From an optimization exercise on the open Yosys and OpenROAD flow, aimed at small area; shortcuts taken in it are not production practice.
At most, simulation tests tie the RTL to the original design; equivalence was not proved.
Some runs may be left out. An edit can pass the tests and still lose a function that they never use.
The RTL of runs 3 to 5 and 11 was laid out without a check of its function.
Power and IR drop assume default switching activity.

File: flow/flow/run.sh
#!/bin/bash
set -euo pipefail
bash standard.sh "BUFFER_PORTS_ARGS=-buffer_cell sky130_fd_sc_hd__buf_1" finish > standard_flow.log 2>&1
File: flow/standard.sh
#!/bin/bash
# synth_recipe.tcl (not shown) runs the flow's synth.tcl, then flattens the netlist and writes it again
# the make line also repeats each setting of config.mk as NAME=value (left out here)
make -C /OpenROAD-flow-scripts/flow DESIGN_CONFIG=/design/flow/config.mk WORK_HOME=/design/flow/orfs CLKGATE_MAP_FILE= SYNTH_SCRIPT=/design/flow/synth_recipe.tcl "${@:-finish}"
File: flow/config.mk
export PLATFORM = sky130hd
export DESIGN_NAME = pipeline
export DESIGN_NICKNAME = pipeline
export VERILOG_FILES = /design/flow/design.v
export SDC_FILE = /design/flow/constraint.sdc
export NUM_CORES = 4
export LEC_CHECK = 0
export ABC_AREA = 1
export CAP_MARGIN = 20
export CORE_MARGIN = 2
export CORE_UTILIZATION = 40
export CTS_BUF_LIST = sky130_fd_sc_hd__clkbuf_4 sky130_fd_sc_hd__clkbuf_8
export GPL_TIMING_DRIVEN = 0
export SLEW_MARGIN = 20
File: flow/constraint.sdc
create_clock -name core_clock -period 4.0 [get_ports {clk}]
set_input_delay 0.8000 -clock core_clock [delete_from_list [all_inputs] [get_ports {clk}]]
set_output_delay 0.8000 -clock core_clock [all_outputs]
set_load 0.01 [all_outputs]
File: flow/design.v
module pipeline(
    input clk,
    input rst,
    input [22:0] a,
    input [7:0] p,
    input [22:0] b,
    input [7:0] q,
    input m,
    output reg [7:0] final_exponent,
    output reg [22:0] normal_mantissa_sum
);
    wire [22:0] orp;
    assign orp[0] = 1'b0;
    genvar i;
    generate
        for (i = 1; i < 23; i = i + 1) begin : g_orp
            assign orp[i] = orp[i-1] | b[i-1];
        end
    endgenerate
    wire [22:0] bn = b ^ ({23{m}} & orp);
    wire       g   = p > q;
    wire [7:0] d   = g ? p - q : q - p;
    wire [7:0] e   = g ? p : q;
    wire [22:0] mx = g ? a : bn;
    wire [22:0] mn = g ? bn : a;
    wire [23:0] sh = {1'b1, mn} >> d;
    reg [7:0]  e0;
    reg [22:0] m0;
    reg [23:0] s0;
    always @(posedge clk) begin
        e0 <= e;
        m0 <= mx;
        s0 <= sh;
    end
    reg [7:0]  e1;
    reg [22:0] m1;
    reg [23:0] s1;
    always @(posedge clk) begin
        e1 <= e0;
        m1 <= m0;
        s1 <= s0;
    end
    reg r1, r2;
    always @(posedge clk) begin
        r1 <= rst;
        r2 <= r1;
    end
    wire [24:0] sum = {2'b01, m1} + ({1'b0, s1} ^ {25{m}}) + {24'd0, m};
    wire c2n = (rst | r1) ? 1'b0 : (r2 ? ~m : sum[24]);
    reg        c2;
    reg [23:0] r2v;
    reg [7:0]  e2;
    always @(posedge clk) begin
        c2 <= c2n;
        if (rst | r1 | r2) begin
            r2v <= 24'd0;
            e2  <= 8'd0;
        end else begin
            r2v <= sum[23:0];
            e2  <= e1;
        end
    end
    wire z16 = ~|r2v[23:8];
    wire k16 = ~c2 & z16;
    wire [23:0] t16 = k16 ? {r2v[7:0], 16'd0} : r2v;
    wire z8 = ~|t16[23:16];
    wire k8 = ~c2 & z8;
    wire [23:0] t8 = k8 ? {t16[15:0], 8'd0} : t16;
    wire z4 = ~|t8[23:20];
    wire k4 = ~c2 & z4;
    wire [23:0] t4 = k4 ? {t8[19:0], 4'd0} : t8;
    wire z2 = ~|t4[23:22];
    wire k2 = ~c2 & z2;
    wire [23:0] t2 = k2 ? {t4[21:0], 2'd0} : t4;
    wire k1 = c2 | ~t2[23];
    wire [22:0] t1 = k1 ? {t2[21:0], 1'b0} : t2[22:0];
    wire zz = k16 & k8;
    wire [7:0] n = {3'd0, k16, k8, k4 & ~zz, k2 & ~zz, k1 & ~zz};
    reg [7:0]  e3;
    reg [4:0]  n3;
    reg [22:0] r3;
    always @(posedge clk) begin
        if (rst) begin
            e3 <= 8'd0;
            n3 <= 5'd0;
            r3 <= 23'd0;
        end else begin
            e3 <= e2;
            n3 <= n[4:0];
            r3 <= t1;
        end
    end
    always @(posedge clk) begin
        if (rst) begin
            final_exponent <= 8'd0;
            normal_mantissa_sum <= 23'd0;
        end else begin
            final_exponent <= c2 ? e3 + {3'd0, n3} : e3 - {3'd0, n3};
            normal_mantissa_sum <= r3;
        end
    end
endmodule
==> run_1/logic_types.png <==
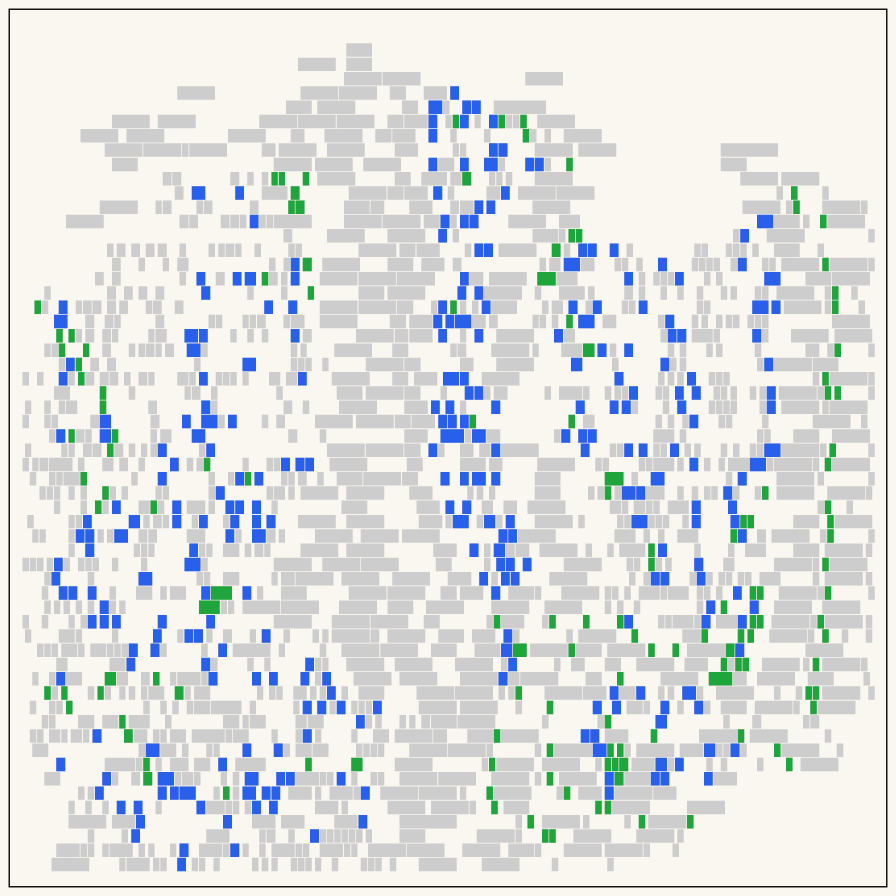
Key: green = nor cells [cells 139, most used nor2_1, where spread over the die]; blue = aoi and oai cells [cells 295, most used a21oi_1, where spread over the die]

==> run_1/placement.png <==
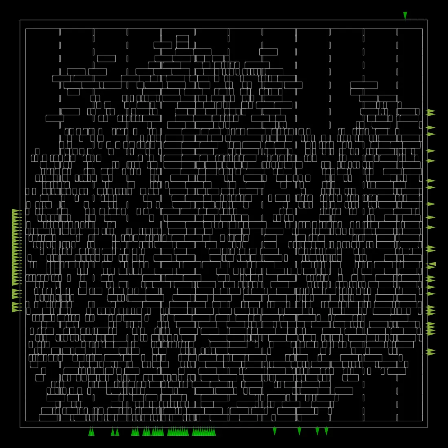
site row count: 59
seq_cells: 212
total core area: 26,100 sq um

==> run_1/io_placement.png <==
Bar = 50 um. Pins as bars across the die edge, other pins in grey.
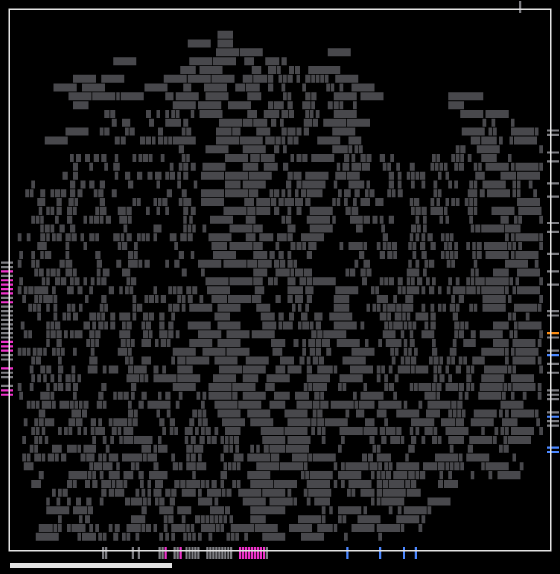
Key: orange = rst [pins 1, direction input, edge east]; blue = final_exponent [pins 8, direction output, edge 4 east, 4 south]; magenta = b [pins 23, direction input, edge 12 west, 11 south]
All pins by edge: 38 south, 29 west, 28 east, 1 north.

==> metrics.md, run 1 <==
| Metric | Value |
|---|---|
| Status | finished clean |
| Setup crit end kind | flop |
| Fmax | approximately 270 MHz |
| DRC | 0 |
| Cell variety after synth | between 50 and 60 |
| Max FO, Critical Path | 10 |
| Minimum clock period | around 3.8 ns |
| Met3 Wirelength | about 1100 um |
| Xor/xnor share of the synthesized area | 4.53% |
| Num CTS Buffers | 34 |
| Multiplexer share of the synthesized area | 0.378% |
| Slew @ Worst Pin | 0.623 ns |
| Yosys Warn Count | 1 |
| Vias in the first global route | 9,016 |
| DIE HEIGHT | 167 um |
| Routability congestion estimate | 0.943 |
| DRT met1 WL | 12,000 um |
| Total gr overflow | 0 |
| H-tree depth | 2 |
| Layout cells sized above 1 | 8.36% |
| DR WL/cell | 14.6 um |
| Total die area | 27,800 sq um |
| Synthesized area per cell | 7.31 sq um |
| Uppermost layer routed | met4 |
| Clock Latency Late Sink | 0.53 ns |
| Worst Hold Class | flop to flop |
| Final clock skew | 0.0371 ns |
| VDD IR max | 0.363 mV |
| Req. time, crit path | between 4 and 5 ns |
| Synth Cell Area | about 11,000 sq um |
| Final count of pins violating max slew | 0 |
| Antenna diode instance count | 0 |
| Initial Util | 40.7% |
| Syn Nets | around 1,600 |
| Post-route ant nets | 0 |
| Most frequent cells in the layout | nand2_1, dfxtp_1, inv_1 |
| Sequential fraction of design power | 33.7% |
| Min Hold Slack | 0.307 ns |
| Simple-gate area share of the yosys netlist | a little under a quarter |
| CTS tree | built |
| LEAKAGE | 5.84 nW |
| Internal Power | 4.86 mW |
| Data arrival, critical path | roughly 4.2 ns |
| Clock Sinks | 212 |
| EDFF count, synth | 0 |
| Comb power frac | 42.2% |
| Nets | 1,695 |
| 1st-iter DRT viols | around 500 |
| Routed length on met2 | between 10,000 and 15,000 um |
| Vias | 9,431 |
| Routed WL | 28,200 um |
| Final hold vios | 0 |
| Normalized max-slew margin | 58.2% |
| Crit Path Class | input pin to flop |
| Total Power Consumption | 7.99 mW |
| FFs w/ async S/R, synth | 0% |
| First-pass GRT wire length | ~45,000 um |
| Final worst setup slack | 0.241 ns |
| P_sw | approximately 3.1 mW |
| Worst setup SP type | input pin |
| Clock power share | 24.1% |
| Switching fraction of total power | between 30% and 40% |
| Max Cap Viol | 0 |
[run 1: logic make-up after synthesis]
group / Yosys count
buf+inv: 259
xor+xnor: 54
flops: 212
simple gates: 561
mux: 4
compound gates: 311
fa+ha+maj: 49
[run 1: flip-flops by register name (all words and copies together) (netlist names)]
signal,flops
c2,1
r2v,24
normal_mantissa_sum,23
e2,8
r1,1
s0,24
s1,24
r3,23
e3,8
m0,23
m1,23
e1,8
e0,8
final_exponent,8
n3,5
r2,1
[run 1: repair_timing]
item	in CTS	in global routing
setup buffers	0	0
resized for setup	9	10
hold buffers	0	0
endpoints found under the setup margin	12	8
[run 1: critical path, stage by stage]
cell      delay (ns)
buf_1           0.09
inv_1           0.07
ha_1            0.18
inv_1           0.06
fa_1            0.36
inv_1           0.11
o21ai_1         0.10
nand2_1         0.07
o211ai_1        0.07
nand2_1         0.12
buf_4           0.19
mux2i_1         0.36
o21ai_0         0.19
xor2_2          0.23
nor2_1          0.51
inv_1           0.15
buf_2           0.22
nor3_1          0.27
[run 1: synth_stat cells (3+ instances only)]
| library cell | instances | area share (%) |
|---|---|---|
| o21bai_1 | 4 | 0.28 |
| o21a_1 | 12 | 0.85 |
| nor2_1 | 119 | 4.2 |
| nand2_1 | 319 | 11 |
| inv_2 | 6 | 0.21 |
| a21oi_2 | 5 | 0.41 |
| ha_1 | 45 | 5.3 |
| nor3_1 | 11 | 0.52 |
| buf_2 | 9 | 0.43 |
| nor2_2 | 3 | 0.18 |
| nand4_1 | 13 | 0.77 |
| o21ai_1 | 36 | 1.7 |
| a22o_1 | 4 | 0.33 |
| xnor2_1 | 7 | 0.58 |
| o21ai_2 | 3 | 0.25 |
| o211ai_1 | 11 | 0.78 |
| inv_1 | 193 | 6.8 |
| a21oi_1 | 112 | 5.3 |
| buf_6 | 13 | 1.4 |
| o221ai_1 | 3 | 0.25 |
| a31oi_1 | 10 | 0.59 |
| fa_1 | 4 | 0.76 |
| nand3_1 | 68 | 3.2 |
| nand4_2 | 3 | 0.35 |
| nand2_2 | 3 | 0.18 |
| mux2i_1 | 4 | 0.38 |
| xor2_1 | 46 | 3.8 |
| clkbuf_1 | 30 | 1.1 |
| buf_1 | 4 | 0.14 |
| o21ai_0 | 104 | 4.9 |
| dfxtp_1 | 212 | 40 |
| or2_2 | 5 | 0.30 |
[run 1: routing by layer]
layer  track usage [%]  up-vias
met3              2.92       72
met4              10.0        0
met5                 0        -
met2              36.7      231
met1              22.6     4216
li1                  -     4912
[run 1: metrics by stage]
step                      TNS [ns]  area (sq um)  instances
after detailed placement    -15.38         11400       1880
after global placement      -14.60         11400       1880
after CTS                        0         12100       1937
final                            0         12200       1937
after global routing       -0.0956         12200       1937
after floorplan                  0         10600       1450
[run 1: power by group through the flow]
stage | combinational, mW | sequential (mW) | clock, mW
2_1_floorplan | 2.50 | 2.73 | 0
3_3_place_gp | 3.30 | 2.74 | 0
3_5_place_dp | 3.32 | 2.74 | 0
4_1_cts | 3.35 | 2.70 | 1.98
5_1_grt | 3.84 | 2.74 | 2.08
6_report | 3.37 | 2.69 | 1.93
[run 1: worst paths after layout]
kind	from	endpoint	slack, ns	cells after the start
max	p[0]	s0[21]	0.24	18
min	s0[4]	s1[4]	0.31	0
max reg2reg	c2	r3[8]	0.80	20
min reg2reg	s0[4]	s1[4]	0.31	0
[run 1: final cells by class]
type / count / area, sq um / area share, %
clock inverters: 8 / 98.8 / 0.811
flip-flops and latches: 212 / 4240 / 34.8
repair buffers: 95 / 358 / 2.94
multi-input cells: 979 / 5320 / 43.6
well taps: 335 / 419 / 3.44
clock buffers: 49 / 631 / 5.18
inverters: 201 / 757 / 6.21
plain buffers: 58 / 359 / 2.95
==> run 2: changes to the inputs <==
==> flow/run.sh (new file) <==
#!/bin/bash
# synth_recipe.tcl (not shown) runs the flow's synth.tcl, then flattens the netlist and writes it again
# the make line also repeats each setting of config.mk as NAME=value (left out here)
make -C /OpenROAD-flow-scripts/flow DESIGN_CONFIG=/design/flow/config.mk WORK_HOME=/design/flow/orfs CLKGATE_MAP_FILE= SYNTH_SCRIPT=/design/flow/synth_recipe.tcl finish
--- a/flow/config.mk
+++ b/flow/config.mk
@@ -10,5 +10,4 @@
 export CORE_MARGIN = 2
 export CORE_UTILIZATION = 40
-export CTS_BUF_LIST = sky130_fd_sc_hd__clkbuf_4 sky130_fd_sc_hd__clkbuf_8
 export GPL_TIMING_DRIVEN = 0
 export SLEW_MARGIN = 20
removed: flow/flow/run.sh
removed: flow/standard.sh
==> run_2/flops_by_reg.png <==
Other sequential cells in the stronger grey, the rest of the logic in the fainter grey.
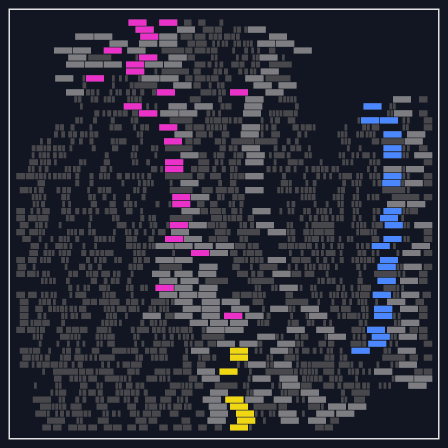
Key: yellow = e1 [placed flops 8, where south]; blue = r3 [placed flops 23]; magenta = s0 [placed flops 24]

==> run 2 against run 1 <==
Still clean on timing, DRC and antenna. Sequential share of layout area decreased by 2.3 points. Count of clock-buffer cells in the layout decreased by 22. Synthesized cell count unchanged. Area after synthesis unchanged. Wire length increased by 2.4%. Via count decreased by 0.19%. Sequential power about the same. Hold slack improved by 0.011 ns. Power increased by 7.4%. Critical path depth increased by 4. Global-route usage increased by 0.70 points. Critical path type unchanged. Highest routed layer unchanged.
==> metrics.md, run 2 <==
| Metric | Value |
|---|---|
| Top FF cell, synth | dfxtp_1 |
| Placed inst area | 12,000 sq um (+5.2%) |
| Vias in the first global route | 9,078 (+0.69%) |
| Vias per cell | 4.88 |
| Most frequent cells in the layout | nand2_1, dfxtp_1, inv_1 |
| Synth cell count leaders | nand2_1, dfxtp_1, inv_1 |
| Max FO, Critical Path | 10 (unchanged) |
| Final hold vios | 0 (unchanged) |
| Req. time, crit path | 4.42 ns (+0.02 ns) |
| Critical path cell sequence | clkdlybuf4s50_1 -> inv_1 -> ha_1 -> nand2_1 -> nor2_1 -> nand2_1 -> o211ai_1 -> nand2_2 -> inv_4 -> nand2_1 -> nand2_1 -> nand3_4 -> nor2_4 -> inv_1 -> o22ai_1 -> inv_1 -> nand2_1 -> o21ai_1 -> or2_1 -> nand3_1 -> nand3_1 -> a21oi_2 |
| Antenna diode instance count | 0 (unchanged) |
| Port-buffer cells | 95 |
| Initial Util | 40.7% (unchanged) |
| Clock slew at reported path FFs | 0.06 ns |
| Data arrival, critical path | 4.23 ns (+0.07 ns) |
| Yosys Warn Count | 1 (unchanged) |
| First-pass GRT wire length | 46,400 um (+3.2%) |
| Crit path max-delay family | simple AND/OR/NAND/NOR gates |
| IO Pins | 96 |
| Most frequent cell after synthesis | nand2_1 |
| Placed Cells | 1,880 (unchanged) |
| Clock Sinks | 212 (unchanged) |
| Total gr overflow | 0 (unchanged) |
| VDD IR max | 0.412 mV (+13%) |
| Router iterations before antenna repair | 4 |
| DRC | 0 (unchanged) |
| P&R area growth vs syn | 23.3% |
| Minimum clock period | 3.81 ns (+0.0522 ns) |
| Status | finished clean |
| Syn Nets | 1,564 (unchanged) |
| FFs w/ async S/R, synth | 0% (unchanged) |
| Share of the synthesized area in the top cell type | 40.1% (unchanged) |
| Synth area leader | dfxtp_1 |
| Post-route ant nets | 0 (unchanged) |
| H-tree depth | 1 (-1) |
| Routed WL | 28,900 um (+2.4%) |
| GR Util All Layers | between 20 and 25% |
| EDFF count, synth | 0 (unchanged) |
| Antenna violations before repair | 0 |
| Synth Instances | approximately 1,500 |
| Synth area leaders | dfxtp_1, nand2_1, inv_1, ha_1, a21oi_1 |
| Largest net degree at the start of global routing | 16 |
| Clock Latency Late Sink | 0.50 ns (-0.03 ns) |
| Hold buffers post-CTS | 0 (unchanged) |
| Max Cap Viol | 0 (unchanged) |
| CTS tree | built |
| Nets | 1,693 (-0.12%) |
| DR WL/cell | 15.0 um (+2.8%) |
| Setup-failing EPs final | 0 |
| DIE HEIGHT | 167 um (unchanged) |
| Setup crit end kind | flop |
| Routability congestion estimate | 0.939 (-0.47%) |
| Num CTS Buffers | 23 (-32%) |
| Synth Cell Area | 10,600 sq um (unchanged) |
| Slew @ Worst Pin | 0.638 ns (+0.0147 ns) |
| Total die area | 27,800 sq um (unchanged) |
| Final cell area excluding filler cells | 13,100 sq um (+7.2%) |
| Final count of pins violating max slew | 0 (unchanged) |
| Pwr dens | between 600 and 700 nW/um^2 |
| Detailed Place HPWL | roughly 23,000 um |
| Commonest non-fill, non-tap cell in the layout | nand2_1 |
| Clock root buffer | clkbuf_16 |
| Final Cycle Share | 95.3% |
| Cell variety after synth | 52 (unchanged) |
| Layout cells sized above 1 | 9.41% (+1.0 points) |
| Register area share after synthesis | 40.1% |
| Vias | 9,413 (-0.19%) |
| Normalized max-slew margin | 57.5% (-0.70 points) |
| Die Wd | 167 um |
| Seq cells post-synth | 212 |
| LEAKAGE | 6.19 nW (+6.0%) |
| Total Power Consumption | 8.58 mW (+7.4%) |
| CP most frequent cell | nand2_1 |
| Top Registers | r2v x24, s0 x24, s1 x24 |
| Total core area | 26,100 sq um (unchanged) |
| Fmax | 262 MHz (-1.4%) |
| Worst stage delay on the critical path | 0.49 ns (-0.02 ns) |
| Crit Path Class | input pin to flop |
| Clock buffer depth | 3 |
| Site row count | 59 (unchanged) |
| Worst path slowest cell | clkdlybuf4s50_1 |
| Synthesized area per cell | 7.31 sq um (unchanged) |
| 1st-iter DRT viols | 649 (+30%) |
| Worst setup SP type | input pin |
| Buffers plus inverters on the worst setup path | 5 (-2) |
| Final clock skew | 0.0143 ns (-0.0228 ns) |
| Worst Hold Class | flop to flop |
==> run_2/placement.png <==
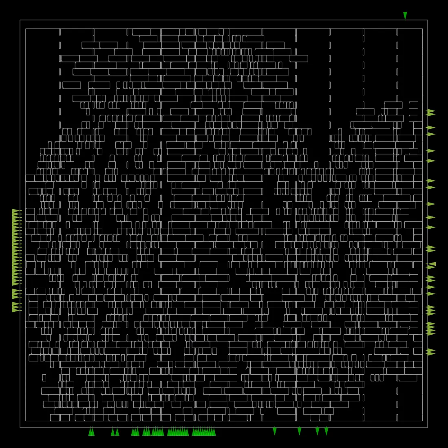
non-filler instance count after layout: 1,929
Final Util: 50.1%
fillcell total: 2,600

[run 2: metrics by stage]
stage                     setup WS (ns)  setup TNS (ns)  hold slack [ns]
after floorplan                  0.0162               0            0.310
after global placement            -1.72          -36.33            0.310
after detailed placement          -1.77          -36.84            0.312
after CTS                       -0.0451          -0.163            0.319
after global routing            -0.0373         -0.0417            0.321
final                             0.189               0            0.318
[run 2: per-layer routing]
metal	vias to the layer above	share of wire [%]	GRT usage, %
met4	0	4.8	10.1
met3	68	3.7	2.31
met1	4185	42	24.3
met2	242	50	37.5
li1	4918	-	-
met5	-	0	0
[run 2: kinds of logic after synthesis]
logic type	after synthesis	share of synthesized area, %
and+or+nand+nor	561	22.5
buffers and inverters	259	10.3
adders and majority gates	49	6.07
xor gates and xnor gates	54	4.53
DFF	212	40.1
muxes	4	0.378
AOI/OAI and AO/OA	311	16.1
[run 2: what timing repair did]
| action | 4_1_cts | 5_1_grt |
|---|---|---|
| buffers inserted | 0 | 9 |
| gates cloned | 0 | 0 |
| pin swaps | 0 | 9 |
| setup endpoints to repair | 22 | 48 |
| resized for setup | 16 | 53 |
[run 2: worst paths after layout]
| kind | cells after the start | from | slack (ns) | to |
|---|---|---|---|---|
| max | 22 | p[5] | 0.19 | s0[3] |
| min | 0 | m0[9] | 0.32 | m1[9] |
| max reg2reg | 20 | c2 | 0.83 | r3[8] |
| min reg2reg | 0 | m0[9] | 0.32 | m1[9] |
[run 2: where the power goes]
group	internal (mW)	switching [mW]	total, mW	leakage, nW
Clock	1.43	0.827	2.25	0.403
Combinational	1.36	2.26	3.62	4.04
Sequential	2.55	0.154	2.70	1.75
Total	5.34	3.24	8.58	6.19
[run 2: worst register-to-register path, stage by stage (launching register included)]
cell and delay, ns:
dfxtp_1 0.50, inv_2 0.19, nand4_2 0.11, nor3_2 0.05, nand2_2 0.07, buf_6 0.15, o21ai_2 0.07, nand3b_1 0.17
nor2_2 0.18, nand2_4 0.09, buf_4 0.17, o21ai_0 0.47, o21ai_2 0.13, nand2_2 0.10, buf_6 0.14, buf_6 0.14
nand2_1 0.06, nand2_1 0.12, nand2_1 0.07, nand2_1 0.07, a21oi_2 0.03
[run 2: layout make-up]
cell class	instances	area, sq um	area share (%)
Multi-Input combinational cell	979	5410	41.4
Sequential cell	212	4240	32.5
Timing Repair Buffer	104	1010	7.76
Inverter	201	759	5.81
Clock buffer	27	611	4.67
Tap cell	335	419	3.21
Buffer	58	389	2.98
Clock inverter	13	219	1.68
==> run 3: changes to the inputs <==
--- a/flow/design.v
+++ b/flow/design.v
@@ -77,15 +77,13 @@
     wire zz = k16 & k8;
     wire [7:0] n = {3'd0, k16, k8, k4 & ~zz, k2 & ~zz, k1 & ~zz};
-    reg [7:0]  e3;
-    reg [4:0]  n3;
+    wire [7:0] fn = c2n ? e2 + n : e2 - n;
+    reg [7:0]  f3;
     reg [22:0] r3;
     always @(posedge clk) begin
         if (rst) begin
-            e3 <= 8'd0;
-            n3 <= 5'd0;
+            f3 <= 8'd0;
             r3 <= 23'd0;
         end else begin
-            e3 <= e2;
-            n3 <= n[4:0];
+            f3 <= fn;
             r3 <= t1;
         end
@@ -96,5 +94,5 @@
             normal_mantissa_sum <= 23'd0;
         end else begin
-            final_exponent <= c2 ? e3 + {3'd0, n3} : e3 - {3'd0, n3};
+            final_exponent <= f3;
             normal_mantissa_sum <= r3;
         end
--- a/flow/config.mk
+++ b/flow/config.mk
@@ -6,8 +6,6 @@
 export NUM_CORES = 4
 export LEC_CHECK = 0
-export ABC_AREA = 1
 export CAP_MARGIN = 20
 export CORE_MARGIN = 2
 export CORE_UTILIZATION = 40
-export GPL_TIMING_DRIVEN = 0
 export SLEW_MARGIN = 20
==> run_3/layer_met2.png <==
Bar = 50 um. Cells faint in the background.
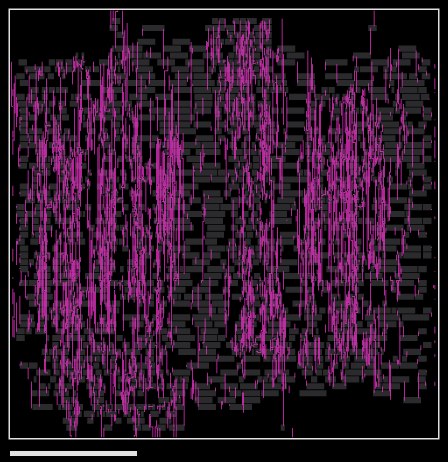
The longest straight run is 54.4 um. The layer holds 50% of the routed length.
routing usage on met2: 36.4%
Routed WL: 28,400 um
vias: 9,754

==> run 3 against run 2 <==
Now fails the layout checks on negative setup slack. Critical path type unchanged. Largest power group unchanged. Sequential share of layout area decreased by 5.2 points. Count of clock-buffer cells in the layout decreased by 1. Synthesized cell count decreased by 17%. Maximum frequency decreased by 11%.
==> metrics.md, run 3 <==
| Metric | Value |
|---|---|
| Synth area leader | dfxtp_1 |
| Buffers plus inverters on the worst setup path | 3 (-2) |
| Internal reg-to-reg setup slack | -0.29 ns (-1.12 ns) |
| Placed Cells | 1,824 (-3.0%) |
| Clock buffer depth | 3 (unchanged) |
| Setup-failing EPs final | 2 (+2) |
| Hold buffers post-CTS | 0 (unchanged) |
| Final clock skew | 0.00809 ns (-0.00617 ns) |
| Largest net degree at the start of global routing | 58 (+42) |
| Antenna violations before repair | 0 (unchanged) |
| IO Pins | 96 (unchanged) |
| Fillcell total | 2,394 (-7.9%) |
| Hold Startpoint | m0[19] |
| Largest family of logic cells by synthesized area | compound AO/OA/AOI/OAI gates |
| Synth Cell Area | 10,900 sq um (+2.7%) |
| Commonest non-fill, non-tap cell in the layout | buf_4 |
| Register area share after synthesis | 38.1% (-2.0 points) |
| WP depth | 23 (+4.5%) |
| Synth area leaders | dfxtp_1, ha_1, nand2_1, mux2i_1, xor2_1 |
| H-tree depth | 1 (unchanged) |
| Data arrival, critical path | 4.66 ns (+0.43 ns) |
| RR Endpoint | f3[7] |
| Clock Latency Late Sink | 0.48 ns (-0.02 ns) |
| Clock Sinks | 207 (-2.4%) |
| Multiplexer share of the synthesized area | 8.95% (+8.6 points) |
| Detailed Place HPWL | 22,300 um (-4.7%) |
| Simple-gate area share of the yosys netlist | 17.5% (-5.0 points) |
| Worst setup SP type | input pin |
| Synth Area in Compound Gates | 18.9% (+2.8 points) |
| Post-Synth Adder-Cell Area | 6.03% (-0.043 points) |
| VDD IR max | 0.255 mV (-38%) |
| Post-route ant nets | 0 (unchanged) |
| LEAKAGE | 6.64 nW (+7.2%) |
| DRC | 0 (unchanged) |
| Cell variety after synth | 86 (+65%) |
| Vias per cell | 5.14 (+5.4%) |
| Final Cycle Share | 108% (+12 points) |
| DP Worst Slack | -1.00 ns (+0.770 ns) |
| Site row count | 60 (+1.7%) |
| Setup crit start | m |
| P&R area growth vs syn | 39.7% |
| Min Hold Slack | 0.323 ns (+0.00525 ns) |
| FFs w/ async S/R, synth | 0% (unchanged) |
| Final count of pins violating max slew | 0 (unchanged) |
| GR Util All Layers | 19.6% (-1.1 points) |
| Pwr dens | 539 nW/um^2 (-18%) |
| Clock slew at reported path FFs | 0.07 ns (about the same) |
| Antenna diode instance count | 0 (unchanged) |
| Total die area | 28,500 sq um (+2.6%) |
| Nets | 1,659 (-2.0%) |
| Share of the synthesized area in the top cell type | 38.1% (-2.0 points) |
| Routability congestion estimate | 0.903 (-3.8%) |
| Synth Instances | 1,201 (-17%) |
| RSZ-0062 raised after global routing | yes |
| Worst reg2reg startpoint | s1[0] |
| EDFF count, synth | 0 (unchanged) |
| Minimum clock period | 4.31 ns (+0.495 ns) |
| Normalized max-slew margin | 61.8% (+4.3 points) |
| Setup crit end kind | flop |
| Port-buffer cells | 95 (unchanged) |
| Area of the multi-input gates | 6540 sq um (+21%) |
| Crit Path Class | input pin to flop |
| Worst setup endpoint | f3[7] |
| Final worst setup slack | -0.306 ns (-0.495 ns) |
| Final Util | 56.7% (+6.6 points) |
| Worst path slowest cell | ha_1 |
| Max FO, Critical Path | 7 (-3) |
| Clock root buffer | clkbuf_16 |
| Slew @ Worst Pin | 0.568 ns (-0.0700 ns) |
| Synth cell count leaders | dfxtp_1, nand2_1, nor2_1 |
| Worst stage delay on the critical path | 0.33 ns (-0.16 ns) |
| Setup TNS | -0.419 ns (-0.419 ns) |
| DR WL/cell | 15.0 um (-0.25%) |
| Initial Util | 40.6% (-0.066 points) |
| Final hold vios | 0 (unchanged) |
| Total gr overflow | 0 (unchanged) |
| Die Wd | 169 um (+1.3%) |
| Xor/xnor share of the synthesized area | 6.52% (+2.0 points) |
| Seq cells post-synth | 207 (-2.4%) |
| CTS tree | built |
| 1st-iter DRT viols | 595 (-8.3%) |
| Max Cap Viol | 0 (unchanged) |
| DIE HEIGHT | 169 um (+1.3%) |
| Total Power Consumption | 8.20 mW (-4.5%) |
| Placed inst area | 14,000 sq um (+17%) |
| Yosys Warn Count | 1 (unchanged) |
| Synthesized area per cell | 9.06 sq um (+24%) |
| Critical path cell sequence | buf_12 -> buf_8 -> xor2_2 -> ha_1 -> a21o_1 -> a21oi_2 -> a21boi_2 -> o31a_1 -> a221oi_2 -> buf_4 -> o21ai_4 -> and3_4 -> nor2_4 -> mux2i_1 -> ha_1 -> a21boi_2 -> o21ai_1 -> nand2b_1 -> a21o_1 -> a21oi_2 -> xnor2_1 -> xnor2_1 -> nor2_1 |
| Vias in the first global route | 9,411 (+3.7%) |
| Layout cells sized above 1 | 27.5% (+18 points) |
| Most frequent cells in the layout | buf_4, dfxtp_1, nand2_1 |
| Syn Nets | 1,316 (-16%) |
| Status | failed layout checks |
| SO Viols | negative setup slack |
| Crit path max-delay family | compound AO/OA/AOI/OAI gates |
| Worst Hold Class | flop to flop |
| Most frequent cell after synthesis | dfxtp_1 |
| First-pass GRT wire length | 45,900 um (-1.2%) |
| Register Area | 4150 sq um (-2.3%) |
| Top Registers | r2v x24, s0 x24, s1 x24 |
| Fmax | 232 MHz (-11%) |
| Reg2reg path depth | 22 (+10%) |
| Router iterations before antenna repair | 5 (+1) |
| Top FF cell, synth | dfxtp_1 |
| Req. time, crit path | 4.36 ns (-0.06 ns) |
| Final cell area excluding filler cells | 15,200 sq um (+16%) |
| Num CTS Buffers | 19 (-17%) |
==> run_3/placement.png <==
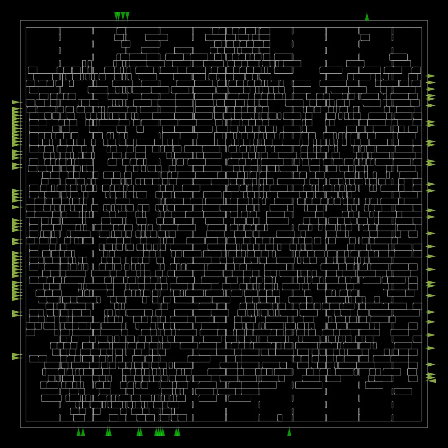
non-filler instance count after layout: 1,897
total core area: 26,800 sq um
tap cells: 341

==> run 3: worst min path at each step <==
| stage | slack (ns) | depth (start not counted) | endpoint |
|---|---|---|---|
| after global routing | 0.33 | 0 | m1[19] |
| after detailed placement | 0.31 | 0 | e1[2] |
| after global placement | 0.31 | 0 | s1[9] |
| final | 0.32 | 0 | m1[19] |
| after floorplan | 0.31 | 0 | e1[0] |
| after CTS | 0.32 | 0 | m1[19] |
==> run 3: kinds of logic (layout without fill, tap and decap cells) <==
group,count (synthesis),count (layout)
simple gates,387,387
compound gates,294,294
flops,207,207
buf+inv,105,460
xor+xnor,81,81
mux,77,77
fa+ha+maj,50,50
==> run 3: what timing repair did <==
action | 4_1_cts | 5_1_grt
gates resized for setup | 25 | 33
endpoints found under the setup margin | 5 | 17
setup buffers | 40 | 8
pin swaps | 22 | 37
==> run 3: layout make-up <==
class / count / area share, %
inverters: 38 / 0.939
flip-flops and latches: 207 / 27.3
multi-input cells: 889 / 43.1
clock inverters: 7 / 0.914
clock buffers: 26 / 3.63
well taps: 341 / 2.81
repair buffers: 389 / 21.4
==> run 3: metal layers <==
| metal | vias up | part of all wire (%) | global-route usage, % |
|---|---|---|---|
| met2 | 244 | 50 | 36.4 |
| met4 | 0 | 3.4 | 7.91 |
| met3 | 60 | 3.1 | 1.89 |
| li1 | 4994 | - | - |
| met1 | 4456 | 44 | 23.1 |
| met5 | - | 0 | 0 |
==> run 3: where the power goes <==
part           leakage [nW]  total, mW  internal, mW  switching (mW)
Sequential             1.70       2.46          2.37          0.0897
Combinational          4.59       3.79          1.89            1.89
Clock                 0.341       1.95          1.22           0.728
Total                  6.64       8.20          5.48            2.71
==> run 4: changes to the inputs <==
--- a/flow/design.v
+++ b/flow/design.v
@@ -77,5 +77,7 @@
     wire zz = k16 & k8;
     wire [7:0] n = {3'd0, k16, k8, k4 & ~zz, k2 & ~zz, k1 & ~zz};
-    wire [7:0] fn = c2n ? e2 + n : e2 - n;
+    wire [7:0] fa = e2 + n;
+    wire [7:0] fs = e2 - n;
+    wire [7:0] fn = ({8{c2n}} & fa) | ({8{~c2n}} & fs);
     reg [7:0]  f3;
     reg [22:0] r3;
--- a/flow/config.mk
+++ b/flow/config.mk
@@ -9,3 +9,4 @@
 export CORE_MARGIN = 2
 export CORE_UTILIZATION = 40
+export GPL_TIMING_DRIVEN = 0
 export SLEW_MARGIN = 20
==> run_4/io_placement.png <==
Bar = 50 um. Pins as bars across the die edge, other pins in grey.
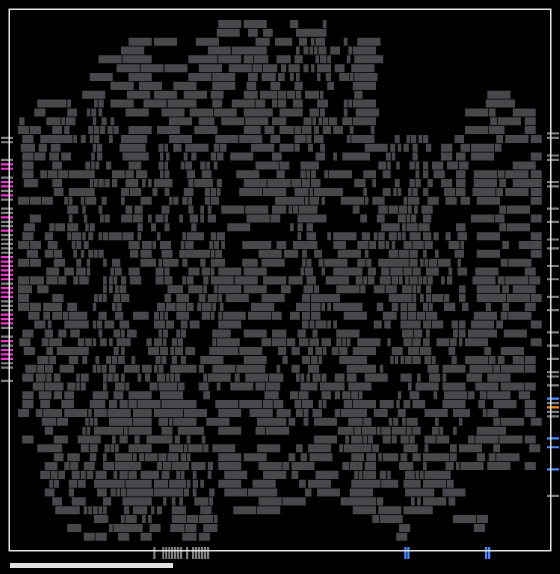
Port-buffer cells: 95
Die Wd: 166 um
DIE HEIGHT: 166 um

==> run 4 against run 3 <==
Still fails the layout checks on negative setup slack. Register-to-register slack improved by 0.17 ns. Clock power increased by 9.7%. Maximum frequency is 4.5% higher. Wire length down 0.41%. Die area decreased by 3.3%.
==> metrics.md, run 4 <==
| Metric | Value |
|---|---|
| Most frequent cells in the layout | dfxtp_1, nor2_1, nand2_1 |
| Synth Cell Area | 10,500 sq um (-3.3%) |
| Final cell area excluding filler cells | 13,900 sq um (-8.7%) |
| Register area share after synthesis | 39.4% (+1.3 points) |
| Worst stage delay on the critical path | 0.54 ns (+0.21 ns) |
| Clock Latency Late Sink | 0.49 ns (about the same) |
| Worst Hold Class | flop to flop |
| RR Endpoint | f3[7] |
| IO Pins | 96 (unchanged) |
| EDFF count, synth | 0 (unchanged) |
| Num CTS Buffers | 22 (+3) |
| Status | failed layout checks |
| Nets | 1,465 (-12%) |
| Final hold vios | 0 (unchanged) |
| LEAKAGE | 5.78 nW (-13%) |
| Crit Path Class | flop to flop |
| DP Worst Slack | -1.33 ns (-0.332 ns) |
| Pwr dens | 586 nW/um^2 (+8.7%) |
| Placed Cells | 1,609 (-12%) |
| Critical path cell sequence | or4_4 -> nor3_4 -> nand3_2 -> o211a_1 -> buf_6 -> a221o_1 -> buf_6 -> a211oi_4 -> nand3_2 -> ha_4 -> inv_4 -> a21oi_2 -> o21bai_1 -> a21oi_1 -> nor2_1 -> nor2_1 -> nor2_1 -> mux2i_2 -> mux2_4 |
| Total gr overflow | 0 (unchanged) |
| Fmax | 243 MHz (+4.5%) |
| Seq cells post-synth | 207 (unchanged) |
| Synth area leader | dfxtp_1 |
| Total die area | 27,600 sq um (-3.3%) |
| Vias per cell | 5.26 (+2.3%) |
| Share of the synthesized area in the top cell type | 39.4% (+1.3 points) |
| Simple-gate area share of the yosys netlist | 17.8% (+0.33 points) |
| Final clock skew | 0.00996 ns (+0.00187 ns) |
| Initial Util | 40.6% (about the same) |
| Synthesized area per cell | 8.92 sq um (-1.5%) |
| CTS tree | built |
| DR WL/cell | 16.6 um (+11%) |
| Data arrival, critical path | 4.50 ns (-0.16 ns) |
| Total core area | 25,900 sq um (-3.3%) |
| Routability congestion estimate | 0.907 (+0.44%) |
| GR Util All Layers | 19.5% (-0.074 points) |
| Worst reg2reg startpoint | r2v[11] |
| Reg2reg path depth | 19 (-14%) |
| Vias | 8,945 (-8.3%) |
| Minimum clock period | 4.12 ns (-0.185 ns) |
| Final worst setup slack | -0.121 ns (+0.185 ns) |
| Internal reg-to-reg setup slack | -0.12 ns (+0.17 ns) |
| Vias in the first global route | 8,740 (-7.1%) |
| Setup-failing EPs final | 3 (+1) |
| Max Cap Viol | 0 (unchanged) |
| P&R area growth vs syn | 31.9% |
| FFs w/ async S/R, synth | 0% (unchanged) |
| Multiplexer share of the synthesized area | 8.13% (-0.82 points) |
| Worst setup endpoint | f3[7] |
| 1st-iter DRT viols | 397 (-33%) |
| Largest net degree at the start of global routing | 16 (-72%) |
| Router iterations before antenna repair | 5 (unchanged) |
| Final Util | 53.5% (-3.2 points) |
| Detailed Place HPWL | 21,700 um (-2.9%) |
| Req. time, crit path | 4.38 ns (+0.02 ns) |
| First-pass GRT wire length | 44,400 um (-3.2%) |
| Normalized max-slew margin | 53.7% (-8.1 points) |
| Cell variety after synth | 85 (-1.2%) |
| SO Viols | negative setup slack |
| Syn Nets | 1,296 (-1.5%) |
| Placed inst area | 12,100 sq um (-13%) |
| Final count of pins violating max slew | 0 (unchanged) |
| Synth Area in Compound Gates | 18.4% (-0.54 points) |
| Clock Sinks | 207 (unchanged) |
| Setup crit end kind | flop |
| Synth area leaders | dfxtp_1, ha_1, mux2i_1, nor2_1, xor2_1 |
==> run_4/logic_types.png <==
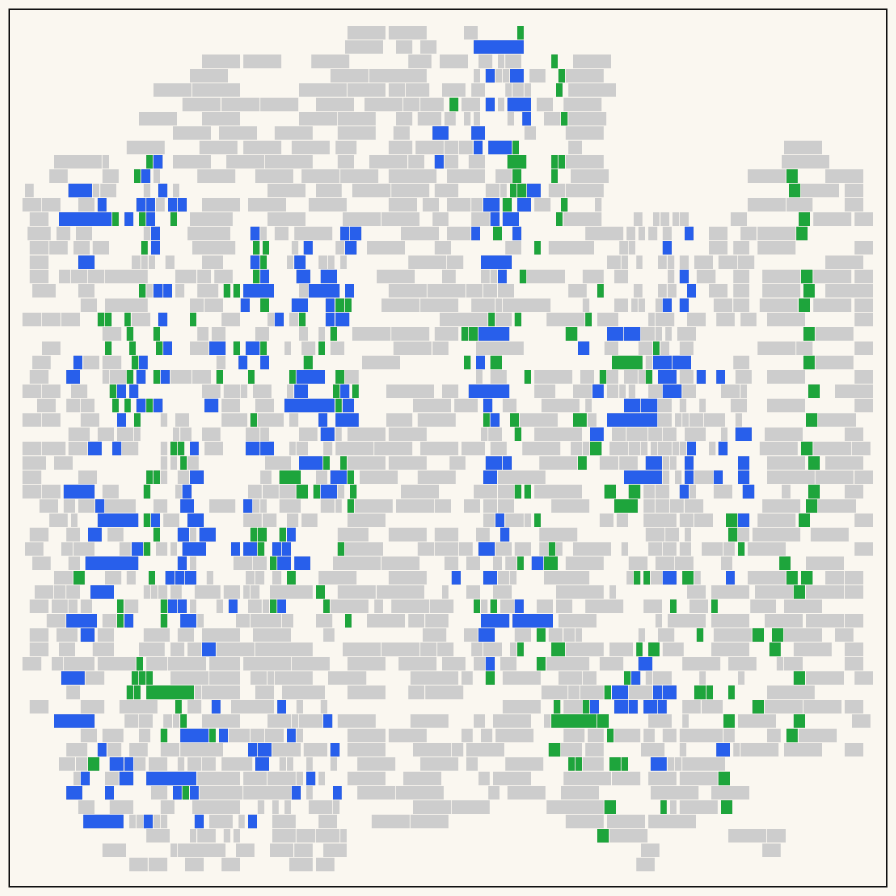
commonest non-fill, non-tap cell in the layout: dfxtp_1
fraction of area in multi-input gates: 47.5%

[run 4: cell types whose count changed after synthesis, sizes merged, moves of 7 or more]
| cell | delta |
|---|---|
| buf | -7 |
| mux2 | -8 |
| mux2i | +17 |
| mux4 | -9 |
| nand2 | -24 |
| nor2 | +46 |
| xnor2 | -18 |
| xor2 | +7 |
[run 4: final cells by class]
cell class | instances | area (sq um)
Clock inverter | 13 | 175
Sequential cell | 207 | 4150
Antenna cell | 1 | 2.50
Clock buffer | 27 | 631
Multi-Input combinational cell | 873 | 6590
Inverter | 37 | 141
Tap cell | 335 | 419
Buffer | 59 | 368
Fill cell | 2376 | 12000
Timing Repair Buffer | 148 | 1390
[run 4: how the worst min path moves through the flow]
stage | from | to | slack (ns) | cells after the start
floorplan | e0[0] | e1[0] | 0.31 | 0
global placement | s0[5] | s1[5] | 0.31 | 0
detailed placement | m0[13] | m1[13] | 0.31 | 0
CTS | s0[18] | s1[18] | 0.32 | 0
global route | m0[17] | m1[17] | 0.32 | 0
finish | s0[18] | s1[18] | 0.32 | 0
[run 4: report_power, final]
| group | total, mW | switching [mW] | internal [mW] |
|---|---|---|---|
| logic | 3.47 | 1.92 | 1.55 |
| registers | 2.51 | 0.125 | 2.39 |
| clock network | 2.14 | 0.814 | 1.33 |
[run 4: cells by family (layout without fill, tap and decap cells)]
kind of cell	count (synthesis)	after routing
buffers and inverters	99	284
XOR/XNOR	70	70
adder cells (fa/ha/maj)	52	52
AO/OA/AOI/OAI	278	278
multiplexers	77	77
other	0	1
AND/OR/NAND/NOR	396	396
flip-flops	207	207
[run 4: worst max-delay path: cells and delay by family, from the launching register on]
family | cells | cell delay (ns)
AND/OR/NAND/NOR | 7 | 1.26
flip-flops | 1 | 0.34
adder cells (fa/ha/maj) | 1 | 0.31
buffers and inverters | 3 | 0.30
multiplexers | 2 | 0.55
AO/OA/AOI/OAI | 6 | 1.26
[run 4: repair_timing]
item,4_1_cts,5_1_grt
pin swaps,29,23
gates resized for setup,70,78
hold buffers,0,0
setup buffers,43,11
setup endpoints to repair,63,42
[run 4: layer usage]
metal	part of all wire [%]	track usage (%)	wire length (um)	up-vias
met5	0	0	0	-
met2	50	36.3	14100	269
met1	42	22.9	12000	4098
li1	-	-	-	4505
met3	4.1	2.29	1170	73
met4	3.4	7.52	974	0
## Run 5: files that changed since run 4, shown whole
removed: flow/run.sh
==> flow/design.v <==
module pipeline(
    input clk,
    input rst,
    input [22:0] a,
    input [7:0] p,
    input [22:0] b,
    input [7:0] q,
    input m,
    output reg [7:0] final_exponent,
    output reg [22:0] normal_mantissa_sum
);
    genvar i;
    wire [22:0] orp;
    assign orp[0] = 1'b0;
    generate
        for (i = 1; i < 23; i = i + 1) begin : g_orp
            assign orp[i] = orp[i-1] | b[i-1];
        end
    endgenerate
    wire [22:0] bn = b ^ ({23{m}} & orp);
    wire [7:0] eh = ~(p ^ q);
    wire [7:0] eg = p & ~q;
    wire [8:0] c0, c1;
    assign c0[0] = 1'b0;
    assign c1[0] = 1'b1;
    generate
        for (i = 0; i < 8; i = i + 1) begin : g_exc
            assign c0[i+1] = eg[i] | (eh[i] & c0[i]);
            assign c1[i+1] = eg[i] | (eh[i] & c1[i]);
        end
    endgenerate
    wire       g  = c0[8];                        
    wire [7:0] d  = g ? (eh ^ c1[7:0]) : ~(eh ^ c0[7:0]);    
    wire       dz = |d[7:5];                      
    wire [4:0] ds = {d[4:3] | {2{dz}}, d[2:0]};   
    wire [7:0] e  = g ? p : q;
    wire [22:0] mx = g ? a : bn;
    wire [22:0] mn = g ? bn : a;
    reg [7:0]  e0;
    reg [22:0] m0;
    reg [22:0] n0;
    reg [4:0]  d0;
    always @(posedge clk) begin
        e0 <= e;
        m0 <= mx;
        n0 <= mn;
        d0 <= ds;
    end
    wire [23:0] a0 = {1'b1, n0};
    wire [23:0] a1 = d0[0] ? {1'b0, a0[23:1]}  : a0;
    wire [23:0] a2 = d0[1] ? {2'b0, a1[23:2]}  : a1;
    wire [23:0] a4 = d0[2] ? {4'b0, a2[23:4]}  : a2;
    wire [23:0] a8 = d0[3] ? {8'b0, a4[23:8]}  : a4;
    wire [23:0] sh = d0[4] ? {16'b0, a8[23:16]} : a8;
    reg [7:0]  e1;
    reg [22:0] m1;
    reg [23:0] s1;
    always @(posedge clk) begin
        e1 <= e0;
        m1 <= m0;
        s1 <= sh;
    end
    reg r1, r2;
    always @(posedge clk) begin
        r1 <= rst;
        r2 <= r1;
    end
    wire [23:0] sum;
    wire co;
    bk_add24 add(.x({1'b1, m1}), .y(s1 ^ {24{m}}), .ci(m), .s(sum), .co(co));
    wire c2n = (rst | r1) ? 1'b0 : (r2 ? ~m : co ^ m);
    reg        c2;
    reg [23:0] r2v;
    reg [7:0]  e2;
    always @(posedge clk) begin
        c2 <= c2n;
        if (rst | r1 | r2) begin
            r2v <= 24'd0;
            e2  <= 8'd0;
        end else begin
            r2v <= sum;
            e2  <= e1;
        end
    end
    wire z16 = ~|r2v[23:8];
    wire k16 = ~c2 & z16;
    wire [23:0] t16 = k16 ? {r2v[7:0], 16'd0} : r2v;
    wire z8 = ~|t16[23:16];
    wire k8 = ~c2 & z8;
    wire [23:0] t8 = k8 ? {t16[15:0], 8'd0} : t16;
    wire z4 = ~|t8[23:20];
    wire k4 = ~c2 & z4;
    wire [23:0] t4 = k4 ? {t8[19:0], 4'd0} : t8;
    wire z2 = ~|t4[23:22];
    wire k2 = ~c2 & z2;
    wire [23:0] t2 = k2 ? {t4[21:0], 2'd0} : t4;
    wire k1 = c2 | ~t2[23];
    wire [22:0] t1 = k1 ? {t2[21:0], 1'b0} : t2[22:0];
    wire zz = k16 & k8;                           
    wire [4:0] n = {k16, k8, k4 & ~zz, k2 & ~zz, k1 & ~zz};
    reg [7:0]  e3;
    reg [4:0]  n3;
    reg [22:0] r3;
    always @(posedge clk) begin
        if (rst) begin
            e3 <= 8'd0;
            n3 <= 5'd0;
            r3 <= 23'd0;
        end else begin
            e3 <= e2;
            n3 <= n;
            r3 <= t1;
        end
    end
    wire [7:0] fy = {3'd0, n3} ^ {8{~c2}};
    wire [8:0] fc;
    assign fc[0] = ~c2;
    generate
        for (i = 0; i < 8; i = i + 1) begin : g_fe
            assign fc[i+1] = (e3[i] & fy[i]) | ((e3[i] ^ fy[i]) & fc[i]);
        end
    endgenerate
    wire [7:0] fe = e3 ^ fy ^ fc[7:0];
    always @(posedge clk) begin
        if (rst) begin
            final_exponent <= 8'd0;
            normal_mantissa_sum <= 23'd0;
        end else begin
            final_exponent <= fe;
            normal_mantissa_sum <= r3;
        end
    end
endmodule
module bk_add24(input [23:0] x, input [23:0] y, input ci, output [23:0] s, output co);
    wire [23:0] hp = x ^ y;
    wire [23:0] hg = x & y;
    wire g_1 = hg[0] | (hp[0] & ci);
    wire g_2 = hg[2] | (hp[2] & hg[1]);
    wire p_2 = hp[2] & hp[1];
    wire g_3 = hg[4] | (hp[4] & hg[3]);
    wire p_3 = hp[4] & hp[3];
    wire g_4 = hg[6] | (hp[6] & hg[5]);
    wire p_4 = hp[6] & hp[5];
    wire g_5 = hg[8] | (hp[8] & hg[7]);
    wire p_5 = hp[8] & hp[7];
    wire g_6 = hg[10] | (hp[10] & hg[9]);
    wire p_6 = hp[10] & hp[9];
    wire g_7 = hg[12] | (hp[12] & hg[11]);
    wire p_7 = hp[12] & hp[11];
    wire g_8 = hg[14] | (hp[14] & hg[13]);
    wire p_8 = hp[14] & hp[13];
    wire g_9 = hg[16] | (hp[16] & hg[15]);
    wire p_9 = hp[16] & hp[15];
    wire g_10 = hg[18] | (hp[18] & hg[17]);
    wire p_10 = hp[18] & hp[17];
    wire g_11 = hg[20] | (hp[20] & hg[19]);
    wire p_11 = hp[20] & hp[19];
    wire g_12 = hg[22] | (hp[22] & hg[21]);
    wire p_12 = hp[22] & hp[21];
    wire g_13 = g_2 | (p_2 & g_1);
    wire g_14 = g_4 | (p_4 & g_3);
    wire p_14 = p_4 & p_3;
    wire g_15 = g_6 | (p_6 & g_5);
    wire p_15 = p_6 & p_5;
    wire g_16 = g_8 | (p_8 & g_7);
    wire p_16 = p_8 & p_7;
    wire g_17 = g_10 | (p_10 & g_9);
    wire p_17 = p_10 & p_9;
    wire g_18 = g_12 | (p_12 & g_11);
    wire p_18 = p_12 & p_11;
    wire g_19 = g_14 | (p_14 & g_13);
    wire g_20 = g_16 | (p_16 & g_15);
    wire p_20 = p_16 & p_15;
    wire g_21 = g_18 | (p_18 & g_17);
    wire p_21 = p_18 & p_17;
    wire g_22 = g_20 | (p_20 & g_19);
    wire g_23 = g_21 | (p_21 & g_22);
    wire g_24 = g_15 | (p_15 & g_19);
    wire g_25 = g_17 | (p_17 & g_22);
    wire g_26 = g_3 | (p_3 & g_13);
    wire g_27 = g_5 | (p_5 & g_19);
    wire g_28 = g_7 | (p_7 & g_24);
    wire g_29 = g_9 | (p_9 & g_22);
    wire g_30 = g_11 | (p_11 & g_25);
    wire g_31 = hg[1] | (hp[1] & g_1);
    wire g_32 = hg[3] | (hp[3] & g_13);
    wire g_33 = hg[5] | (hp[5] & g_26);
    wire g_34 = hg[7] | (hp[7] & g_19);
    wire g_35 = hg[9] | (hp[9] & g_27);
    wire g_36 = hg[11] | (hp[11] & g_24);
    wire g_37 = hg[13] | (hp[13] & g_28);
    wire g_38 = hg[15] | (hp[15] & g_22);
    wire g_39 = hg[17] | (hp[17] & g_29);
    wire g_40 = hg[19] | (hp[19] & g_25);
    wire g_41 = hg[21] | (hp[21] & g_30);
    wire g_42 = hg[23] | (hp[23] & g_23);
    assign s[0] = hp[0] ^ ci;
    assign s[1] = hp[1] ^ g_1;
    assign s[2] = hp[2] ^ g_31;
    assign s[3] = hp[3] ^ g_13;
    assign s[4] = hp[4] ^ g_32;
    assign s[5] = hp[5] ^ g_26;
    assign s[6] = hp[6] ^ g_33;
    assign s[7] = hp[7] ^ g_19;
    assign s[8] = hp[8] ^ g_34;
    assign s[9] = hp[9] ^ g_27;
    assign s[10] = hp[10] ^ g_35;
    assign s[11] = hp[11] ^ g_24;
    assign s[12] = hp[12] ^ g_36;
    assign s[13] = hp[13] ^ g_28;
    assign s[14] = hp[14] ^ g_37;
    assign s[15] = hp[15] ^ g_22;
    assign s[16] = hp[16] ^ g_38;
    assign s[17] = hp[17] ^ g_29;
    assign s[18] = hp[18] ^ g_39;
    assign s[19] = hp[19] ^ g_25;
    assign s[20] = hp[20] ^ g_40;
    assign s[21] = hp[21] ^ g_30;
    assign s[22] = hp[22] ^ g_41;
    assign s[23] = hp[23] ^ g_23;
    assign co = g_42;
endmodule
==> flow/flow/run.sh <==
#!/bin/bash
set -euo pipefail
bash standard.sh "BUFFER_PORTS_ARGS=-buffer_cell sky130_fd_sc_hd__buf_1" finish > standard_flow.log 2>&1
==> flow/standard.sh <==
#!/bin/bash
# synth_recipe.tcl (not shown) runs the flow's synth.tcl, then flattens the netlist and writes it again
# the make line also repeats each setting of config.mk as NAME=value (left out here)
make -C /OpenROAD-flow-scripts/flow DESIGN_CONFIG=/design/flow/config.mk WORK_HOME=/design/flow/orfs CLKGATE_MAP_FILE= SYNTH_SCRIPT=/design/flow/synth_recipe.tcl "${@:-finish}"
==> flow/config.mk <==
export PLATFORM = sky130hd
export DESIGN_NAME = pipeline
export DESIGN_NICKNAME = pipeline
export VERILOG_FILES = /design/flow/design.v
export SDC_FILE = /design/flow/constraint.sdc
export NUM_CORES = 4
export LEC_CHECK = 0
export CAP_MARGIN = 20
export CORE_MARGIN = 2
export CORE_UTILIZATION = 40
export CTS_BUF_LIST = sky130_fd_sc_hd__clkbuf_16
export CTS_CLUSTER_DIAMETER = 80
export CTS_CLUSTER_SIZE = 30
export GPL_TIMING_DRIVEN = 0
export SLEW_MARGIN = 20
==> run_5/placement.png <==
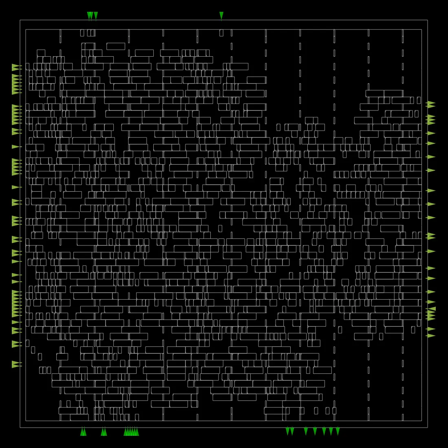
non-filler instance count after layout: 1,532
Final Util: 46.1%
Seq area share: 37.2%

==> run 5 against run 4 <==
The run now finishes clean. Non-clock buffer count down 51. Synthesized cell count down 8.0%. Die area down 2.2%.
==> metrics.md, run 5 <==
| Metric | Value |
|---|---|
| Status | finished clean |
| DR WL/cell | 15.7 um (-5.8%) |
| Largest net degree at the start of global routing | 31 (+15) |
| Routed WL | between 20,000 and 25,000 um |
| Synth area leaders | dfxtp_1, mux2i_1, fa_1, xor2_1, nor2_1 |
| Worst stage delay on the critical path | 0.41 ns (-0.13 ns) |
| EDFF count, synth | 0 (unchanged) |
| Total core area | 25,200 sq um (-2.8%) |
| Die Wd | 164 um (-1.1%) |
| LEAKAGE | 4.84 nW (-16%) |
| Req. time, crit path | 4.38 ns (about the same) |
| Final clock skew | 0.0213 ns (+0.0114 ns) |
| Vias in the first global route | 7,651 (-12%) |
| Synth Instances | 1,085 |
| Data arrival, critical path | 4.22 ns (-0.28 ns) |
| Normalized max-slew margin | 42.8% (-11 points) |
| Clock root buffer | clkbuf_16 |
| Clock buffer depth | 3 |
| RSZ-0062 raised after global routing | no |
| Final Cycle Share | 96.0% |
| Initial Util | 40.8% (+0.24 points) |
| Min Hold Slack | 0.334 ns |
| Register area share after synthesis | 42.1% (+2.7 points) |
| Synth cell count leaders | dfxtp_1, nor2_1, inv_1 |
| Antenna violations before repair | 0 |
| Synth Cell Area | 10,300 sq um (-2.2%) |
| Port-buffer cells | 95 (unchanged) |
| Most frequent cell after synthesis | dfxtp_1 |
| Final hold vios | 0 (unchanged) |
| Slew @ Worst Pin | 0.853 ns |
| DP Worst Slack | -0.952 ns (+0.381 ns) |
| Synthesized area per cell | 9.47 sq um (+6.2%) |
| Final worst setup slack | 0.160 ns (+0.281 ns) |
| CTS tree | built |
| Clock slew at reported path FFs | 0.10 ns |
| Routability congestion estimate | 0.945 (+4.2%) |
| 1st-iter DRT viols | 414 (+4.3%) |
| Setup-failing EPs final | 0 (-3) |
| Cell variety after synth | 71 (-16%) |
| FFs w/ async S/R, synth | 0% (unchanged) |
| Vias | 7,630 (-15%) |
| H-tree depth | 1 |
| Vias per cell | 4.98 (-5.3%) |
| Placed Cells | 1,510 (-6.2%) |
| Post-route ant nets | 0 |
| Pwr dens | 538 nW/um^2 (-8.3%) |
| Top FF cell, synth | dfxtp_1 |
| Num CTS Buffers | 13 (-41%) |
| Total gr overflow | 0 (unchanged) |
| Critical path cell sequence | buf_1 -> inv_1 -> ha_1 -> inv_1 -> fa_1 -> inv_1 -> fa_2 -> fa_2 -> fa_2 -> fa_2 -> fa_2 -> fa_2 -> clkbuf_8 -> buf_8 -> mux2i_1 |
| Site row count | 58 |
| Final count of pins violating max slew | 0 (unchanged) |
| Router iterations before antenna repair | 5 (unchanged) |
| Antenna diode instance count | 0 (-1) |
| Worst path slowest cell | fa_2 |
| Clock Sinks | 216 (+4.3%) |
| DIE HEIGHT | 164 um (-1.1%) |
| IO Pins | 96 (unchanged) |
| Detailed Place HPWL | 19,200 um (-12%) |
| Worst Hold Class | flop to flop |
| Share of the synthesized area in the top cell type | 42.1% (+2.7 points) |
| Fmax | 260 MHz (+7.3%) |
| Worst setup SP type | input pin |
| Setup crit end kind | flop |
| Layout cells sized above 1 | 8.32% |
| Commonest non-fill, non-tap cell in the layout | dfxtp_1 |
| Crit Path Class | input pin to flop |
| First-pass GRT wire length | 39,800 um (-10%) |
| Nets | 1,315 (-10%) |
| Most frequent cells in the layout | dfxtp_1, nor2_1, buf_1 |
| Yosys Warn Count | 1 |
| Fillcell total | 2,492 (+4.9%) |
| DRC | 0 |
| Syn Nets | 1,205 (-7.0%) |
| CP most frequent cell | fa_2 |
| Hold buffers post-CTS | 0 (unchanged) |
| Clock Latency Late Sink | 0.49 ns (about the same) |
| Max Cap Viol | 0 (unchanged) |
| Synth area leader | dfxtp_1 |
| P&R area growth vs syn | 13.0% |
| GR Util All Layers | 18.5% (-1.1 points) |
| Max FO, Critical Path | 10 |
| Minimum clock period | 3.84 ns (-0.281 ns) |
| Seq cells post-synth | 216 (+4.3%) |
| VDD IR max | about 0.41 mV |
| Top Registers | r2v x24, s1 x24 |
| Total Power Consumption | 6.25 mW |
| Total die area | 27,000 sq um (-2.2%) |
==> run_5/logic_types.png <==
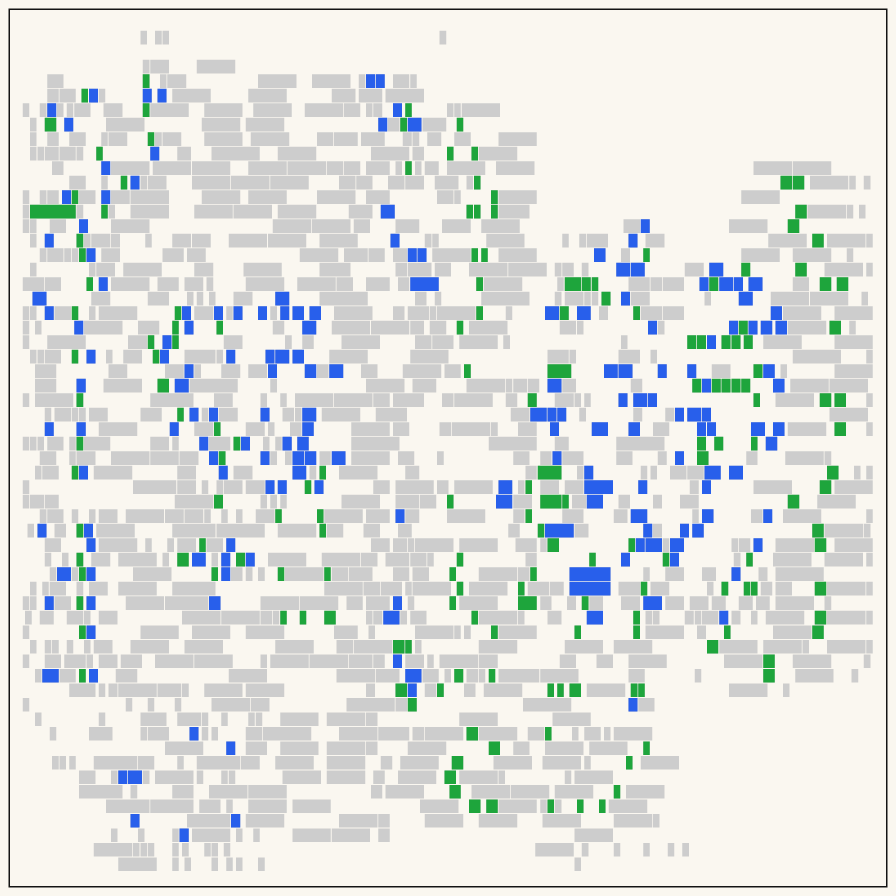
Key: green = nor cells [cells 174, most used nor2_1]; blue = aoi and oai cells [cells 179, most used a21oi_1]
fraction of area in multi-input gates: 47.0%

[run 5: cell count changes in the layout (fill, tap and decap cells not counted), sizes merged, moves of 17 or more]
| cell | change |
|---|---|
| buf | +45 |
| clkdlybuf4s50 | -84 |
| fa | +25 |
| ha | -22 |
| inv | +38 |
| nand2 | -31 |
| nand3 | -17 |
| nor2 | -32 |
[run 5: critical path: cells and delay by family]
| family | cells | cell delay, ns |
|---|---|---|
| buffers and inverters | 6 | 0.68 |
| adder cells (fa/ha/maj) | 8 | 2.46 |
| multiplexers | 1 | 0.27 |
[run 5: metrics by stage]
stage | area, sq um | TNS [ns]
floorplan | 10400 | -0.0347
global placement | 11100 | -24.33
detailed placement | 11100 | -28.15
CTS | 11600 | 0
global route | 11600 | 0
finish | 11600 | 0
[run 5: layout make-up]
type / instances / area [sq um] / share of cell area [%]
flip-flops and latches: 216 / 4330 / 37.2
multi-input cells: 735 / 5470 / 47.0
plain buffers: 59 / 334 / 2.88
repair buffers: 97 / 372 / 3.20
clock inverters: 9 / 109 / 0.937
clock buffers: 13 / 325 / 2.80
inverters: 73 / 274 / 2.36
well taps: 330 / 413 / 3.55
[run 5: final timing paths]
path          from                 to  slack [ns]  cells after the start
max           q[0]             m0[13]        0.16                     15
min          m0[1]              m1[1]        0.33                      0
max reg2reg     c2  final_exponent[7]        0.29                     12
min reg2reg  m0[1]              m1[1]        0.33                      0
[run 5: what timing repair did]
| action | 4_1_cts | 5_1_grt |
|---|---|---|
| gates resized for setup | 8 | 13 |
| pin swaps | 0 | 1 |
| gates cloned | 0 | 0 |
| setup buffers | 0 | 2 |
| endpoints found under the setup margin | 10 | 27 |
[run 5: power breakdown]
part           total (mW)  internal, mW  leakage, nW  switching, mW
combinational        2.23         0.865         2.85           1.36
clock                1.43         0.652        0.210          0.778
sequential           2.59          2.45         1.79          0.133
total                6.25          3.97         4.84           2.28
[run 5: kinds of logic (layout without fill, tap and decap cells)]
family	count (synthesis)	in the layout	share of synthesized area [%]
AOI/OAI and AO/OA	213	213	13.7
adders and majority gates	55	55	8.89
buffers and inverters	134	251	5.15
xor gates and xnor gates	65	65	5.54
DFF	216	216	42.1
muxes	86	86	9.21
and+or+nand+nor	316	316	15.5
[run 5: layer usage]
metal  wire [um]  GRT usage (%)  vias up
met4         884           6.38        0
met2       11900           33.4      208
li1            -              -     3917
met5           0              0        -
met1       10300           22.5     3451
met3         956           2.35       54
==> run 6: changes to the inputs <==
--- a/flow/design.v
+++ b/flow/design.v
@@ -61,8 +61,10 @@
         s1 <= sh;
     end
-    reg r1, r2;
+    reg r1, r2, r3, r4;
     always @(posedge clk) begin
         r1 <= rst;
         r2 <= r1;
+        r3 <= r2;
+        r4 <= r3;
     end
     wire [23:0] sum;
@@ -74,12 +76,7 @@
     reg [7:0]  e2;
     always @(posedge clk) begin
-        c2 <= c2n;
-        if (rst | r1 | r2) begin
-            r2v <= 24'd0;
-            e2  <= 8'd0;
-        end else begin
-            r2v <= sum;
-            e2  <= e1;
-        end
+        c2  <= c2n;
+        r2v <= sum;
+        e2  <= e1;
     end
     wire z16 = ~|r2v[23:8];
@@ -99,17 +96,12 @@
     wire zz = k16 & k8;                           
     wire [4:0] n = {k16, k8, k4 & ~zz, k2 & ~zz, k1 & ~zz};
+    wire z2r = r1 | r2 | r3;
     reg [7:0]  e3;
     reg [4:0]  n3;
-    reg [22:0] r3;
-    always @(posedge clk) begin
-        if (rst) begin
-            e3 <= 8'd0;
-            n3 <= 5'd0;
-            r3 <= 23'd0;
-        end else begin
-            e3 <= e2;
-            n3 <= n;
-            r3 <= t1;
-        end
+    reg [22:0] m3;
+    always @(posedge clk) begin
+        e3 <= z2r ? 8'd0 : e2;
+        n3 <= (z2r & ~c2) ? 5'd24 : n;
+        m3 <= t1;
     end
     wire [7:0] fy = {3'd0, n3} ^ {8{~c2}};
@@ -123,11 +115,6 @@
     wire [7:0] fe = e3 ^ fy ^ fc[7:0];
     always @(posedge clk) begin
-        if (rst) begin
-            final_exponent <= 8'd0;
-            normal_mantissa_sum <= 23'd0;
-        end else begin
-            final_exponent <= fe;
-            normal_mantissa_sum <= r3;
-        end
+        final_exponent <= (rst | r1) ? 8'd0 : fe;
+        normal_mantissa_sum <= (rst | r1 | r2 | r3 | r4) ? 23'd0 : m3;
     end
 endmodule
==> flow/flow/run.sh (replaced) <==
#!/bin/bash
set -euo pipefail
bash standard.sh \
  "BUFFER_PORTS_ARGS=-buffer_cell sky130_fd_sc_hd__buf_1" \
  "CTS_ARGS=-sink_clustering_enable -repair_clock_nets -sink_clustering_size 30 -sink_clustering_max_diameter 80 -buf_list sky130_fd_sc_hd__clkbuf_16 -dont_use_dummy_load" \
  "RECOVER_POWER=100" \
  finish > standard_flow.log 2>&1
--- a/flow/config.mk
+++ b/flow/config.mk
@@ -9,7 +9,4 @@
 export CORE_MARGIN = 2
 export CORE_UTILIZATION = 40
-export CTS_BUF_LIST = sky130_fd_sc_hd__clkbuf_16
-export CTS_CLUSTER_DIAMETER = 80
-export CTS_CLUSTER_SIZE = 30
 export GPL_TIMING_DRIVEN = 0
 export SLEW_MARGIN = 20
==> run_6/io_placement.png <==
Bar = 50 um. Pins as bars across the die edge, other pins in grey.
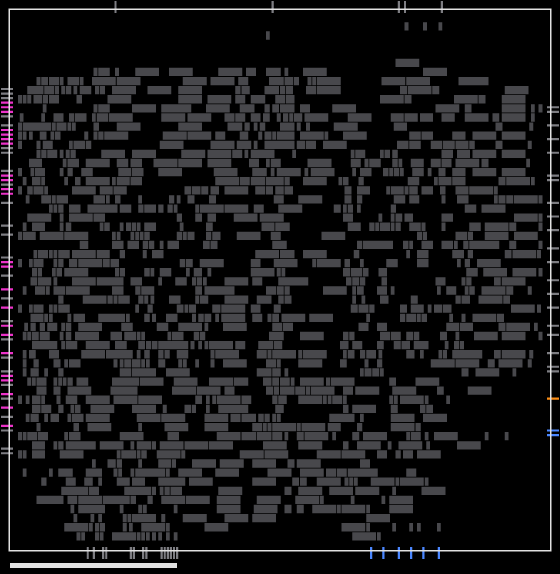
Key: blue = final_exponent [pins 8, direction output, edge 6 south, 2 east]; orange = rst [pins 1, direction input, edge east]; magenta = b [pins 23, direction input, edge west]
All pins by edge: 48 west, 23 east, 20 south, 5 north.
Die Wd: 161 um
DIE HEIGHT: 161 um

==> run 6 against run 5 <==
Core utilization is 0.55 points lower. Global-route usage is 1.8 points lower. Maximum frequency is 0.72% lower. Clock skew is 0.038 ns higher. Critical path type unchanged. Wire length is 11% lower. Synthesized cell count is 7.6% lower. Still clean on timing, DRC and antenna. Highest routed layer unchanged.
==> metrics.md, run 6 <==
| Metric | Value |
|---|---|
| Largest net degree at the start of global routing | 31 (unchanged) |
| Status | finished clean |
| Data arrival, critical path | 4.24 ns (+0.02 ns) |
| Final Util | 45.6% (-0.55 points) |
| Clock buffer depth | 3 (unchanged) |
| Clock Latency Late Sink | 0.49 ns (about the same) |
| 1st-iter DRT viols | 281 (-32%) |
| Pwr dens | 555 nW/um^2 (+3.3%) |
| Synth area leader | dfxtp_1 |
| Final clock skew | 0.0589 ns (+0.0376 ns) |
| Seq cells post-synth | 218 (+0.93%) |
| Yosys Warn Count | 1 (unchanged) |
| RSZ-0062 raised after global routing | yes |
| Final hold vios | 0 (unchanged) |
| GR Layer Usage met3 | 2.16% (-0.19 points) |
| VDD IR max | 0.227 mV (-45%) |
| Worst Hold Class | flop to flop |
| Most frequent cells in the layout | dfxtp_1, buf_1, nor2_1 |
| Max FO, Critical Path | 10 (unchanged) |
| Setup crit end kind | flop |
| Initial Util | 40.7% (-0.12 points) |
| Cell variety after synth | 59 (-17%) |
| Final count of pins violating max slew | 0 (unchanged) |
| Nets | 1,232 (-6.3%) |
| GR Util All Layers | 16.6% (-1.8 points) |
| Sequential fraction of design power | 46.9% (+5.5 points) |
| Setup-failing EPs final | 0 (unchanged) |
| Register area share after synthesis | 44.1% (+2.0 points) |
| Minimum clock period | 3.87 ns (+0.0280 ns) |
| Comb power frac | 32.8% (-2.9 points) |
| Site row count | 57 (-1.7%) |
| Met1 usage | 21.1% (-1.4 points) |
| Normalized max-slew margin | 45.8% (+3.0 points) |
| Num CTS Buffers | 13 (unchanged) |
| Post-route ant nets | 0 (unchanged) |
| Clock root buffer | clkbuf_16 |
| Slew @ Worst Pin | 0.805 ns (-0.0472 ns) |
| Top Registers | r2v x24, s1 x24 |
| Total die area | 26,000 sq um (-3.6%) |
| Final cell area excluding filler cells | 11,100 sq um (-4.6%) |
| Synth area leaders | dfxtp_1, mux2i_1, fa_1, xor2_1, mux2_2 |
| Fmax | 259 MHz (-0.72%) |
| Antenna violations before repair | 0 (unchanged) |
| Clock Sinks | 218 (+0.93%) |
| Syn Nets | 1,122 (-6.9%) |
| Routing usage on met2 | 29.1% (-4.3 points) |
| Total gr overflow | 0 (unchanged) |
| Commonest non-fill, non-tap cell in the layout | dfxtp_1 |
| Clock slew at reported path FFs | 0.10 ns (about the same) |
| Vias | 6,880 (-9.8%) |
| H-tree depth | 1 (unchanged) |
| Most frequent cell after synthesis | dfxtp_1 |
| Switching fraction of total power | 33.8% (-2.6 points) |
| Placed inst area | 10,700 sq um (-3.5%) |
| IO Pins | 96 (unchanged) |
| Synth Cell Area | 9900 sq um (-3.7%) |
| P&R area growth vs syn | 12.0% |
| LEAKAGE | 4.74 nW (-2.1%) |
| EDFF count, synth | 0 (unchanged) |
| Routed WL | 21,400 um (-11%) |
| Synth Instances | 1,002 (-7.6%) |
| Max Cap Viol | 0 (unchanged) |
| Final Cycle Share | 96.7% (+0.70 points) |
| Top FF cell, synth | dfxtp_1 |
| Req. time, crit path | 4.38 ns (about the same) |
| Hold buffers post-CTS | 0 (unchanged) |
| Clock power share | 20.3% (-2.6 points) |
| Layout cells sized above 1 | 8.38% (+0.059 points) |
| DRC | 0 (unchanged) |
| First-pass GRT wire length | 34,700 um (-13%) |
| FFs w/ async S/R, synth | 0% (unchanged) |
| Synthesized area per cell | 9.88 sq um (+4.3%) |
| Worst setup SP type | input pin |
| Port-buffer cells | 95 (unchanged) |
| DR WL/cell | 14.9 um (-4.9%) |
| Crit Path Class | input pin to flop |
| Synth cell count leaders | dfxtp_1, nor2_1, inv_1 |
| P_sw | 2.08 mW (-8.6%) |
| Internal Power | 4.08 mW (+2.7%) |
| Vias in the first global route | 6,700 (-12%) |
| Router iterations before antenna repair | 4 (-1) |
| Share of the synthesized area in the top cell type | 44.1% (+2.0 points) |
| Most Used Layer, Global Route | met2 |
| Antenna diode instance count | 0 (unchanged) |
| Detailed Place HPWL | 17,000 um (-11%) |
| CTS tree | built |
| Vias per cell | 4.80 (-3.7%) |
| Total core area | 24,300 sq um (-3.4%) |
| Routability congestion estimate | 0.873 (-7.7%) |
==> run_6/logic_types.png <==
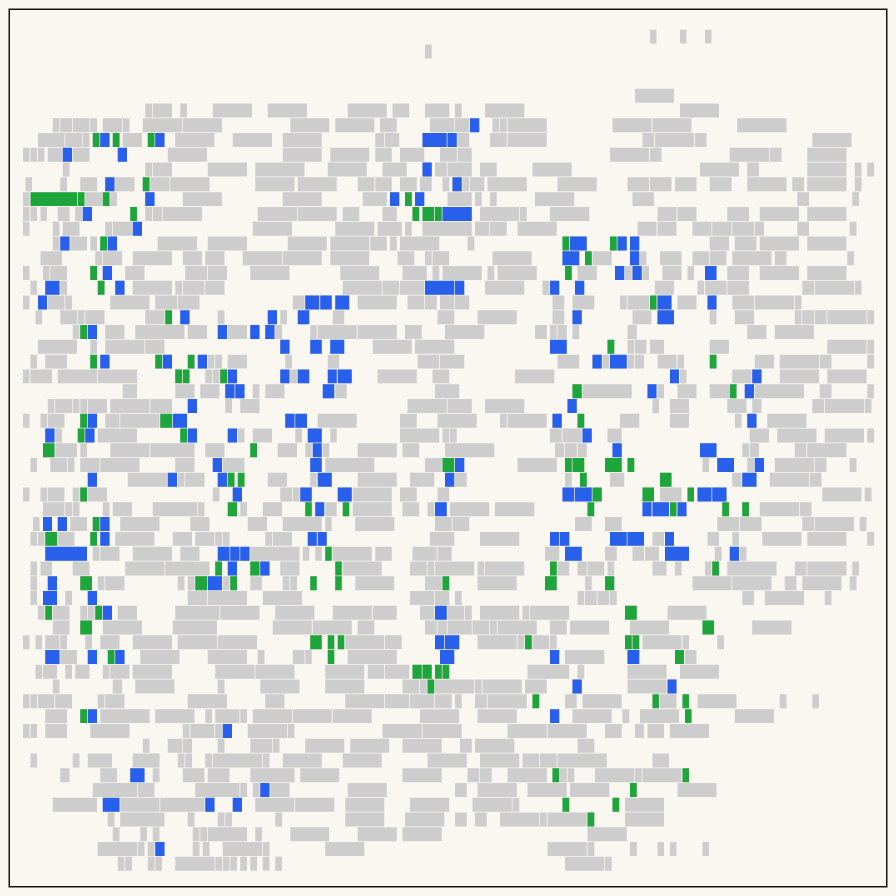
Key: blue = aoi and oai cells [cells 154, most used a21oi_1]; green = nor cells [cells 106, most used nor2_1]

==> run 6: kinds of logic (layout without fill, tap and decap cells) <==
logic type	after synthesis	in the layout	share of synthesized area (%)
AND/OR/NAND/NOR	249	249	12.6
adder cells (fa/ha/maj)	55	55	9.23
multiplexers	113	113	12.5
AO/OA/AOI/OAI	174	174	10.9
buffers and inverters	127	235	4.85
XOR/XNOR	66	66	5.84
flip-flops	218	218	44.1
==> run 6: layout make-up <==
cell class / instances / area, sq um
fill: 2364 / 13200
sequential: 218 / 4370
multi-input combinational: 657 / 5090
buffer: 47 / 236
timing repair buffer: 96 / 364
tap: 324 / 405
inverter: 79 / 297
clock buffer: 13 / 325
==> run 6: worst paths after layout <==
check | startpoint | endpoint | slack [ns] | depth (start not counted)
worst max-delay path | q[0] | m0[15] | 0.13 | 16
worst min register to register | e0[5] | e1[5] | 0.29 | 0
worst min-delay path | e0[5] | e1[5] | 0.29 | 0
worst max register to register | c2 | final_exponent[7] | 0.28 | 11
==> run 6: worst max-delay path, cell delays in order <==
cell,delay (ns)
buf_1,0.12
inv_1,0.07
ha_1,0.17
inv_1,0.06
fa_1,0.16
inv_1,0.05
fa_2,0.33
fa_2,0.34
fa_2,0.34
fa_2,0.34
fa_2,0.34
fa_2,0.32
clkbuf_2,0.15
clkbuf_8,0.19
buf_4,0.20
mux2i_1,0.22
==> run 6: metal layers <==
metal	wire (um)	vias to the layer above
li1	-	3587
met1	9770	3104
met2	10200	147
met3	722	42
met4	703	0
met5	0	-
==> run 6: what timing repair did <==
item / in CTS / in global routing
endpoints found under the setup margin: 16 / 24
endpoints found under the hold margin: 0 / 0
resized for setup: 5 / 17
setup buffers: 1 / 0
pin swaps: 1 / 0
==> run 6: stage by stage <==
step	setup TNS (ns)	total power [mW]	setup slack, ns	hold slack [ns]	cells
after floorplan	0	4.36	0.0181	0.310	1002
after global placement	-29.30	4.93	-1.10	0.311	1421
after detailed placement	-32.92	4.94	-1.14	0.312	1421
after CTS	0	6.21	0.0241	0.297	1435
after global routing	-0.00134	6.59	-0.00134	0.300	1434
final	0	6.16	0.132	0.293	1434
==> run 6: power by group through the flow <==
stage	clock [mW]	sequential [mW]	combinational (mW)
floorplan	0	2.81	1.55
global placement	0	2.93	2.00
detailed placement	0	2.94	2.00
CTS	1.30	2.88	2.03
global route	1.38	2.93	2.28
finish	1.25	2.89	2.02
==> run 7: changes to the inputs <==
==> flow/flow/run.sh (replaced) <==
#!/bin/bash
set -euo pipefail
bash standard.sh \
  "BUFFER_PORTS_ARGS=-buffer_cell sky130_fd_sc_hd__buf_1" \
  "CTS_ARGS=-sink_clustering_enable -repair_clock_nets -sink_clustering_size 30 -sink_clustering_max_diameter 80 -buf_list sky130_fd_sc_hd__clkbuf_16 -dont_use_dummy_load" \
  finish > standard_flow.log 2>&1
--- a/flow/config.mk
+++ b/flow/config.mk
@@ -6,4 +6,5 @@
 export NUM_CORES = 4
 export LEC_CHECK = 0
+export ABC_AREA = 1
 export CAP_MARGIN = 20
 export CORE_MARGIN = 2
==> run_7/logic_types.png <==
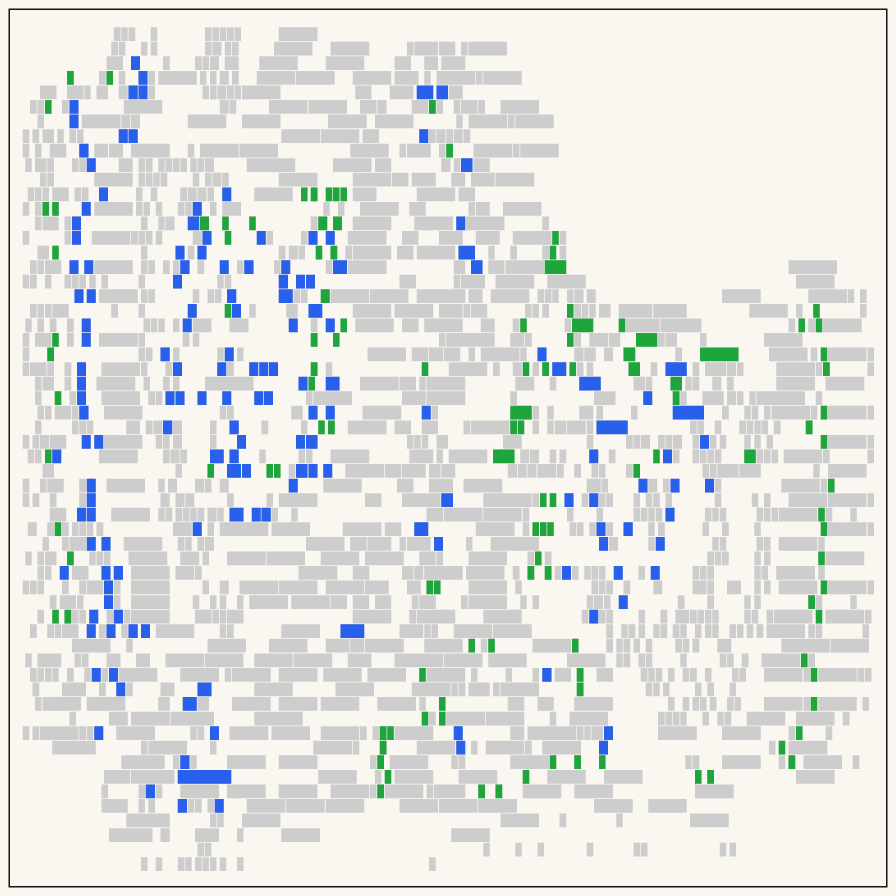
Key: blue = aoi and oai cells [cells 158, most used o21ai_0]; green = nor cells [cells 120, most used nor2_1, where spread over the die]
fraction of area in multi-input gates: 43.9%
non-filler instance count after layout: 1,752
commonest non-fill, non-tap cell in the layout: nand2_1

==> run 7 against run 6 <==
Flip-flop and latch count did not move. Combinational power rose by 16%. Global-route usage rose by 0.52 points. Count of clock-buffer cells in the layout did not move. Sequential power fell by 4%. Clock power barely moved. Non-clock buffer count rose by 4. Critical endpoint is now m0[11].
==> metrics.md, run 7 <==
| Metric | Value |
|---|---|
| Worst Hold Class | flop to flop |
| Initial Util | 40.6% (-0.11 points) |
| FFs w/ async S/R, synth | 0% (unchanged) |
| GR Util All Layers | 17.1% (+0.52 points) |
| Antenna violations before repair | 0 (unchanged) |
| Synth Cell Area | 10,200 sq um (+3.0%) |
| Clock Latency Late Sink | 0.49 ns (about the same) |
| Synth Instances | 1,313 (+31%) |
| Synth area leaders | dfxtp_1, nand2_1, inv_1, fa_1, o21ai_0 |
| Final count of pins violating max slew | 0 (unchanged) |
| EDFF count, synth | 0 (unchanged) |
| Slew @ Worst Pin | 0.615 ns (-0.191 ns) |
| Worst hold stages | 0 (unchanged) |
| Final Util | 45.4% (-0.18 points) |
| Hold buffers post-CTS | 0 (unchanged) |
| Setup crit end kind | flop |
| P&R area growth vs syn | 11.9% |
| Total core area | 25,100 sq um (+3.2%) |
| RR Endpoint | final_exponent[7] |
| Largest family of logic cells by synthesized area | simple AND/OR/NAND/NOR gates |
| RSZ-0062 raised after global routing | yes |
| Xor/xnor share of the synthesized area | 5.24% (-0.60 points) |
| Internal reg-to-reg setup slack | 0.20 ns (-0.08 ns) |
| Req. time, crit path | 4.35 ns (-0.03 ns) |
| Hold Startpoint | m0[1] |
| Vias per cell | 4.54 (-5.3%) |
| Pwr dens | 557 nW/um^2 (+0.32%) |
| Met1 usage | 20.3% (-0.75 points) |
| Layout cells sized above 1 | 6.26% (-2.1 points) |
| VDD IR max | 0.373 mV (+64%) |
| Synth cell count leaders | nand2_1, dfxtp_1, inv_1 |
| DRC | 0 (unchanged) |
| Final Cycle Share | 98.3% (+1.6 points) |
| Max FO, Critical Path | 10 (unchanged) |
| Share of the synthesized area in the top cell type | 42.8% (-1.3 points) |
| LEAKAGE | 5.47 nW (+15%) |
| Normalized max-slew margin | 58.6% (+13 points) |
| Top FF cell, synth | dfxtp_1 |
| Placed Cells | 1,737 (+22%) |
| Die Wd | 164 um (+1.4%) |
| Top Registers | r2v x24, s1 x24 |
| Seq cells post-synth | 218 (unchanged) |
| DP Worst Slack | -0.616 ns (+0.522 ns) |
| Routing usage on met2 | 32.6% (+3.5 points) |
| Register Area | 4360 sq um (about the same) |
| Hold EP | m1[1] |
| Most frequent cell after synthesis | nand2_1 |
| Cell variety after synth | 47 (-20%) |
| Comb power frac | 36.9% (+4.1 points) |
| Multiplexer share of the synthesized area | 0.687% (-12 points) |
| Nets | 1,544 (+25%) |
| Num CTS Buffers | 13 (unchanged) |
| Status | finished clean |
| Crit Path Class | input pin to flop |
| DIE HEIGHT | 164 um (+1.4%) |
| Port-buffer cells | 94 (-1.1%) |
| Total Power Consumption | 6.35 mW (+3.2%) |
| IO Pins | 96 (unchanged) |
| Routability congestion estimate | 0.937 (+7.3%) |
| Setup crit start | q[0] |
| Register area share after synthesis | 42.8% (-1.3 points) |
| Setup TNS | 0 ns (unchanged) |
| Clock slew at reported path FFs | 0.10 ns (about the same) |
| Router iterations before antenna repair | 5 (+1) |
| Reg2reg path depth | 12 (+1) |
| Final clock skew | 0.0675 ns (+0.00860 ns) |
| Min Hold Slack | 0.333 ns (+0.0398 ns) |
| Detailed Place HPWL | 18,500 um (+8.5%) |
| Max Cap Viol | 0 (unchanged) |
| H-tree depth | 1 (unchanged) |
| Final hold vios | 0 (unchanged) |
| Synth Area in Compound Gates | 9.21% (-1.7 points) |
| Routed WL | 22,500 um (+5.2%) |
| Clock power share | 19.4% (-0.9 points) |
| Worst setup SP type | input pin |
| Worst reg2reg startpoint | c2 |
| Switching fraction of total power | 36.9% (+3.1 points) |
| First-pass GRT wire length | 36,600 um (+5.4%) |
| Clock root buffer | clkbuf_16 |
| Clock Sinks | 218 (unchanged) |
| 1st-iter DRT viols | 374 (+33%) |
| Syn Nets | 1,433 (+28%) |
| Yosys Warn Count | 1 (unchanged) |
| Final cell area excluding filler cells | 11,400 sq um (+2.8%) |
| Total gr overflow | 0 (unchanged) |
| P_sw | 2.34 mW (+13%) |
| Site row count | 58 (+1.8%) |
| Total die area | 26,800 sq um (+2.9%) |
| GR Layer Usage met3 | 2.01% (-0.15 points) |
| Internal Power | 4.01 mW (-1.6%) |
| Vias | 7,961 (+16%) |
| Antenna diode instance count | 0 (unchanged) |
| Post-route ant nets | 0 (unchanged) |
| Vias in the first global route | 7,506 (+12%) |
| CTS tree | built |
| Clock buffer depth | 3 (unchanged) |
| Placed inst area | 11,000 sq um (+2.6%) |
| Most Used Layer, Global Route | met2 |
| Data arrival, critical path | 4.29 ns (+0.05 ns) |
| Sequential fraction of design power | 43.7% (-3.2 points) |
| Area of the multi-input gates | 5010 sq um (-1.7%) |
| Fmax | 254 MHz (-1.7%) |
| Simple-gate area share of the yosys netlist | 24.5% (+12 points) |
| Synth area leader | dfxtp_1 |
| Post-Synth Adder-Cell Area | 8.96% (-0.27 points) |
| Largest net degree at the start of global routing | 30 (-3.2%) |
| Most frequent cells in the layout | nand2_1, dfxtp_1, inv_1 |
| Fillcell total | 2,635 (+11%) |
| Setup-failing EPs final | 0 (unchanged) |
| Minimum clock period | 3.93 ns (+0.0657 ns) |
| DR WL/cell | 12.8 um (-14%) |
| Synthesized area per cell | 7.76 sq um (-21%) |
| Final worst setup slack | 0.0661 ns (-0.0657 ns) |
==> run_7/layer_met2.png <==
Bar = 50 um. Cells faint in the background.
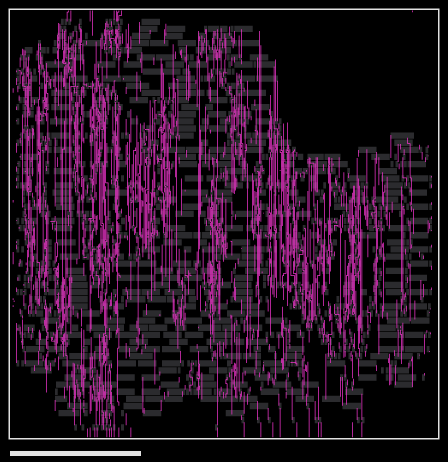
1,155 nets have wire on it. The layer carries 11,400 um of wire. The longest straight run is 111 um. The wires run mostly vertical.

## run 7: power by group through the flow
| stage | Combinational (mW) | Sequential, mW | Clock, mW |
|---|---|---|---|
| finish | 2.34 | 2.78 | 1.23 |
| global route | 2.70 | 2.82 | 1.37 |
| CTS | 2.34 | 2.78 | 1.29 |
| detailed placement | 2.33 | 2.83 | 0 |
| global placement | 2.30 | 2.83 | 0 |
| floorplan | 1.78 | 2.77 | 0 |
## run 7: final cells by class
cell class                      count  share of cell area, %
Multi-Input combinational cell    877                   43.9
Buffer                             51                   2.56
Clock buffer                       13                   2.85
Timing Repair Buffer               96                   3.23
Tap cell                          330                   3.62
Inverter                          167                   5.56
Sequential cell                   218                   38.3
## run 7: kinds of logic (layout without fill, tap and decap cells)
group,count (synthesis),count (layout)
adder cells (fa/ha/maj),55,55
multiplexers,7,7
AO/OA/AOI/OAI,167,167
buffers and inverters,218,327
XOR/XNOR,61,61
AND/OR/NAND/NOR,587,587
flip-flops,218,218
## run 7: per-layer routing
metal / wire length, um / vias up / part of all wire, %
li1: - / 4274 / -
met1: 9610 / 3495 / 43
met2: 11400 / 160 / 51
met3: 861 / 32 / 3.8
met4: 555 / 0 / 2.5
met5: 0 / - / 0
## run 7: worst max path at each step
stage,end,cells past startpoint,slack [ns]
floorplan,d0[4],15,0.02
global placement,r2v[22],16,-0.54
detailed placement,r2v[22],16,-0.62
CTS,m0[11],15,0.009
global route,n0[12],17,-0.04
finish,m0[11],15,0.07
## run 7: what timing repair did
| item | in CTS | in global routing |
|---|---|---|
| resized for setup | 2 | 34 |
| endpoints found under the setup margin | 7 | 44 |
| hold endpoints to repair | 0 | 0 |
| buffers inserted | 0 | 2 |
## run 7: worst max-delay path: stages
cell      delay, ns
buf_1          0.09
inv_1          0.06
ha_1           0.17
inv_1          0.06
fa_1           0.16
inv_1          0.05
fa_2           0.36
fa_2           0.40
fa_2           0.35
fa_2           0.35
fa_2           0.34
fa_2           0.34
clkbuf_8       0.18
clkbuf_1       0.23
o21ai_1        0.33
==> run 8: changes to the inputs <==
--- a/flow/config.mk
+++ b/flow/config.mk
@@ -6,5 +6,4 @@
 export NUM_CORES = 4
 export LEC_CHECK = 0
-export ABC_AREA = 1
 export CAP_MARGIN = 20
 export CORE_MARGIN = 2
==> run_8/placement.png <==
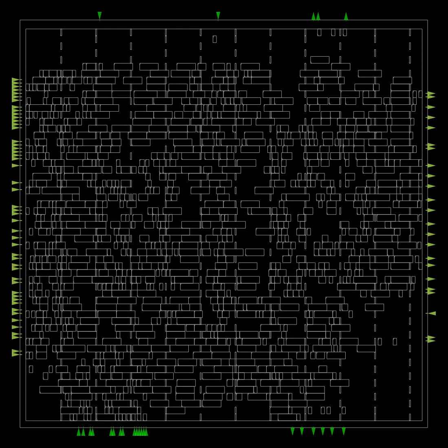
tap cells: 324
fillcell total: 2,366
Final Util: 45.6%
site row count: 57

==> run 8 against run 7 <==
Sequential power increased by 4%. Critical endpoint is now m0[15]. Synthesized cell count decreased by 24%. Non-clock buffer count decreased by 4. First-iteration DRC count decreased by 25%. Cell area decreased by 2.8%. Largest power group unchanged. Hold slack got worse by 0.038 ns. Cell count decreased by 18%. Clock power about the same. Still clean on timing, DRC and antenna.
==> metrics.md, run 8 <==
| Metric | Value |
|---|---|
| Post-route ant nets | 0 (unchanged) |
| Share of the synthesized area in the top cell type | 44.1% (+1.3 points) |
| GR Util All Layers | 16.6% (-0.52 points) |
| Final worst setup slack | 0.113 ns (+0.0466 ns) |
| Num CTS Buffers | 13 (unchanged) |
| VDD IR max | 0.227 mV (-39%) |
| Internal reg-to-reg setup slack | 0.28 ns (+0.08 ns) |
| LEAKAGE | 4.76 nW (-13%) |
| Synth Cell Area | 9900 sq um (-2.9%) |
| CTS tree | built |
| Clock root buffer | clkbuf_16 |
| Final clock skew | 0.0572 ns (-0.0103 ns) |
| Final hold vios | 0 (unchanged) |
| Synthesized area per cell | 9.88 sq um (+27%) |
| FFs w/ async S/R, synth | 0% (unchanged) |
| Top FF cell, synth | dfxtp_1 |
| Max Cap Viol | 0 (unchanged) |
| Worst reg2reg startpoint | c2 |
| Routed WL | 21,300 um (-5.0%) |
| Reg2reg path depth | 11 (-1) |
| Setup crit end kind | flop |
| EDFF count, synth | 0 (unchanged) |
| Clock slew at reported path FFs | 0.10 ns (about the same) |
| RSZ-0062 raised after global routing | yes |
| Req. time, crit path | 4.37 ns (+0.02 ns) |
| Vias per cell | 4.79 (+5.5%) |
| RR Endpoint | final_exponent[7] |
| Vias | 6,873 (-14%) |
| Final Cycle Share | 97.2% (-1.2 points) |
| Detailed Place HPWL | 17,000 um (-7.9%) |
| Non-filler instance count after layout | 1,434 (-18%) |
| First-pass GRT wire length | 34,700 um (-5.1%) |
| Worst Hold Class | flop to flop |
| Status | finished clean |
| Total die area | 26,000 sq um (-2.8%) |
| Register area share after synthesis | 44.1% (+1.3 points) |
| Placed Cells | 1,421 (-18%) |
| Hold buffers post-CTS | 0 (unchanged) |
| Largest net degree at the start of global routing | 31 (+3.3%) |
| Port-buffer cells | 95 (+1.1%) |
| Normalized max-slew margin | 45.1% (-14 points) |
| Data arrival, critical path | 4.26 ns (-0.03 ns) |
| Top Registers | r2v x24, s1 x24 |
| Vias in the first global route | 6,700 (-11%) |
| DR WL/cell | 14.9 um (+16%) |
| Clock buffer depth | 3 (unchanged) |
| Final count of pins violating max slew | 0 (unchanged) |
| Layout cells sized above 1 | 8.56% (+2.3 points) |
| P&R area growth vs syn | 12.0% |
| DRC | 0 (unchanged) |
| Synth area leader | dfxtp_1 |
| Antenna violations before repair | 0 (unchanged) |
| Worst setup SP type | input pin |
| Routability congestion estimate | 0.873 (-6.8%) |
| Crit Path Class | input pin to flop |
| Syn Nets | 1,122 (-22%) |
| Setup-failing EPs final | 0 (unchanged) |
| Yosys Warn Count | 1 (unchanged) |
| Die Wd | 161 um (-1.4%) |
| 1st-iter DRT viols | 279 (-25%) |
| Nets | 1,232 (-20%) |
| Clock Latency Late Sink | 0.48 ns (about the same) |
| Router iterations before antenna repair | 4 (-1) |
| Pwr dens | 555 nW/um^2 (-0.31%) |
| Minimum clock period | 3.89 ns (-0.0466 ns) |
| Total gr overflow | 0 (unchanged) |
| Worst setup endpoint | m0[15] |
| Most frequent cells in the layout | dfxtp_1, buf_1, nor2_1 |
| Fmax | 257 MHz (+1.2%) |
| Synth cell count leaders | dfxtp_1, nor2_1, inv_1 |
| Slew @ Worst Pin | 0.817 ns (+0.202 ns) |
| Total core area | 24,300 sq um (-3.1%) |
| Final cell area excluding filler cells | 11,100 sq um (-2.8%) |
| Max FO, Critical Path | 10 (unchanged) |
| Antenna diode instance count | 0 (unchanged) |
| Synth area leaders | dfxtp_1, mux2i_1, fa_1, xor2_1, mux2_2 |
| H-tree depth | 1 (unchanged) |
| Clock Sinks | 218 (unchanged) |
| DP Worst Slack | -1.14 ns (-0.522 ns) |
| Cell variety after synth | 59 (+26%) |
| IO Pins | 96 (unchanged) |
| Initial Util | 40.7% (+0.11 points) |
| Most frequent cell after synthesis | dfxtp_1 |
| Seq cells post-synth | 218 (unchanged) |
| Placed inst area | 10,700 sq um (-2.5%) |
| Commonest non-fill, non-tap cell in the layout | dfxtp_1 |
| DIE HEIGHT | 161 um (-1.4%) |
| Setup crit start | q[0] |
| Synth Instances | 1,002 (-24%) |
==> run_8/io_placement.png <==
Bar = 50 um. Pins as bars across the die edge, other pins in grey.
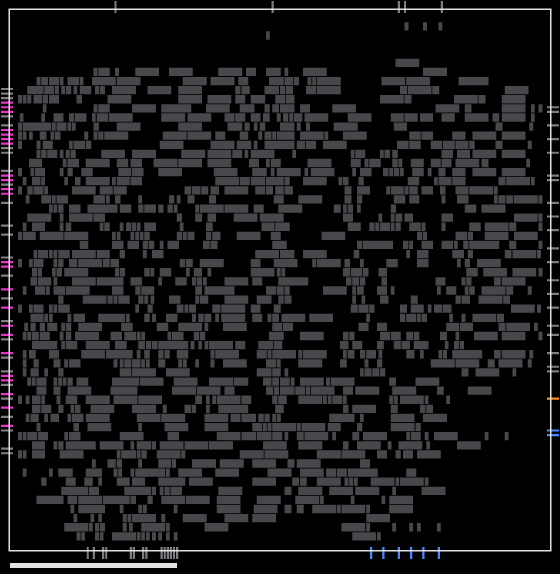
Key: magenta = b [pins 23, direction input, edge west]; blue = final_exponent [pins 8, direction output, edge 6 south, 2 east]; orange = rst [pins 1, direction input, edge east]
All pins by edge: 48 west, 23 east, 20 south, 5 north.

run 8: changes by cell type in the layout (fill, tap and decap cells not counted), moves of 10 or more:
cell	before	now
nand3_1	48	9
mux2_2	0	32
o21ai_1	15	3
inv_1	160	77
and2_1	0	37
nand2_1	384	57
nor2_1	106	81
o21ai_0	99	46
o22ai_1	1	12
a21oi_1	18	54
xor2_1	42	52
mux2i_1	7	76
run 8: metrics by stage:
stage	power (mW)	hold WS, ns	utilization, %	TNS, ns
final	6.16	0.294	45.6	0
after global routing	6.59	0.300	45.6	-0.00134
after CTS	6.21	0.297	45.5	0
after detailed placement	4.94	0.312	44.1	-32.92
after global placement	4.93	0.311	44.1	-29.30
after floorplan	4.36	0.310	-	0
run 8: area by class of cell:
class	instances	area, sq um
fill	2366	13200
inverter	79	297
tap	324	405
timing repair buffer	96	364
sequential	218	4370
clock buffer	13	325
buffer	47	238
multi-input combinational	657	5090
run 8: power breakdown:
group | leakage (nW) | switching, mW | internal, mW
Sequential | 1.82 | 0.295 | 2.59
Combinational | 2.78 | 1.12 | 0.903
Clock | 0.160 | 0.668 | 0.583
run 8: metal layers:
layer | global-route usage, % | up-vias | routed length [um]
li1 | - | 3590 | -
met1 | 21.1 | 3099 | 9840
met2 | 29.1 | 138 | 10100
met3 | 2.16 | 46 | 639
met4 | 5.93 | 0 | 764
met5 | 0 | - | 0
run 8: repair_timing:
item	CTS	global route
buffers inserted	1	0
hold endpoints to repair	0	0
setup endpoints to repair	16	24
pin swaps	1	0
resized for setup	5	17
run 8: cell families (layout without fill, tap and decap cells):
family	after synthesis	in the layout	share of synthesized area, %
and+or+nand+nor	249	249	12.6
adders and majority gates	55	55	9.23
buffers and inverters	127	235	4.85
DFF	218	218	44.1
xor gates and xnor gates	66	66	5.84
AOI/OAI and AO/OA	174	174	10.9
muxes	113	113	12.5
run 8: worst min-delay path by stage:
stage	start	endpoint	slack, ns	depth (start not counted)
6_report	e0[5]	e1[5]	0.29	0
5_1_grt	e0[5]	e1[5]	0.30	0
4_1_cts	e0[7]	e1[7]	0.30	0
3_5_place_dp	m0[2]	m1[2]	0.31	0
3_3_place_gp	m0[21]	m1[21]	0.31	0
2_1_floorplan	e0[0]	e1[0]	0.31	0
run 8: worst max-delay path: stages:
cell and delay, ns:
buf_1 0.12, inv_1 0.07, ha_1 0.17, inv_1 0.06, fa_1 0.16, inv_1 0.05
fa_2 0.33, fa_2 0.34, fa_2 0.34, fa_2 0.34, fa_2 0.34, fa_2 0.32
clkbuf_2 0.15, clkbuf_8 0.19, buf_4 0.20, mux2i_1 0.24
==> run 9: changes to the inputs <==
==> flow/flow/run.sh (replaced) <==
#!/bin/bash
set -euo pipefail
bash standard.sh \
  "BUFFER_PORTS_ARGS=-buffer_cell sky130_fd_sc_hd__buf_1" \
  "CTS_ARGS=-sink_clustering_enable -repair_clock_nets -sink_clustering_size 35 -sink_clustering_max_diameter 90 -buf_list sky130_fd_sc_hd__clkbuf_16 -dont_use_dummy_load" \
  finish > standard_flow.log 2>&1
==> run_9/layer_met2.png <==
Bar = 50 um. Cells faint in the background.
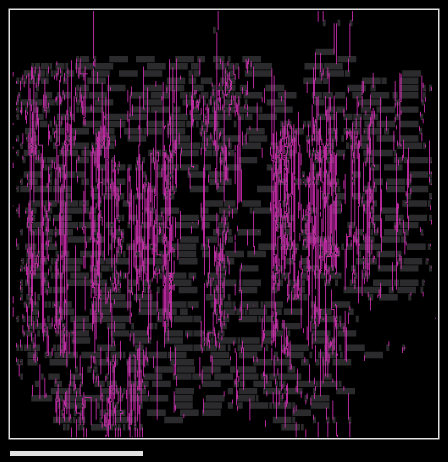
The layer holds 48% of the routed length. 916 nets have wire on it.

==> run 9 against run 8 <==
Sequential power hardly changed. Critical path depth stayed put. Die area stayed put. Count of clock-buffer cells in the layout is 3 lower. Non-clock buffer count stayed put. Power is 3.1% lower. Critical path type unchanged. Critical endpoint is now m0[11]. Largest power group unchanged. Highest routed layer unchanged.
==> metrics.md, run 9 <==
| Metric | Value |
|---|---|
| Status | finished clean |
| EDFF count, synth | 0 (unchanged) |
| Minimum clock period | 3.89 ns (-0.000461 ns) |
| IO Pins | 96 (unchanged) |
| 1st-iter DRT viols | 293 (+5.0%) |
| Top FF cell, synth | dfxtp_1 |
| Met1 usage | 20.7% (-0.42 points) |
| Max Cap Viol | 0 (unchanged) |
| GR Layer Usage met3 | 2.08% (-0.077 points) |
| Normalized max-slew margin | 47.3% (+2.2 points) |
| Clock Latency Late Sink | 0.47 ns (about the same) |
| Worst setup SP type | input pin |
| Final worst setup slack | 0.113 ns (+0.000461 ns) |
| Data arrival, critical path | 4.27 ns (about the same) |
| Synth area leader | dfxtp_1 |
| Final clock skew | 0.0245 ns (-0.0327 ns) |
| Worst Hold Class | flop to flop |
| Req. time, crit path | 4.38 ns (about the same) |
| Largest net degree at the start of global routing | 36 (+16%) |
| First-pass GRT wire length | 34,300 um (-1.3%) |
| Clock Sinks | 218 (unchanged) |
| Cell variety after synth | 59 (unchanged) |
| Final cell area excluding filler cells | 11,000 sq um (-0.81%) |
| Post-route ant nets | 0 (unchanged) |
| Routing usage on met2 | 29.1% (about the same) |
| Final count of pins violating max slew | 0 (unchanged) |
| Most frequent cells in the layout | dfxtp_1, buf_1, nor2_1 |
| Nets | 1,229 (-0.24%) |
| Router iterations before antenna repair | 4 (unchanged) |
| Routed WL | 21,000 um (-1.6%) |
| Synth area leaders | dfxtp_1, mux2i_1, fa_1, xor2_1, mux2_2 |
| Routability congestion estimate | 0.873 (unchanged) |
| Most Used Layer, Global Route | met2 |
| Placed Cells | 1,421 (unchanged) |
| Die Wd | 161 um (unchanged) |
| FFs w/ async S/R, synth | 0% (unchanged) |
| Vias per cell | 4.76 (-0.69%) |
| Crit Path Class | input pin to flop |
| Yosys Warn Count | 1 (unchanged) |
| DRC | 0 (unchanged) |
| Antenna violations before repair | 0 (unchanged) |
| Commonest non-fill, non-tap cell in the layout | dfxtp_1 |
| Seq cells post-synth | 218 (unchanged) |
| Setup-failing EPs final | 0 (unchanged) |
| Placed inst area | 10,700 sq um (unchanged) |
| Clock root buffer | clkbuf_16 |
| VDD IR max | 0.272 mV (+19%) |
| Worst hold stages | 0 (unchanged) |
| Non-filler instance count after layout | 1,431 (-0.21%) |
| LEAKAGE | 4.72 nW (-0.82%) |
| Max FO, Critical Path | 10 (unchanged) |
| Synth Cell Area | 9900 sq um (unchanged) |
| GR Util All Layers | 16.4% (-0.27 points) |
| Num CTS Buffers | 10 (-3) |
| RSZ-0062 raised after global routing | no |
| Syn Nets | 1,122 (unchanged) |
| Clock slew at reported path FFs | 0.11 ns (about the same) |
| Layout cells sized above 1 | 8.04% (-0.52 points) |
| Min Hold Slack | 0.337 ns (+0.0427 ns) |
| Detailed Place HPWL | 17,000 um (unchanged) |
| DP Worst Slack | -1.14 ns (unchanged) |
| Clock buffer depth | 3 (unchanged) |
| Share of the synthesized area in the top cell type | 44.1% (unchanged) |
| Site row count | 57 (unchanged) |
| Top Registers | r2v x24, s1 x24 |
| Total die area | 26,000 sq um (unchanged) |
| Internal reg-to-reg setup slack | 0.28 ns (about the same) |
| DR WL/cell | 14.7 um (-1.4%) |
| DIE HEIGHT | 161 um (unchanged) |
| Final Cycle Share | 97.2% (about the same) |
| Hold buffers post-CTS | 0 (unchanged) |
| Port-buffer cells | 95 (unchanged) |
| Antenna diode instance count | 0 (unchanged) |
==> run_9/placement.png <==
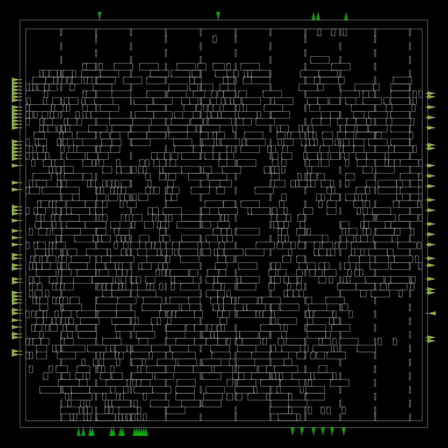
fillcell total: 2,363
total core area: 24,300 sq um

## run 9: critical path: stages
cell and delay, ns:
buf_1 0.12, inv_1 0.07, ha_1 0.17, inv_1 0.06, fa_1 0.16, inv_1 0.05, fa_2 0.33, fa_2 0.34
fa_2 0.34, fa_2 0.34, fa_2 0.34, fa_2 0.32, clkbuf_2 0.15, clkbuf_8 0.19, buf_4 0.21, mux2i_1 0.24
## run 9: per-layer routing
layer	up-vias	routed length (um)
li1	3581	-
met1	3059	9560
met2	135	10200
met3	36	634
met4	0	660
met5	-	0
## run 9: layout make-up
type	count	area (sq um)	area share [%]
flip-flops and latches	218	4370	39.7
inverters	79	297	2.70
clock buffers	10	250	2.28
multi-input cells	657	5080	46.2
plain buffers	47	233	2.12
well taps	324	405	3.69
repair buffers	96	364	3.31
## run 9: final timing paths
| path | start | to |
|---|---|---|
| worst max-delay path | q[0] | m0[11] |
| worst min-delay path | m0[1] | m1[1] |
| worst max register to register | c2 | final_exponent[7] |
| worst min register to register | m0[1] | m1[1] |
## run 9: logic make-up after synthesis
group / share of synthesized area [%]
buf+inv: 4.85
mux: 12.5
fa+ha+maj: 9.23
simple gates: 12.6
xor+xnor: 5.84
flops: 44.1
compound gates: 10.9
## run 9: what timing repair did
| action | CTS | global route |
|---|---|---|
| setup endpoints to repair | 16 | 24 |
| setup buffers | 1 | 0 |
| cloned | 0 | 0 |
| pin swaps | 1 | 0 |
| gates resized for setup | 4 | 11 |
## run 9: power breakdown
| part | internal, mW | leakage (nW) | switching, mW | total (mW) |
|---|---|---|---|---|
| clock network | 0.454 | 0.123 | 0.615 | 1.07 |
| logic | 0.901 | 2.78 | 1.11 | 2.01 |
| registers | 2.59 | 1.82 | 0.295 | 2.89 |
==> run 10: changes to the inputs <==
==> flow/flow/run.sh (replaced) <==
#!/bin/bash
set -euo pipefail
bash standard.sh \
  "BUFFER_PORTS_ARGS=-buffer_cell sky130_fd_sc_hd__buf_1" \
  "CTS_ARGS=-sink_clustering_enable -repair_clock_nets -sink_clustering_size 18 -sink_clustering_max_diameter 60 -buf_list sky130_fd_sc_hd__clkbuf_8 -dont_use_dummy_load" \
  finish > standard_flow.log 2>&1
==> run_10/layer_met2.png <==
Bar = 50 um. Cells faint in the background.
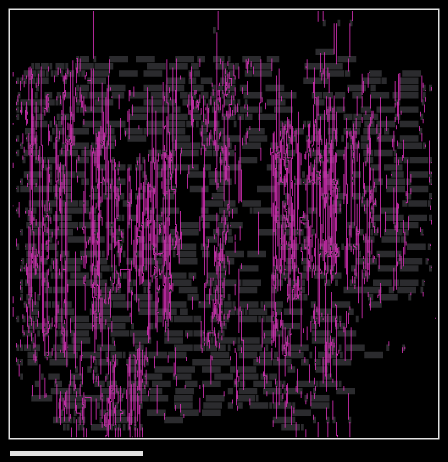
928 nets have wire on it. The layer holds 47% of the routed length. The layer carries 10,100 um of wire. The wires run mostly vertical.

==> run 10 against run 9 <==
Power up 0.46%. Cell area is 0.22% higher. Area after synthesis unchanged. Core utilization up 0.098 points. Cell count up 0.70%. Sequential share of layout area fell by 0.086 points. Flip-flop and latch count did not move. Non-clock buffer count is the same. Count of clock-buffer cells in the layout is 10 higher. Hold slack lost 0.045 ns.
==> metrics.md, run 10 <==
| Metric | Value |
|---|---|
| Crit Path Class | input pin to flop |
| Buffers plus inverters on the worst setup path | 7 (unchanged) |
| P&R area growth vs syn | 11.4% |
| Critical path cell sequence | buf_1 -> inv_1 -> ha_1 -> inv_1 -> fa_1 -> inv_1 -> fa_2 -> fa_2 -> fa_2 -> fa_2 -> fa_2 -> fa_2 -> clkbuf_2 -> clkbuf_8 -> buf_2 -> o21ai_1 |
| Top Registers | r2v x24, s1 x24 |
| Post-route ant nets | 0 (unchanged) |
| Req. time, crit path | 4.42 ns (+0.04 ns) |
| Register area share after synthesis | 44.1% |
| First-pass GRT wire length | 34,700 um (+1.2%) |
| Total gr overflow | 0 |
| RSZ-0062 raised after global routing | no |
| Synth cell count leaders | dfxtp_1, nor2_1, inv_1 |
| Max FO, Critical Path | 10 (unchanged) |
| Detailed Place HPWL | 17,000 um (unchanged) |
| Initial Util | 40.7% |
| FFs w/ async S/R, synth | 0% (unchanged) |
| Slew @ Worst Pin | around 0.79 ns |
| Clock Sinks | 218 (unchanged) |
| Final hold vios | 0 |
| Router iterations before antenna repair | 4 (unchanged) |
| IO Pins | 96 (unchanged) |
| 1st-iter DRT viols | 272 (-7.2%) |
| Placed Cells | 1,421 (unchanged) |
| Minimum clock period | 3.83 ns (-0.0599 ns) |
| Switching fraction of total power | 34.3% (+0.41 points) |
| Synth area leader | dfxtp_1 |
| LEAKAGE | 4.74 nW (+0.41%) |
| CP most frequent cell | fa_2 |
| Clock slew at reported path FFs | 0.10 ns (about the same) |
| Worst stage delay on the critical path | 0.34 ns (about the same) |
| Worst reg2reg startpoint | c2 |
| Hold buffers post-CTS | 0 (unchanged) |
| Layout cells sized above 1 | 8.77% (+0.73 points) |
| Site row count | 57 (unchanged) |
| Synth Cell Area | 9900 sq um (unchanged) |
| Area of the multi-input gates | 5080 sq um (about the same) |
| P_sw | 2.06 mW (+1.7%) |
| Routed WL | 21,200 um (+1.0%) |
| Antenna violations before repair | 0 (unchanged) |
| Routability congestion estimate | 0.873 (unchanged) |
| Synth area leaders | dfxtp_1, mux2i_1, fa_1, xor2_1, mux2_2 |
| H-tree depth | 1 |
| Setup crit end kind | flop |
| Commonest non-fill, non-tap cell in the layout | dfxtp_1 |
| Clock Latency Late Sink | 0.54 ns (+0.07 ns) |
| Most frequent cells in the layout | dfxtp_1, buf_1, nor2_1 |
| Worst setup SP type | input pin |
| Most frequent cell after synthesis | dfxtp_1 |
| Vias | 6,859 |
| Max Cap Viol | 0 (unchanged) |
| Cell variety after synth | 59 (unchanged) |
| Final count of pins violating max slew | 0 (unchanged) |
| Total core area | 24,300 sq um (unchanged) |
| Final Cycle Share | 95.7% (-1.5 points) |
| Status | finished clean |
| Vias in the first global route | 6,766 |
| Setup-failing EPs final | 0 (unchanged) |
| Clock root buffer | clkbuf_8 |
| Sequential fraction of design power | 48.1% (-0.2 points) |
| VDD IR max | 0.235 mV (-13%) |
| Worst path slowest cell | fa_2 |
| DP Worst Slack | -1.14 ns (unchanged) |
| Data arrival, critical path | 4.25 ns (-0.02 ns) |
| Final worst setup slack | 0.173 ns (+0.0599 ns) |
| Synth Instances | 1,002 |
| DR WL/cell | 14.7 um (+0.35%) |
| DIE HEIGHT | 161 um (unchanged) |
| Pwr dens | 544 nW/um^2 |
| EDFF count, synth | 0 (unchanged) |
| Nets | 1,239 (+0.81%) |
| GR Util All Layers | 16.6% (+0.20 points) |
| Clock buffer depth | 3 (unchanged) |
| Vias per cell | 4.76 (about the same) |
| Crit path max-delay family | adder cells |
| Clock power share | 18.3% (+0.4 points) |
| Largest net degree at the start of global routing | 19 (-47%) |
| CTS tree | built |
| Top FF cell, synth | dfxtp_1 |
| Num CTS Buffers | 20 (+10) |
| Final cell area excluding filler cells | 11,000 sq um (+0.22%) |
| Synthesized area per cell | between 9 and 10 sq um |
| Final clock skew | 0.0764 ns (+0.0519 ns) |
| Hold Startpoint | e0[5] |
| Die Wd | 161 um (unchanged) |
| Port-buffer cells | 95 (unchanged) |
| Share of the synthesized area in the top cell type | 44.1% (unchanged) |
| Normalized max-slew margin | 46.6% (-0.69 points) |
| Internal Power | 3.94 mW (-0.16%) |
| Setup crit start | q[0] |
| Antenna diode instance count | 0 (unchanged) |
| Yosys Warn Count | 1 (unchanged) |
| Total die area | 26,000 sq um (unchanged) |
| Seq cells post-synth | 218 (unchanged) |
| Register Area | 4370 sq um (unchanged) |
| Placed inst area | 10,700 sq um (unchanged) |
| Fmax | 261 MHz |
| Syn Nets | 1,122 (unchanged) |
| DRC | 0 (unchanged) |
| Worst Hold Class | flop to flop |
| Comb power frac | 33.6% (about the same) |
==> run_10/placement.png <==
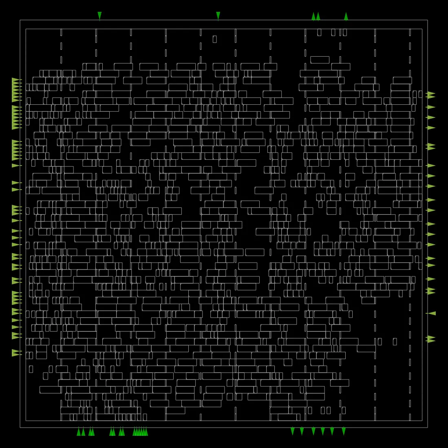
Seq area share: 39.6%
Final Util: 45.3%
non-filler instance count after layout: 1,441
fillcell total: 2,373
seq_cells: 218

run 10: cell count changes in the layout (fill, tap and decap cells not counted), sizes merged:
cell	previous run	this run
clkbuf	40	54
buf	113	109
run 10: worst paths after layout:
| kind | to | depth (start not counted) | slack [ns] |
|---|---|---|---|
| hold reg to reg | e1[5] | 0 | 0.29 |
| setup / recovery | e0[6] | 16 | 0.17 |
| hold / removal | e1[5] | 0 | 0.29 |
| setup reg to reg | final_exponent[7] | 12 | 0.25 |
run 10: kinds of logic after synthesis:
group	synth area share (%)
and+or+nand+nor	12.6
DFF	44.1
AOI/OAI and AO/OA	10.9
buffers and inverters	4.85
muxes	12.5
xor gates and xnor gates	5.84
adders and majority gates	9.23
run 10: area by class of cell:
| cell class | count | share of cell area [%] |
|---|---|---|
| buffer | 47 | 2.13 |
| timing repair buffer | 96 | 3.30 |
| inverter | 79 | 2.69 |
| clock buffer | 20 | 2.50 |
| sequential | 218 | 39.6 |
| tap | 324 | 3.68 |
| multi-input combinational | 657 | 46.1 |
run 10: worst reg2reg max path: stages, from the launching register on:
cell and delay, ns:
dfxtp_2 0.38, clkbuf_4 0.21, nor2_1 0.12, a21oi_1 0.06
fa_1 0.42, fa_1 0.43, fa_1 0.42, fa_1 0.42
fa_1 0.39, fa_1 0.38, xor2_1 0.16, xnor2_1 0.13
nor2_1 0.05
run 10: layer usage:
metal  wire (um)  vias to the layer above  global-route usage [%]
li1            -                     3598                       -
met1        9570                     3060                    20.6
met2       10100                      153                    29.0
met3         843                       48                    2.59
met4         759                        0                    5.93
met5           0                        -                       0
run 10: stage by stage:
step	power (mW)	hold WS [ns]	setup TNS [ns]
final	6.00	0.292	0
after global routing	6.43	0.280	0
after CTS	6.05	0.290	0
after detailed placement	4.94	0.312	-32.92
after global placement	4.93	0.311	-29.30
after floorplan	4.36	0.310	0
run 10: what timing repair did:
action / 4_1_cts / 5_1_grt
setup endpoints to repair: 15 / 13
pin swaps: 1 / 0
resized for setup: 3 / 10
buffers inserted: 1 / 0
gates cloned: 0 / 0
run 10: power groups by stage:
stage	combinational, mW	sequential (mW)	clock (mW)
final	2.01	2.89	1.10
after global placement	2.00	2.93	0
after CTS	2.02	2.88	1.14
after global routing	2.27	2.93	1.23
after floorplan	1.55	2.81	0
after detailed placement	2.00	2.94	0
==> run 11: changes to the inputs <==
--- a/flow/design.v
+++ b/flow/design.v
@@ -35,18 +35,20 @@
     wire [4:0] ds = {d[4:3] | {2{dz}}, d[2:0]};   
     wire [7:0] e  = g ? p : q;
-    wire [22:0] mx = g ? a : bn;
-    wire [22:0] mn = g ? bn : a;
     reg [7:0]  e0;
-    reg [22:0] m0;
-    reg [22:0] n0;
+    reg [22:0] a0;
+    reg [22:0] b0;
+    reg        g0;
     reg [4:0]  d0;
     always @(posedge clk) begin
         e0 <= e;
-        m0 <= mx;
-        n0 <= mn;
+        a0 <= a;
+        b0 <= bn;
+        g0 <= g;
         d0 <= ds;
     end
-    wire [23:0] a0 = {1'b1, n0};
-    wire [23:0] a1 = d0[0] ? {1'b0, a0[23:1]}  : a0;
+    wire [22:0] mx = g0 ? a0 : b0;
+    wire [22:0] mn = g0 ? b0 : a0;
+    wire [23:0] x0 = {1'b1, mn};
+    wire [23:0] a1 = d0[0] ? {1'b0, x0[23:1]}  : x0;
     wire [23:0] a2 = d0[1] ? {2'b0, a1[23:2]}  : a1;
     wire [23:0] a4 = d0[2] ? {4'b0, a2[23:4]}  : a2;
@@ -58,5 +60,5 @@
     always @(posedge clk) begin
         e1 <= e0;
-        m1 <= m0;
+        m1 <= mx;
         s1 <= sh;
     end
==> flow/flow/run.sh (replaced) <==
#!/bin/bash
set -euo pipefail
bash standard.sh \
  "BUFFER_PORTS_ARGS=-buffer_cell sky130_fd_sc_hd__buf_1" \
  "CTS_ARGS=-sink_clustering_enable -repair_clock_nets -sink_clustering_size 30 -sink_clustering_max_diameter 80 -buf_list sky130_fd_sc_hd__clkbuf_16 -dont_use_dummy_load" \
  finish > standard_flow.log 2>&1
==> run_11/flops_by_reg.png <==
Other sequential cells in the stronger grey, the rest of the logic in the fainter grey.
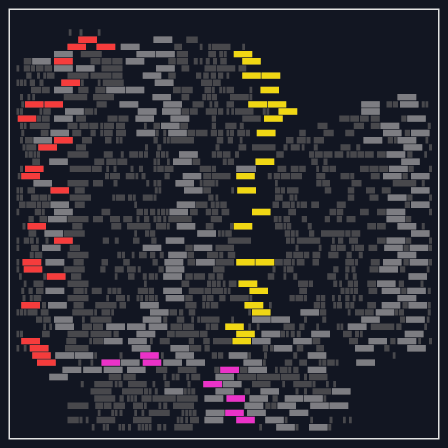
Register Area: 4390 sq um
Final Util: 45.7%

==> run 11 against run 10 <==
Largest power group unchanged. Via count decreased by 0.90%. Combinational power is essentially flat. Clock skew fell by 0.040 ns. Largest cell class unchanged. Hold slack improved by 0.041 ns. Critical path type unchanged. Non-clock buffer count grew 1. Core utilization up 0.42 points. Setup slack better by 0.0090 ns. Flip-flop and latch count up 1. Cell count fell by 5.0%. Clock power rose by 14%. Highest routed layer unchanged.
==> metrics.md, run 11 <==
| Metric | Value |
|---|---|
| Status | finished clean |
| Die Wd | 162 um (+0.57%) |
| Site row count | 57 (unchanged) |
| Slew @ Worst Pin | 0.871 ns (+0.0775 ns) |
| Synthesized area per cell | 10.7 sq um (+8.3%) |
| Synth area leaders | dfxtp_1, fa_1, mux2_2, mux2i_1, mux4_2 |
| Synth Cell Area | 10,000 sq um (+1.2%) |
| Syn Nets | 1,056 (-5.9%) |
| Pwr dens | 547 nW/um^2 (+0.63%) |
| Clock Sinks | 219 (+0.46%) |
| Setup crit start | q[0] |
| Simple-gate area share of the yosys netlist | 10.8% (-1.8 points) |
| Post-Synth Adder-Cell Area | 9.12% (-0.11 points) |
| Hold Startpoint | e0[3] |
| Largest family of logic cells by synthesized area | multiplexers |
| LEAKAGE | 4.50 nW (-4.9%) |
| Nets | 1,167 (-5.8%) |
| Largest net degree at the start of global routing | 31 (+12) |
| Hold EP | e1[3] |
| Layout cells sized above 1 | 12.2% (+3.4 points) |
| Register area share after synthesis | 43.8% (-0.31 points) |
| First-pass GRT wire length | 35,600 um (+2.6%) |
| Placed inst area | 10,800 sq um (+1.0%) |
| Routed WL | 22,100 um (+4.2%) |
| Antenna violations before repair | 0 (unchanged) |
| Clock power share | 20.4% (+2.1 points) |
| Clock buffer depth | 3 (unchanged) |
| Vias per cell | 4.96 (+4.3%) |
| Final hold vios | 0 (unchanged) |
| Worst Hold Class | flop to flop |
| Seq cells post-synth | 219 (+0.46%) |
| Sequential fraction of design power | 46.4% (-1.7 points) |
| Normalized max-slew margin | 41.9% (-4.7 points) |
| Crit Path Class | input pin to flop |
| Port-buffer cells | 95 (unchanged) |
| Data arrival, critical path | 4.18 ns (-0.07 ns) |
| Clock Latency Late Sink | 0.48 ns (-0.06 ns) |
| Clock root buffer | clkbuf_16 |
| Router iterations before antenna repair | 6 (+2) |
| Worst hold stages | 0 (unchanged) |
| Final Cycle Share | 95.5% (-0.22 points) |
| Commonest non-fill, non-tap cell in the layout | dfxtp_1 |
| Top Registers | r2v x24, s1 x24 |
| Antenna diode instance count | 0 (unchanged) |
| RR Endpoint | final_exponent[7] |
| FFs w/ async S/R, synth | 0% (unchanged) |
| Top FF cell, synth | dfxtp_1 |
| Yosys Warn Count | 1 (unchanged) |
| Total Power Consumption | 6.13 mW (+2.2%) |
| Synth area leader | dfxtp_1 |
| Placed Cells | 1,355 (-4.6%) |
| Setup TNS | 0 ns (unchanged) |
| RSZ-0062 raised after global routing | no |
| Minimum clock period | 3.82 ns (-0.00896 ns) |
| Synth Area in Compound Gates | 10.7% (-0.23 points) |
| Reg2reg path depth | 11 (-1) |
| Synth cell count leaders | dfxtp_1, inv_1, mux2i_1 |
| P_sw | 2.07 mW (+0.42%) |
| Routability congestion estimate | 0.925 (+6.0%) |
| Clock slew at reported path FFs | 0.10 ns (about the same) |
| Internal reg-to-reg setup slack | 0.20 ns (-0.05 ns) |
| GR Util All Layers | 16.9% (+0.38 points) |
| Post-route ant nets | 0 (unchanged) |
| Worst setup SP type | input pin |
| DP Worst Slack | -0.963 ns (+0.175 ns) |
| DR WL/cell | 16.2 um (+9.7%) |
| DIE HEIGHT | 162 um (+0.57%) |
| Worst reg2reg startpoint | c2 |
| VDD IR max | 0.342 mV (+46%) |
| Most frequent cell after synthesis | dfxtp_1 |
| Area of the multi-input gates | 5270 sq um (+3.6%) |
| Xor/xnor share of the synthesized area | 5.68% (-0.16 points) |
| Multiplexer share of the synthesized area | 15.8% (+3.4 points) |
| Vias in the first global route | 6,844 (+1.2%) |
| Setup crit end kind | flop |
| Detailed Place HPWL | 17,500 um (+2.6%) |
| Final worst setup slack | 0.182 ns (+0.00896 ns) |
| Initial Util | 40.9% (+0.24 points) |
==> run_11/placement.png <==
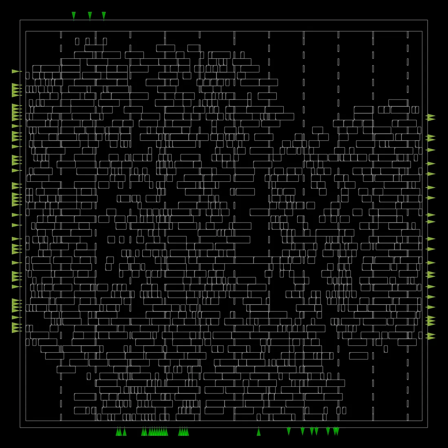
total core area: 24,500 sq um
non-filler instance count after layout: 1,369

run 11: kinds of logic (layout without fill, tap and decap cells):
family | count (synthesis) | count (layout)
XOR/XNOR | 65 | 65
multiplexers | 126 | 126
AO/OA/AOI/OAI | 162 | 162
flip-flops | 219 | 219
AND/OR/NAND/NOR | 201 | 201
buffers and inverters | 108 | 217
adder cells (fa/ha/maj) | 55 | 55
run 11: routing by layer:
metal  GRT usage (%)  share of wire (%)
met2            29.9                 49
met5               0                  0
met1            20.8                 43
met3            2.30                4.0
met4            7.00                4.0
run 11: worst max-delay path, stage by stage:
cell      delay, ns
clkbuf_2       0.12
inv_4          0.04
ha_4           0.15
fa_2           0.33
fa_2           0.34
fa_2           0.35
fa_2           0.35
fa_2           0.34
fa_2           0.36
fa_2           0.43
clkbuf_8       0.19
nand4b_1       0.19
o31ai_2        0.09
nand2_1        0.09
run 11: power groups by stage:
stage                     clock [mW]  combinational [mW]  sequential (mW)
after global placement             0                2.01             2.90
after CTS                       1.30                2.04             2.84
after detailed placement           0                2.02             2.89
after floorplan                    0                1.54             2.78
after global routing            1.38                2.27             2.88
final                           1.25                2.03             2.84
run 11: final cells by class:
| class | instances | share of cell area, % |
|---|---|---|
| tap | 324 | 3.62 |
| multi-input combinational | 609 | 47.1 |
| timing repair buffer | 96 | 3.26 |
| buffer | 48 | 1.92 |
| clock buffer | 13 | 2.91 |
| inverter | 60 | 2.03 |
| sequential | 219 | 39.2 |
run 11: what timing repair did:
action | in CTS | in global routing
pin swaps | 1 | 0
setup buffers | 1 | 0
resized for setup | 5 | 5
setup endpoints to repair | 11 | 2
run 11: worst max-delay path by stage:
stage	depth (start not counted)	endpoint	slack [ns]
2_1_floorplan	13	d0[3]	0.003
3_3_place_gp	14	r2v[19]	-0.91
3_5_place_dp	14	r2v[19]	-0.96
4_1_cts	14	r2v[19]	0.09
5_1_grt	11	final_exponent[7]	0.02
6_report	14	d0[4]	0.18
==> run 12: changes to the inputs <==
--- a/flow/design.v
+++ b/flow/design.v
@@ -35,20 +35,18 @@
     wire [4:0] ds = {d[4:3] | {2{dz}}, d[2:0]};   
     wire [7:0] e  = g ? p : q;
+    wire [22:0] mx = g ? a : bn;
+    wire [22:0] mn = g ? bn : a;
     reg [7:0]  e0;
-    reg [22:0] a0;
-    reg [22:0] b0;
-    reg        g0;
+    reg [22:0] m0n;
+    reg [22:0] n0n;
     reg [4:0]  d0;
     always @(posedge clk) begin
-        e0 <= e;
-        a0 <= a;
-        b0 <= bn;
-        g0 <= g;
-        d0 <= ds;
-    end
-    wire [22:0] mx = g0 ? a0 : b0;
-    wire [22:0] mn = g0 ? b0 : a0;
-    wire [23:0] x0 = {1'b1, mn};
-    wire [23:0] a1 = d0[0] ? {1'b0, x0[23:1]}  : x0;
+        e0  <= e;
+        m0n <= ~mx;
+        n0n <= ~mn;
+        d0  <= ds;
+    end
+    wire [23:0] a0 = {1'b1, ~n0n};
+    wire [23:0] a1 = d0[0] ? {1'b0, a0[23:1]}  : a0;
     wire [23:0] a2 = d0[1] ? {2'b0, a1[23:2]}  : a1;
     wire [23:0] a4 = d0[2] ? {4'b0, a2[23:4]}  : a2;
@@ -56,10 +54,10 @@
     wire [23:0] sh = d0[4] ? {16'b0, a8[23:16]} : a8;
     reg [7:0]  e1;
-    reg [22:0] m1;
+    reg [22:0] m1n;
     reg [23:0] s1;
     always @(posedge clk) begin
-        e1 <= e0;
-        m1 <= mx;
-        s1 <= sh;
+        e1  <= e0;
+        m1n <= m0n;
+        s1  <= sh;
     end
     reg r1, r2, r3, r4;
@@ -72,5 +70,5 @@
     wire [23:0] sum;
     wire co;
-    bk_add24 add(.x({1'b1, m1}), .y(s1 ^ {24{m}}), .ci(m), .s(sum), .co(co));
+    bk_add24 add(.x({1'b1, ~m1n}), .y(s1 ^ {24{m}}), .ci(m), .s(sum), .co(co));
     wire c2n = (rst | r1) ? 1'b0 : (r2 ? ~m : co ^ m);
     reg        c2;
@@ -101,9 +99,9 @@
     reg [7:0]  e3;
     reg [4:0]  n3;
-    reg [22:0] m3;
-    always @(posedge clk) begin
-        e3 <= z2r ? 8'd0 : e2;
-        n3 <= (z2r & ~c2) ? 5'd24 : n;
-        m3 <= t1;
+    reg [22:0] m3n;                               
+    always @(posedge clk) begin
+        e3  <= z2r ? 8'd0 : e2;
+        n3  <= (z2r & ~c2) ? 5'd24 : n;
+        m3n <= ~t1;
     end
     wire [7:0] fy = {3'd0, n3} ^ {8{~c2}};
@@ -118,5 +116,5 @@
     always @(posedge clk) begin
         final_exponent <= (rst | r1) ? 8'd0 : fe;
-        normal_mantissa_sum <= (rst | r1 | r2 | r3 | r4) ? 23'd0 : m3;
+        normal_mantissa_sum <= ~(m3n | {23{rst | r1 | r2 | r3 | r4}});
     end
 endmodule
==> run_12/logic_types.png <==
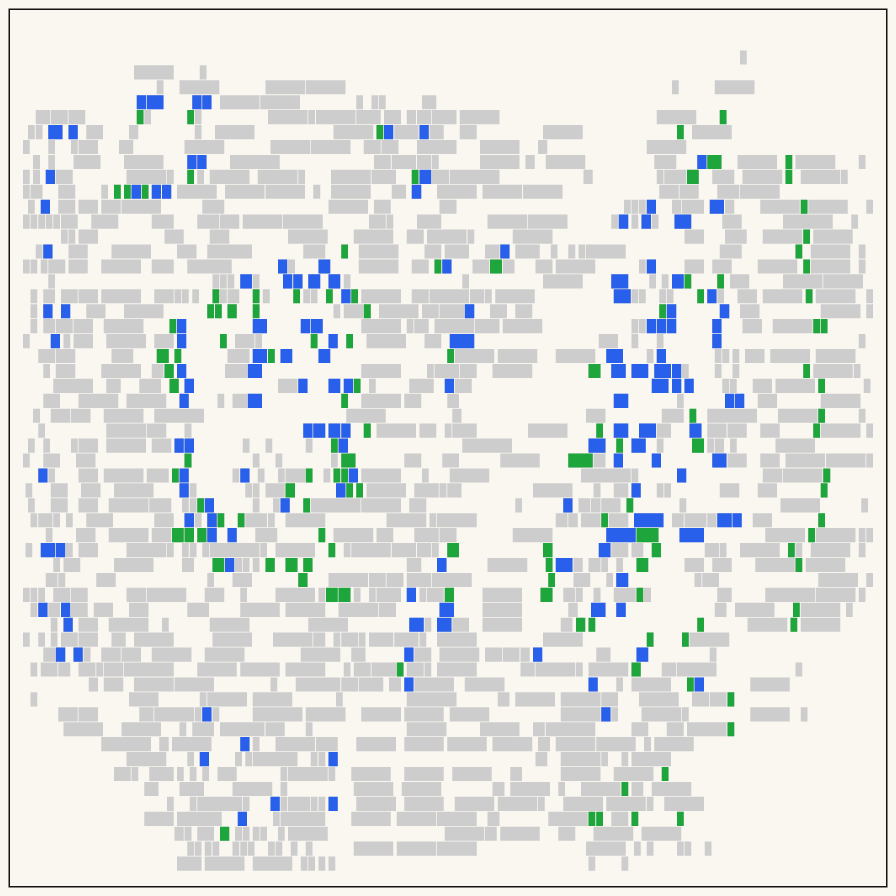
Key: blue = aoi and oai cells [cells 148, most used a21oi_1]; green = nor cells [cells 124, most used nor2_1]

==> run 12 against run 11 <==
Cell area down 2.4%. Cell count is 4.4% higher. Highest routed layer unchanged. Sequential power barely moved. Sequential share of layout area grew 0.76 points. Area after synthesis decreased by 3.3%. Core utilization is 0.52 points higher. Clock power about the same. Hold slack worse by 0.040 ns.
==> metrics.md, run 12 <==
| Metric | Value |
|---|---|
| Final Cycle Share | 97.0% (+1.6 points) |
| RR Endpoint | final_exponent[7] |
| Synth Cell Area | 9690 sq um (-3.3%) |
| Worst setup endpoint | m0n[7] |
| Placed inst area | 10,500 sq um (-3.0%) |
| Status | finished clean |
| Setup TNS | 0 ns (unchanged) |
| Worst stage delay on the critical path | 0.38 ns (-0.05 ns) |
| LEAKAGE | 4.70 nW (+4.2%) |
| FFs w/ async S/R, synth | 0% (unchanged) |
| Antenna diode instance count | 0 (unchanged) |
| Initial Util | 41.0% (+0.079 points) |
| Register Area | 4360 sq um (-0.49%) |
| WP depth | 16 (+2) |
| Final worst setup slack | 0.120 ns (-0.0624 ns) |
| Post-cts sizing count | 9 (+4) |
| Vias per cell | 4.82 (-2.9%) |
==> run_12/placement.png <==
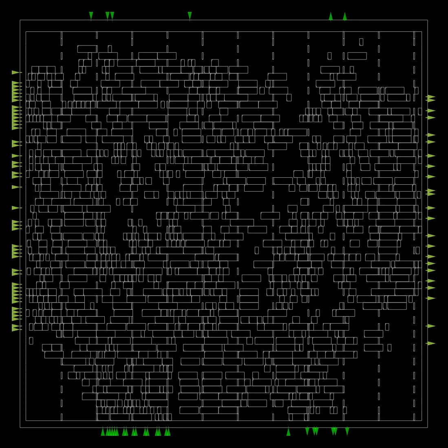
tap cells: 319
total core area: 23,600 sq um
non-filler instance count after layout: 1,429
Final Util: 46.3%
fillcell total: 2,357

==> run 12: cell count changes after synthesis, sizes merged, moves of 16 or more <==
cell,previous run,this run
a21oi,36,52
and2,34,13
mux2,50,23
mux2i,55,77
mux4,21,2
nand2,39,100
nor2,50,94
xnor2,33,17
xor2,32,49
==> run 12: cell type report <==
class,instances,area share (%)
Clock buffer,13,2.98
Inverter,60,2.11
Timing Repair Buffer,98,3.52
Buffer,52,2.77
Tap cell,319,3.65
Multi-Input combinational cell,669,45.0
Sequential cell,218,39.9
==> run 12: per-stage QoR <==
step,power [mW],util [%]
global route,6.44,46.3
global placement,4.81,44.5
finish,6.02,46.3
CTS,6.06,46.0
detailed placement,4.81,44.5
floorplan,4.27,-
==> run 12: where the power goes <==
part,internal [mW],switching (mW),total (mW)
Sequential,2.59,0.243,2.83
Combinational,0.838,1.12,1.96
Clock,0.582,0.652,1.23
==> run 12: cell families after synthesis <==
logic type	count (synthesis)	share of synthesized area, %
AND/OR/NAND/NOR	269	12.3
adder cells (fa/ha/maj)	55	9.43
XOR/XNOR	66	5.97
flip-flops	218	45.1
buffers and inverters	112	4.55
multiplexers	102	11.1
AO/OA/AOI/OAI	177	11.5
==> run 12: routing by layer <==
metal	wire length, um	part of all wire (%)	vias up	GRT usage, %
li1	-	-	3592	-
met1	9420	45	3107	20.3
met2	10000	48	150	28.4
met3	731	3.5	39	2.21
met4	622	3.0	0	5.33
met5	0	0	-	0

Setup slack of run 12, layout unchanged: 0.120 ns with ideal ports, 0.139 ns with driving cells assumed (clock clkbuf_16, inputs buf_2), -0.369 ns with port delays also shifted by the 0.508 ns mid clock arrival.
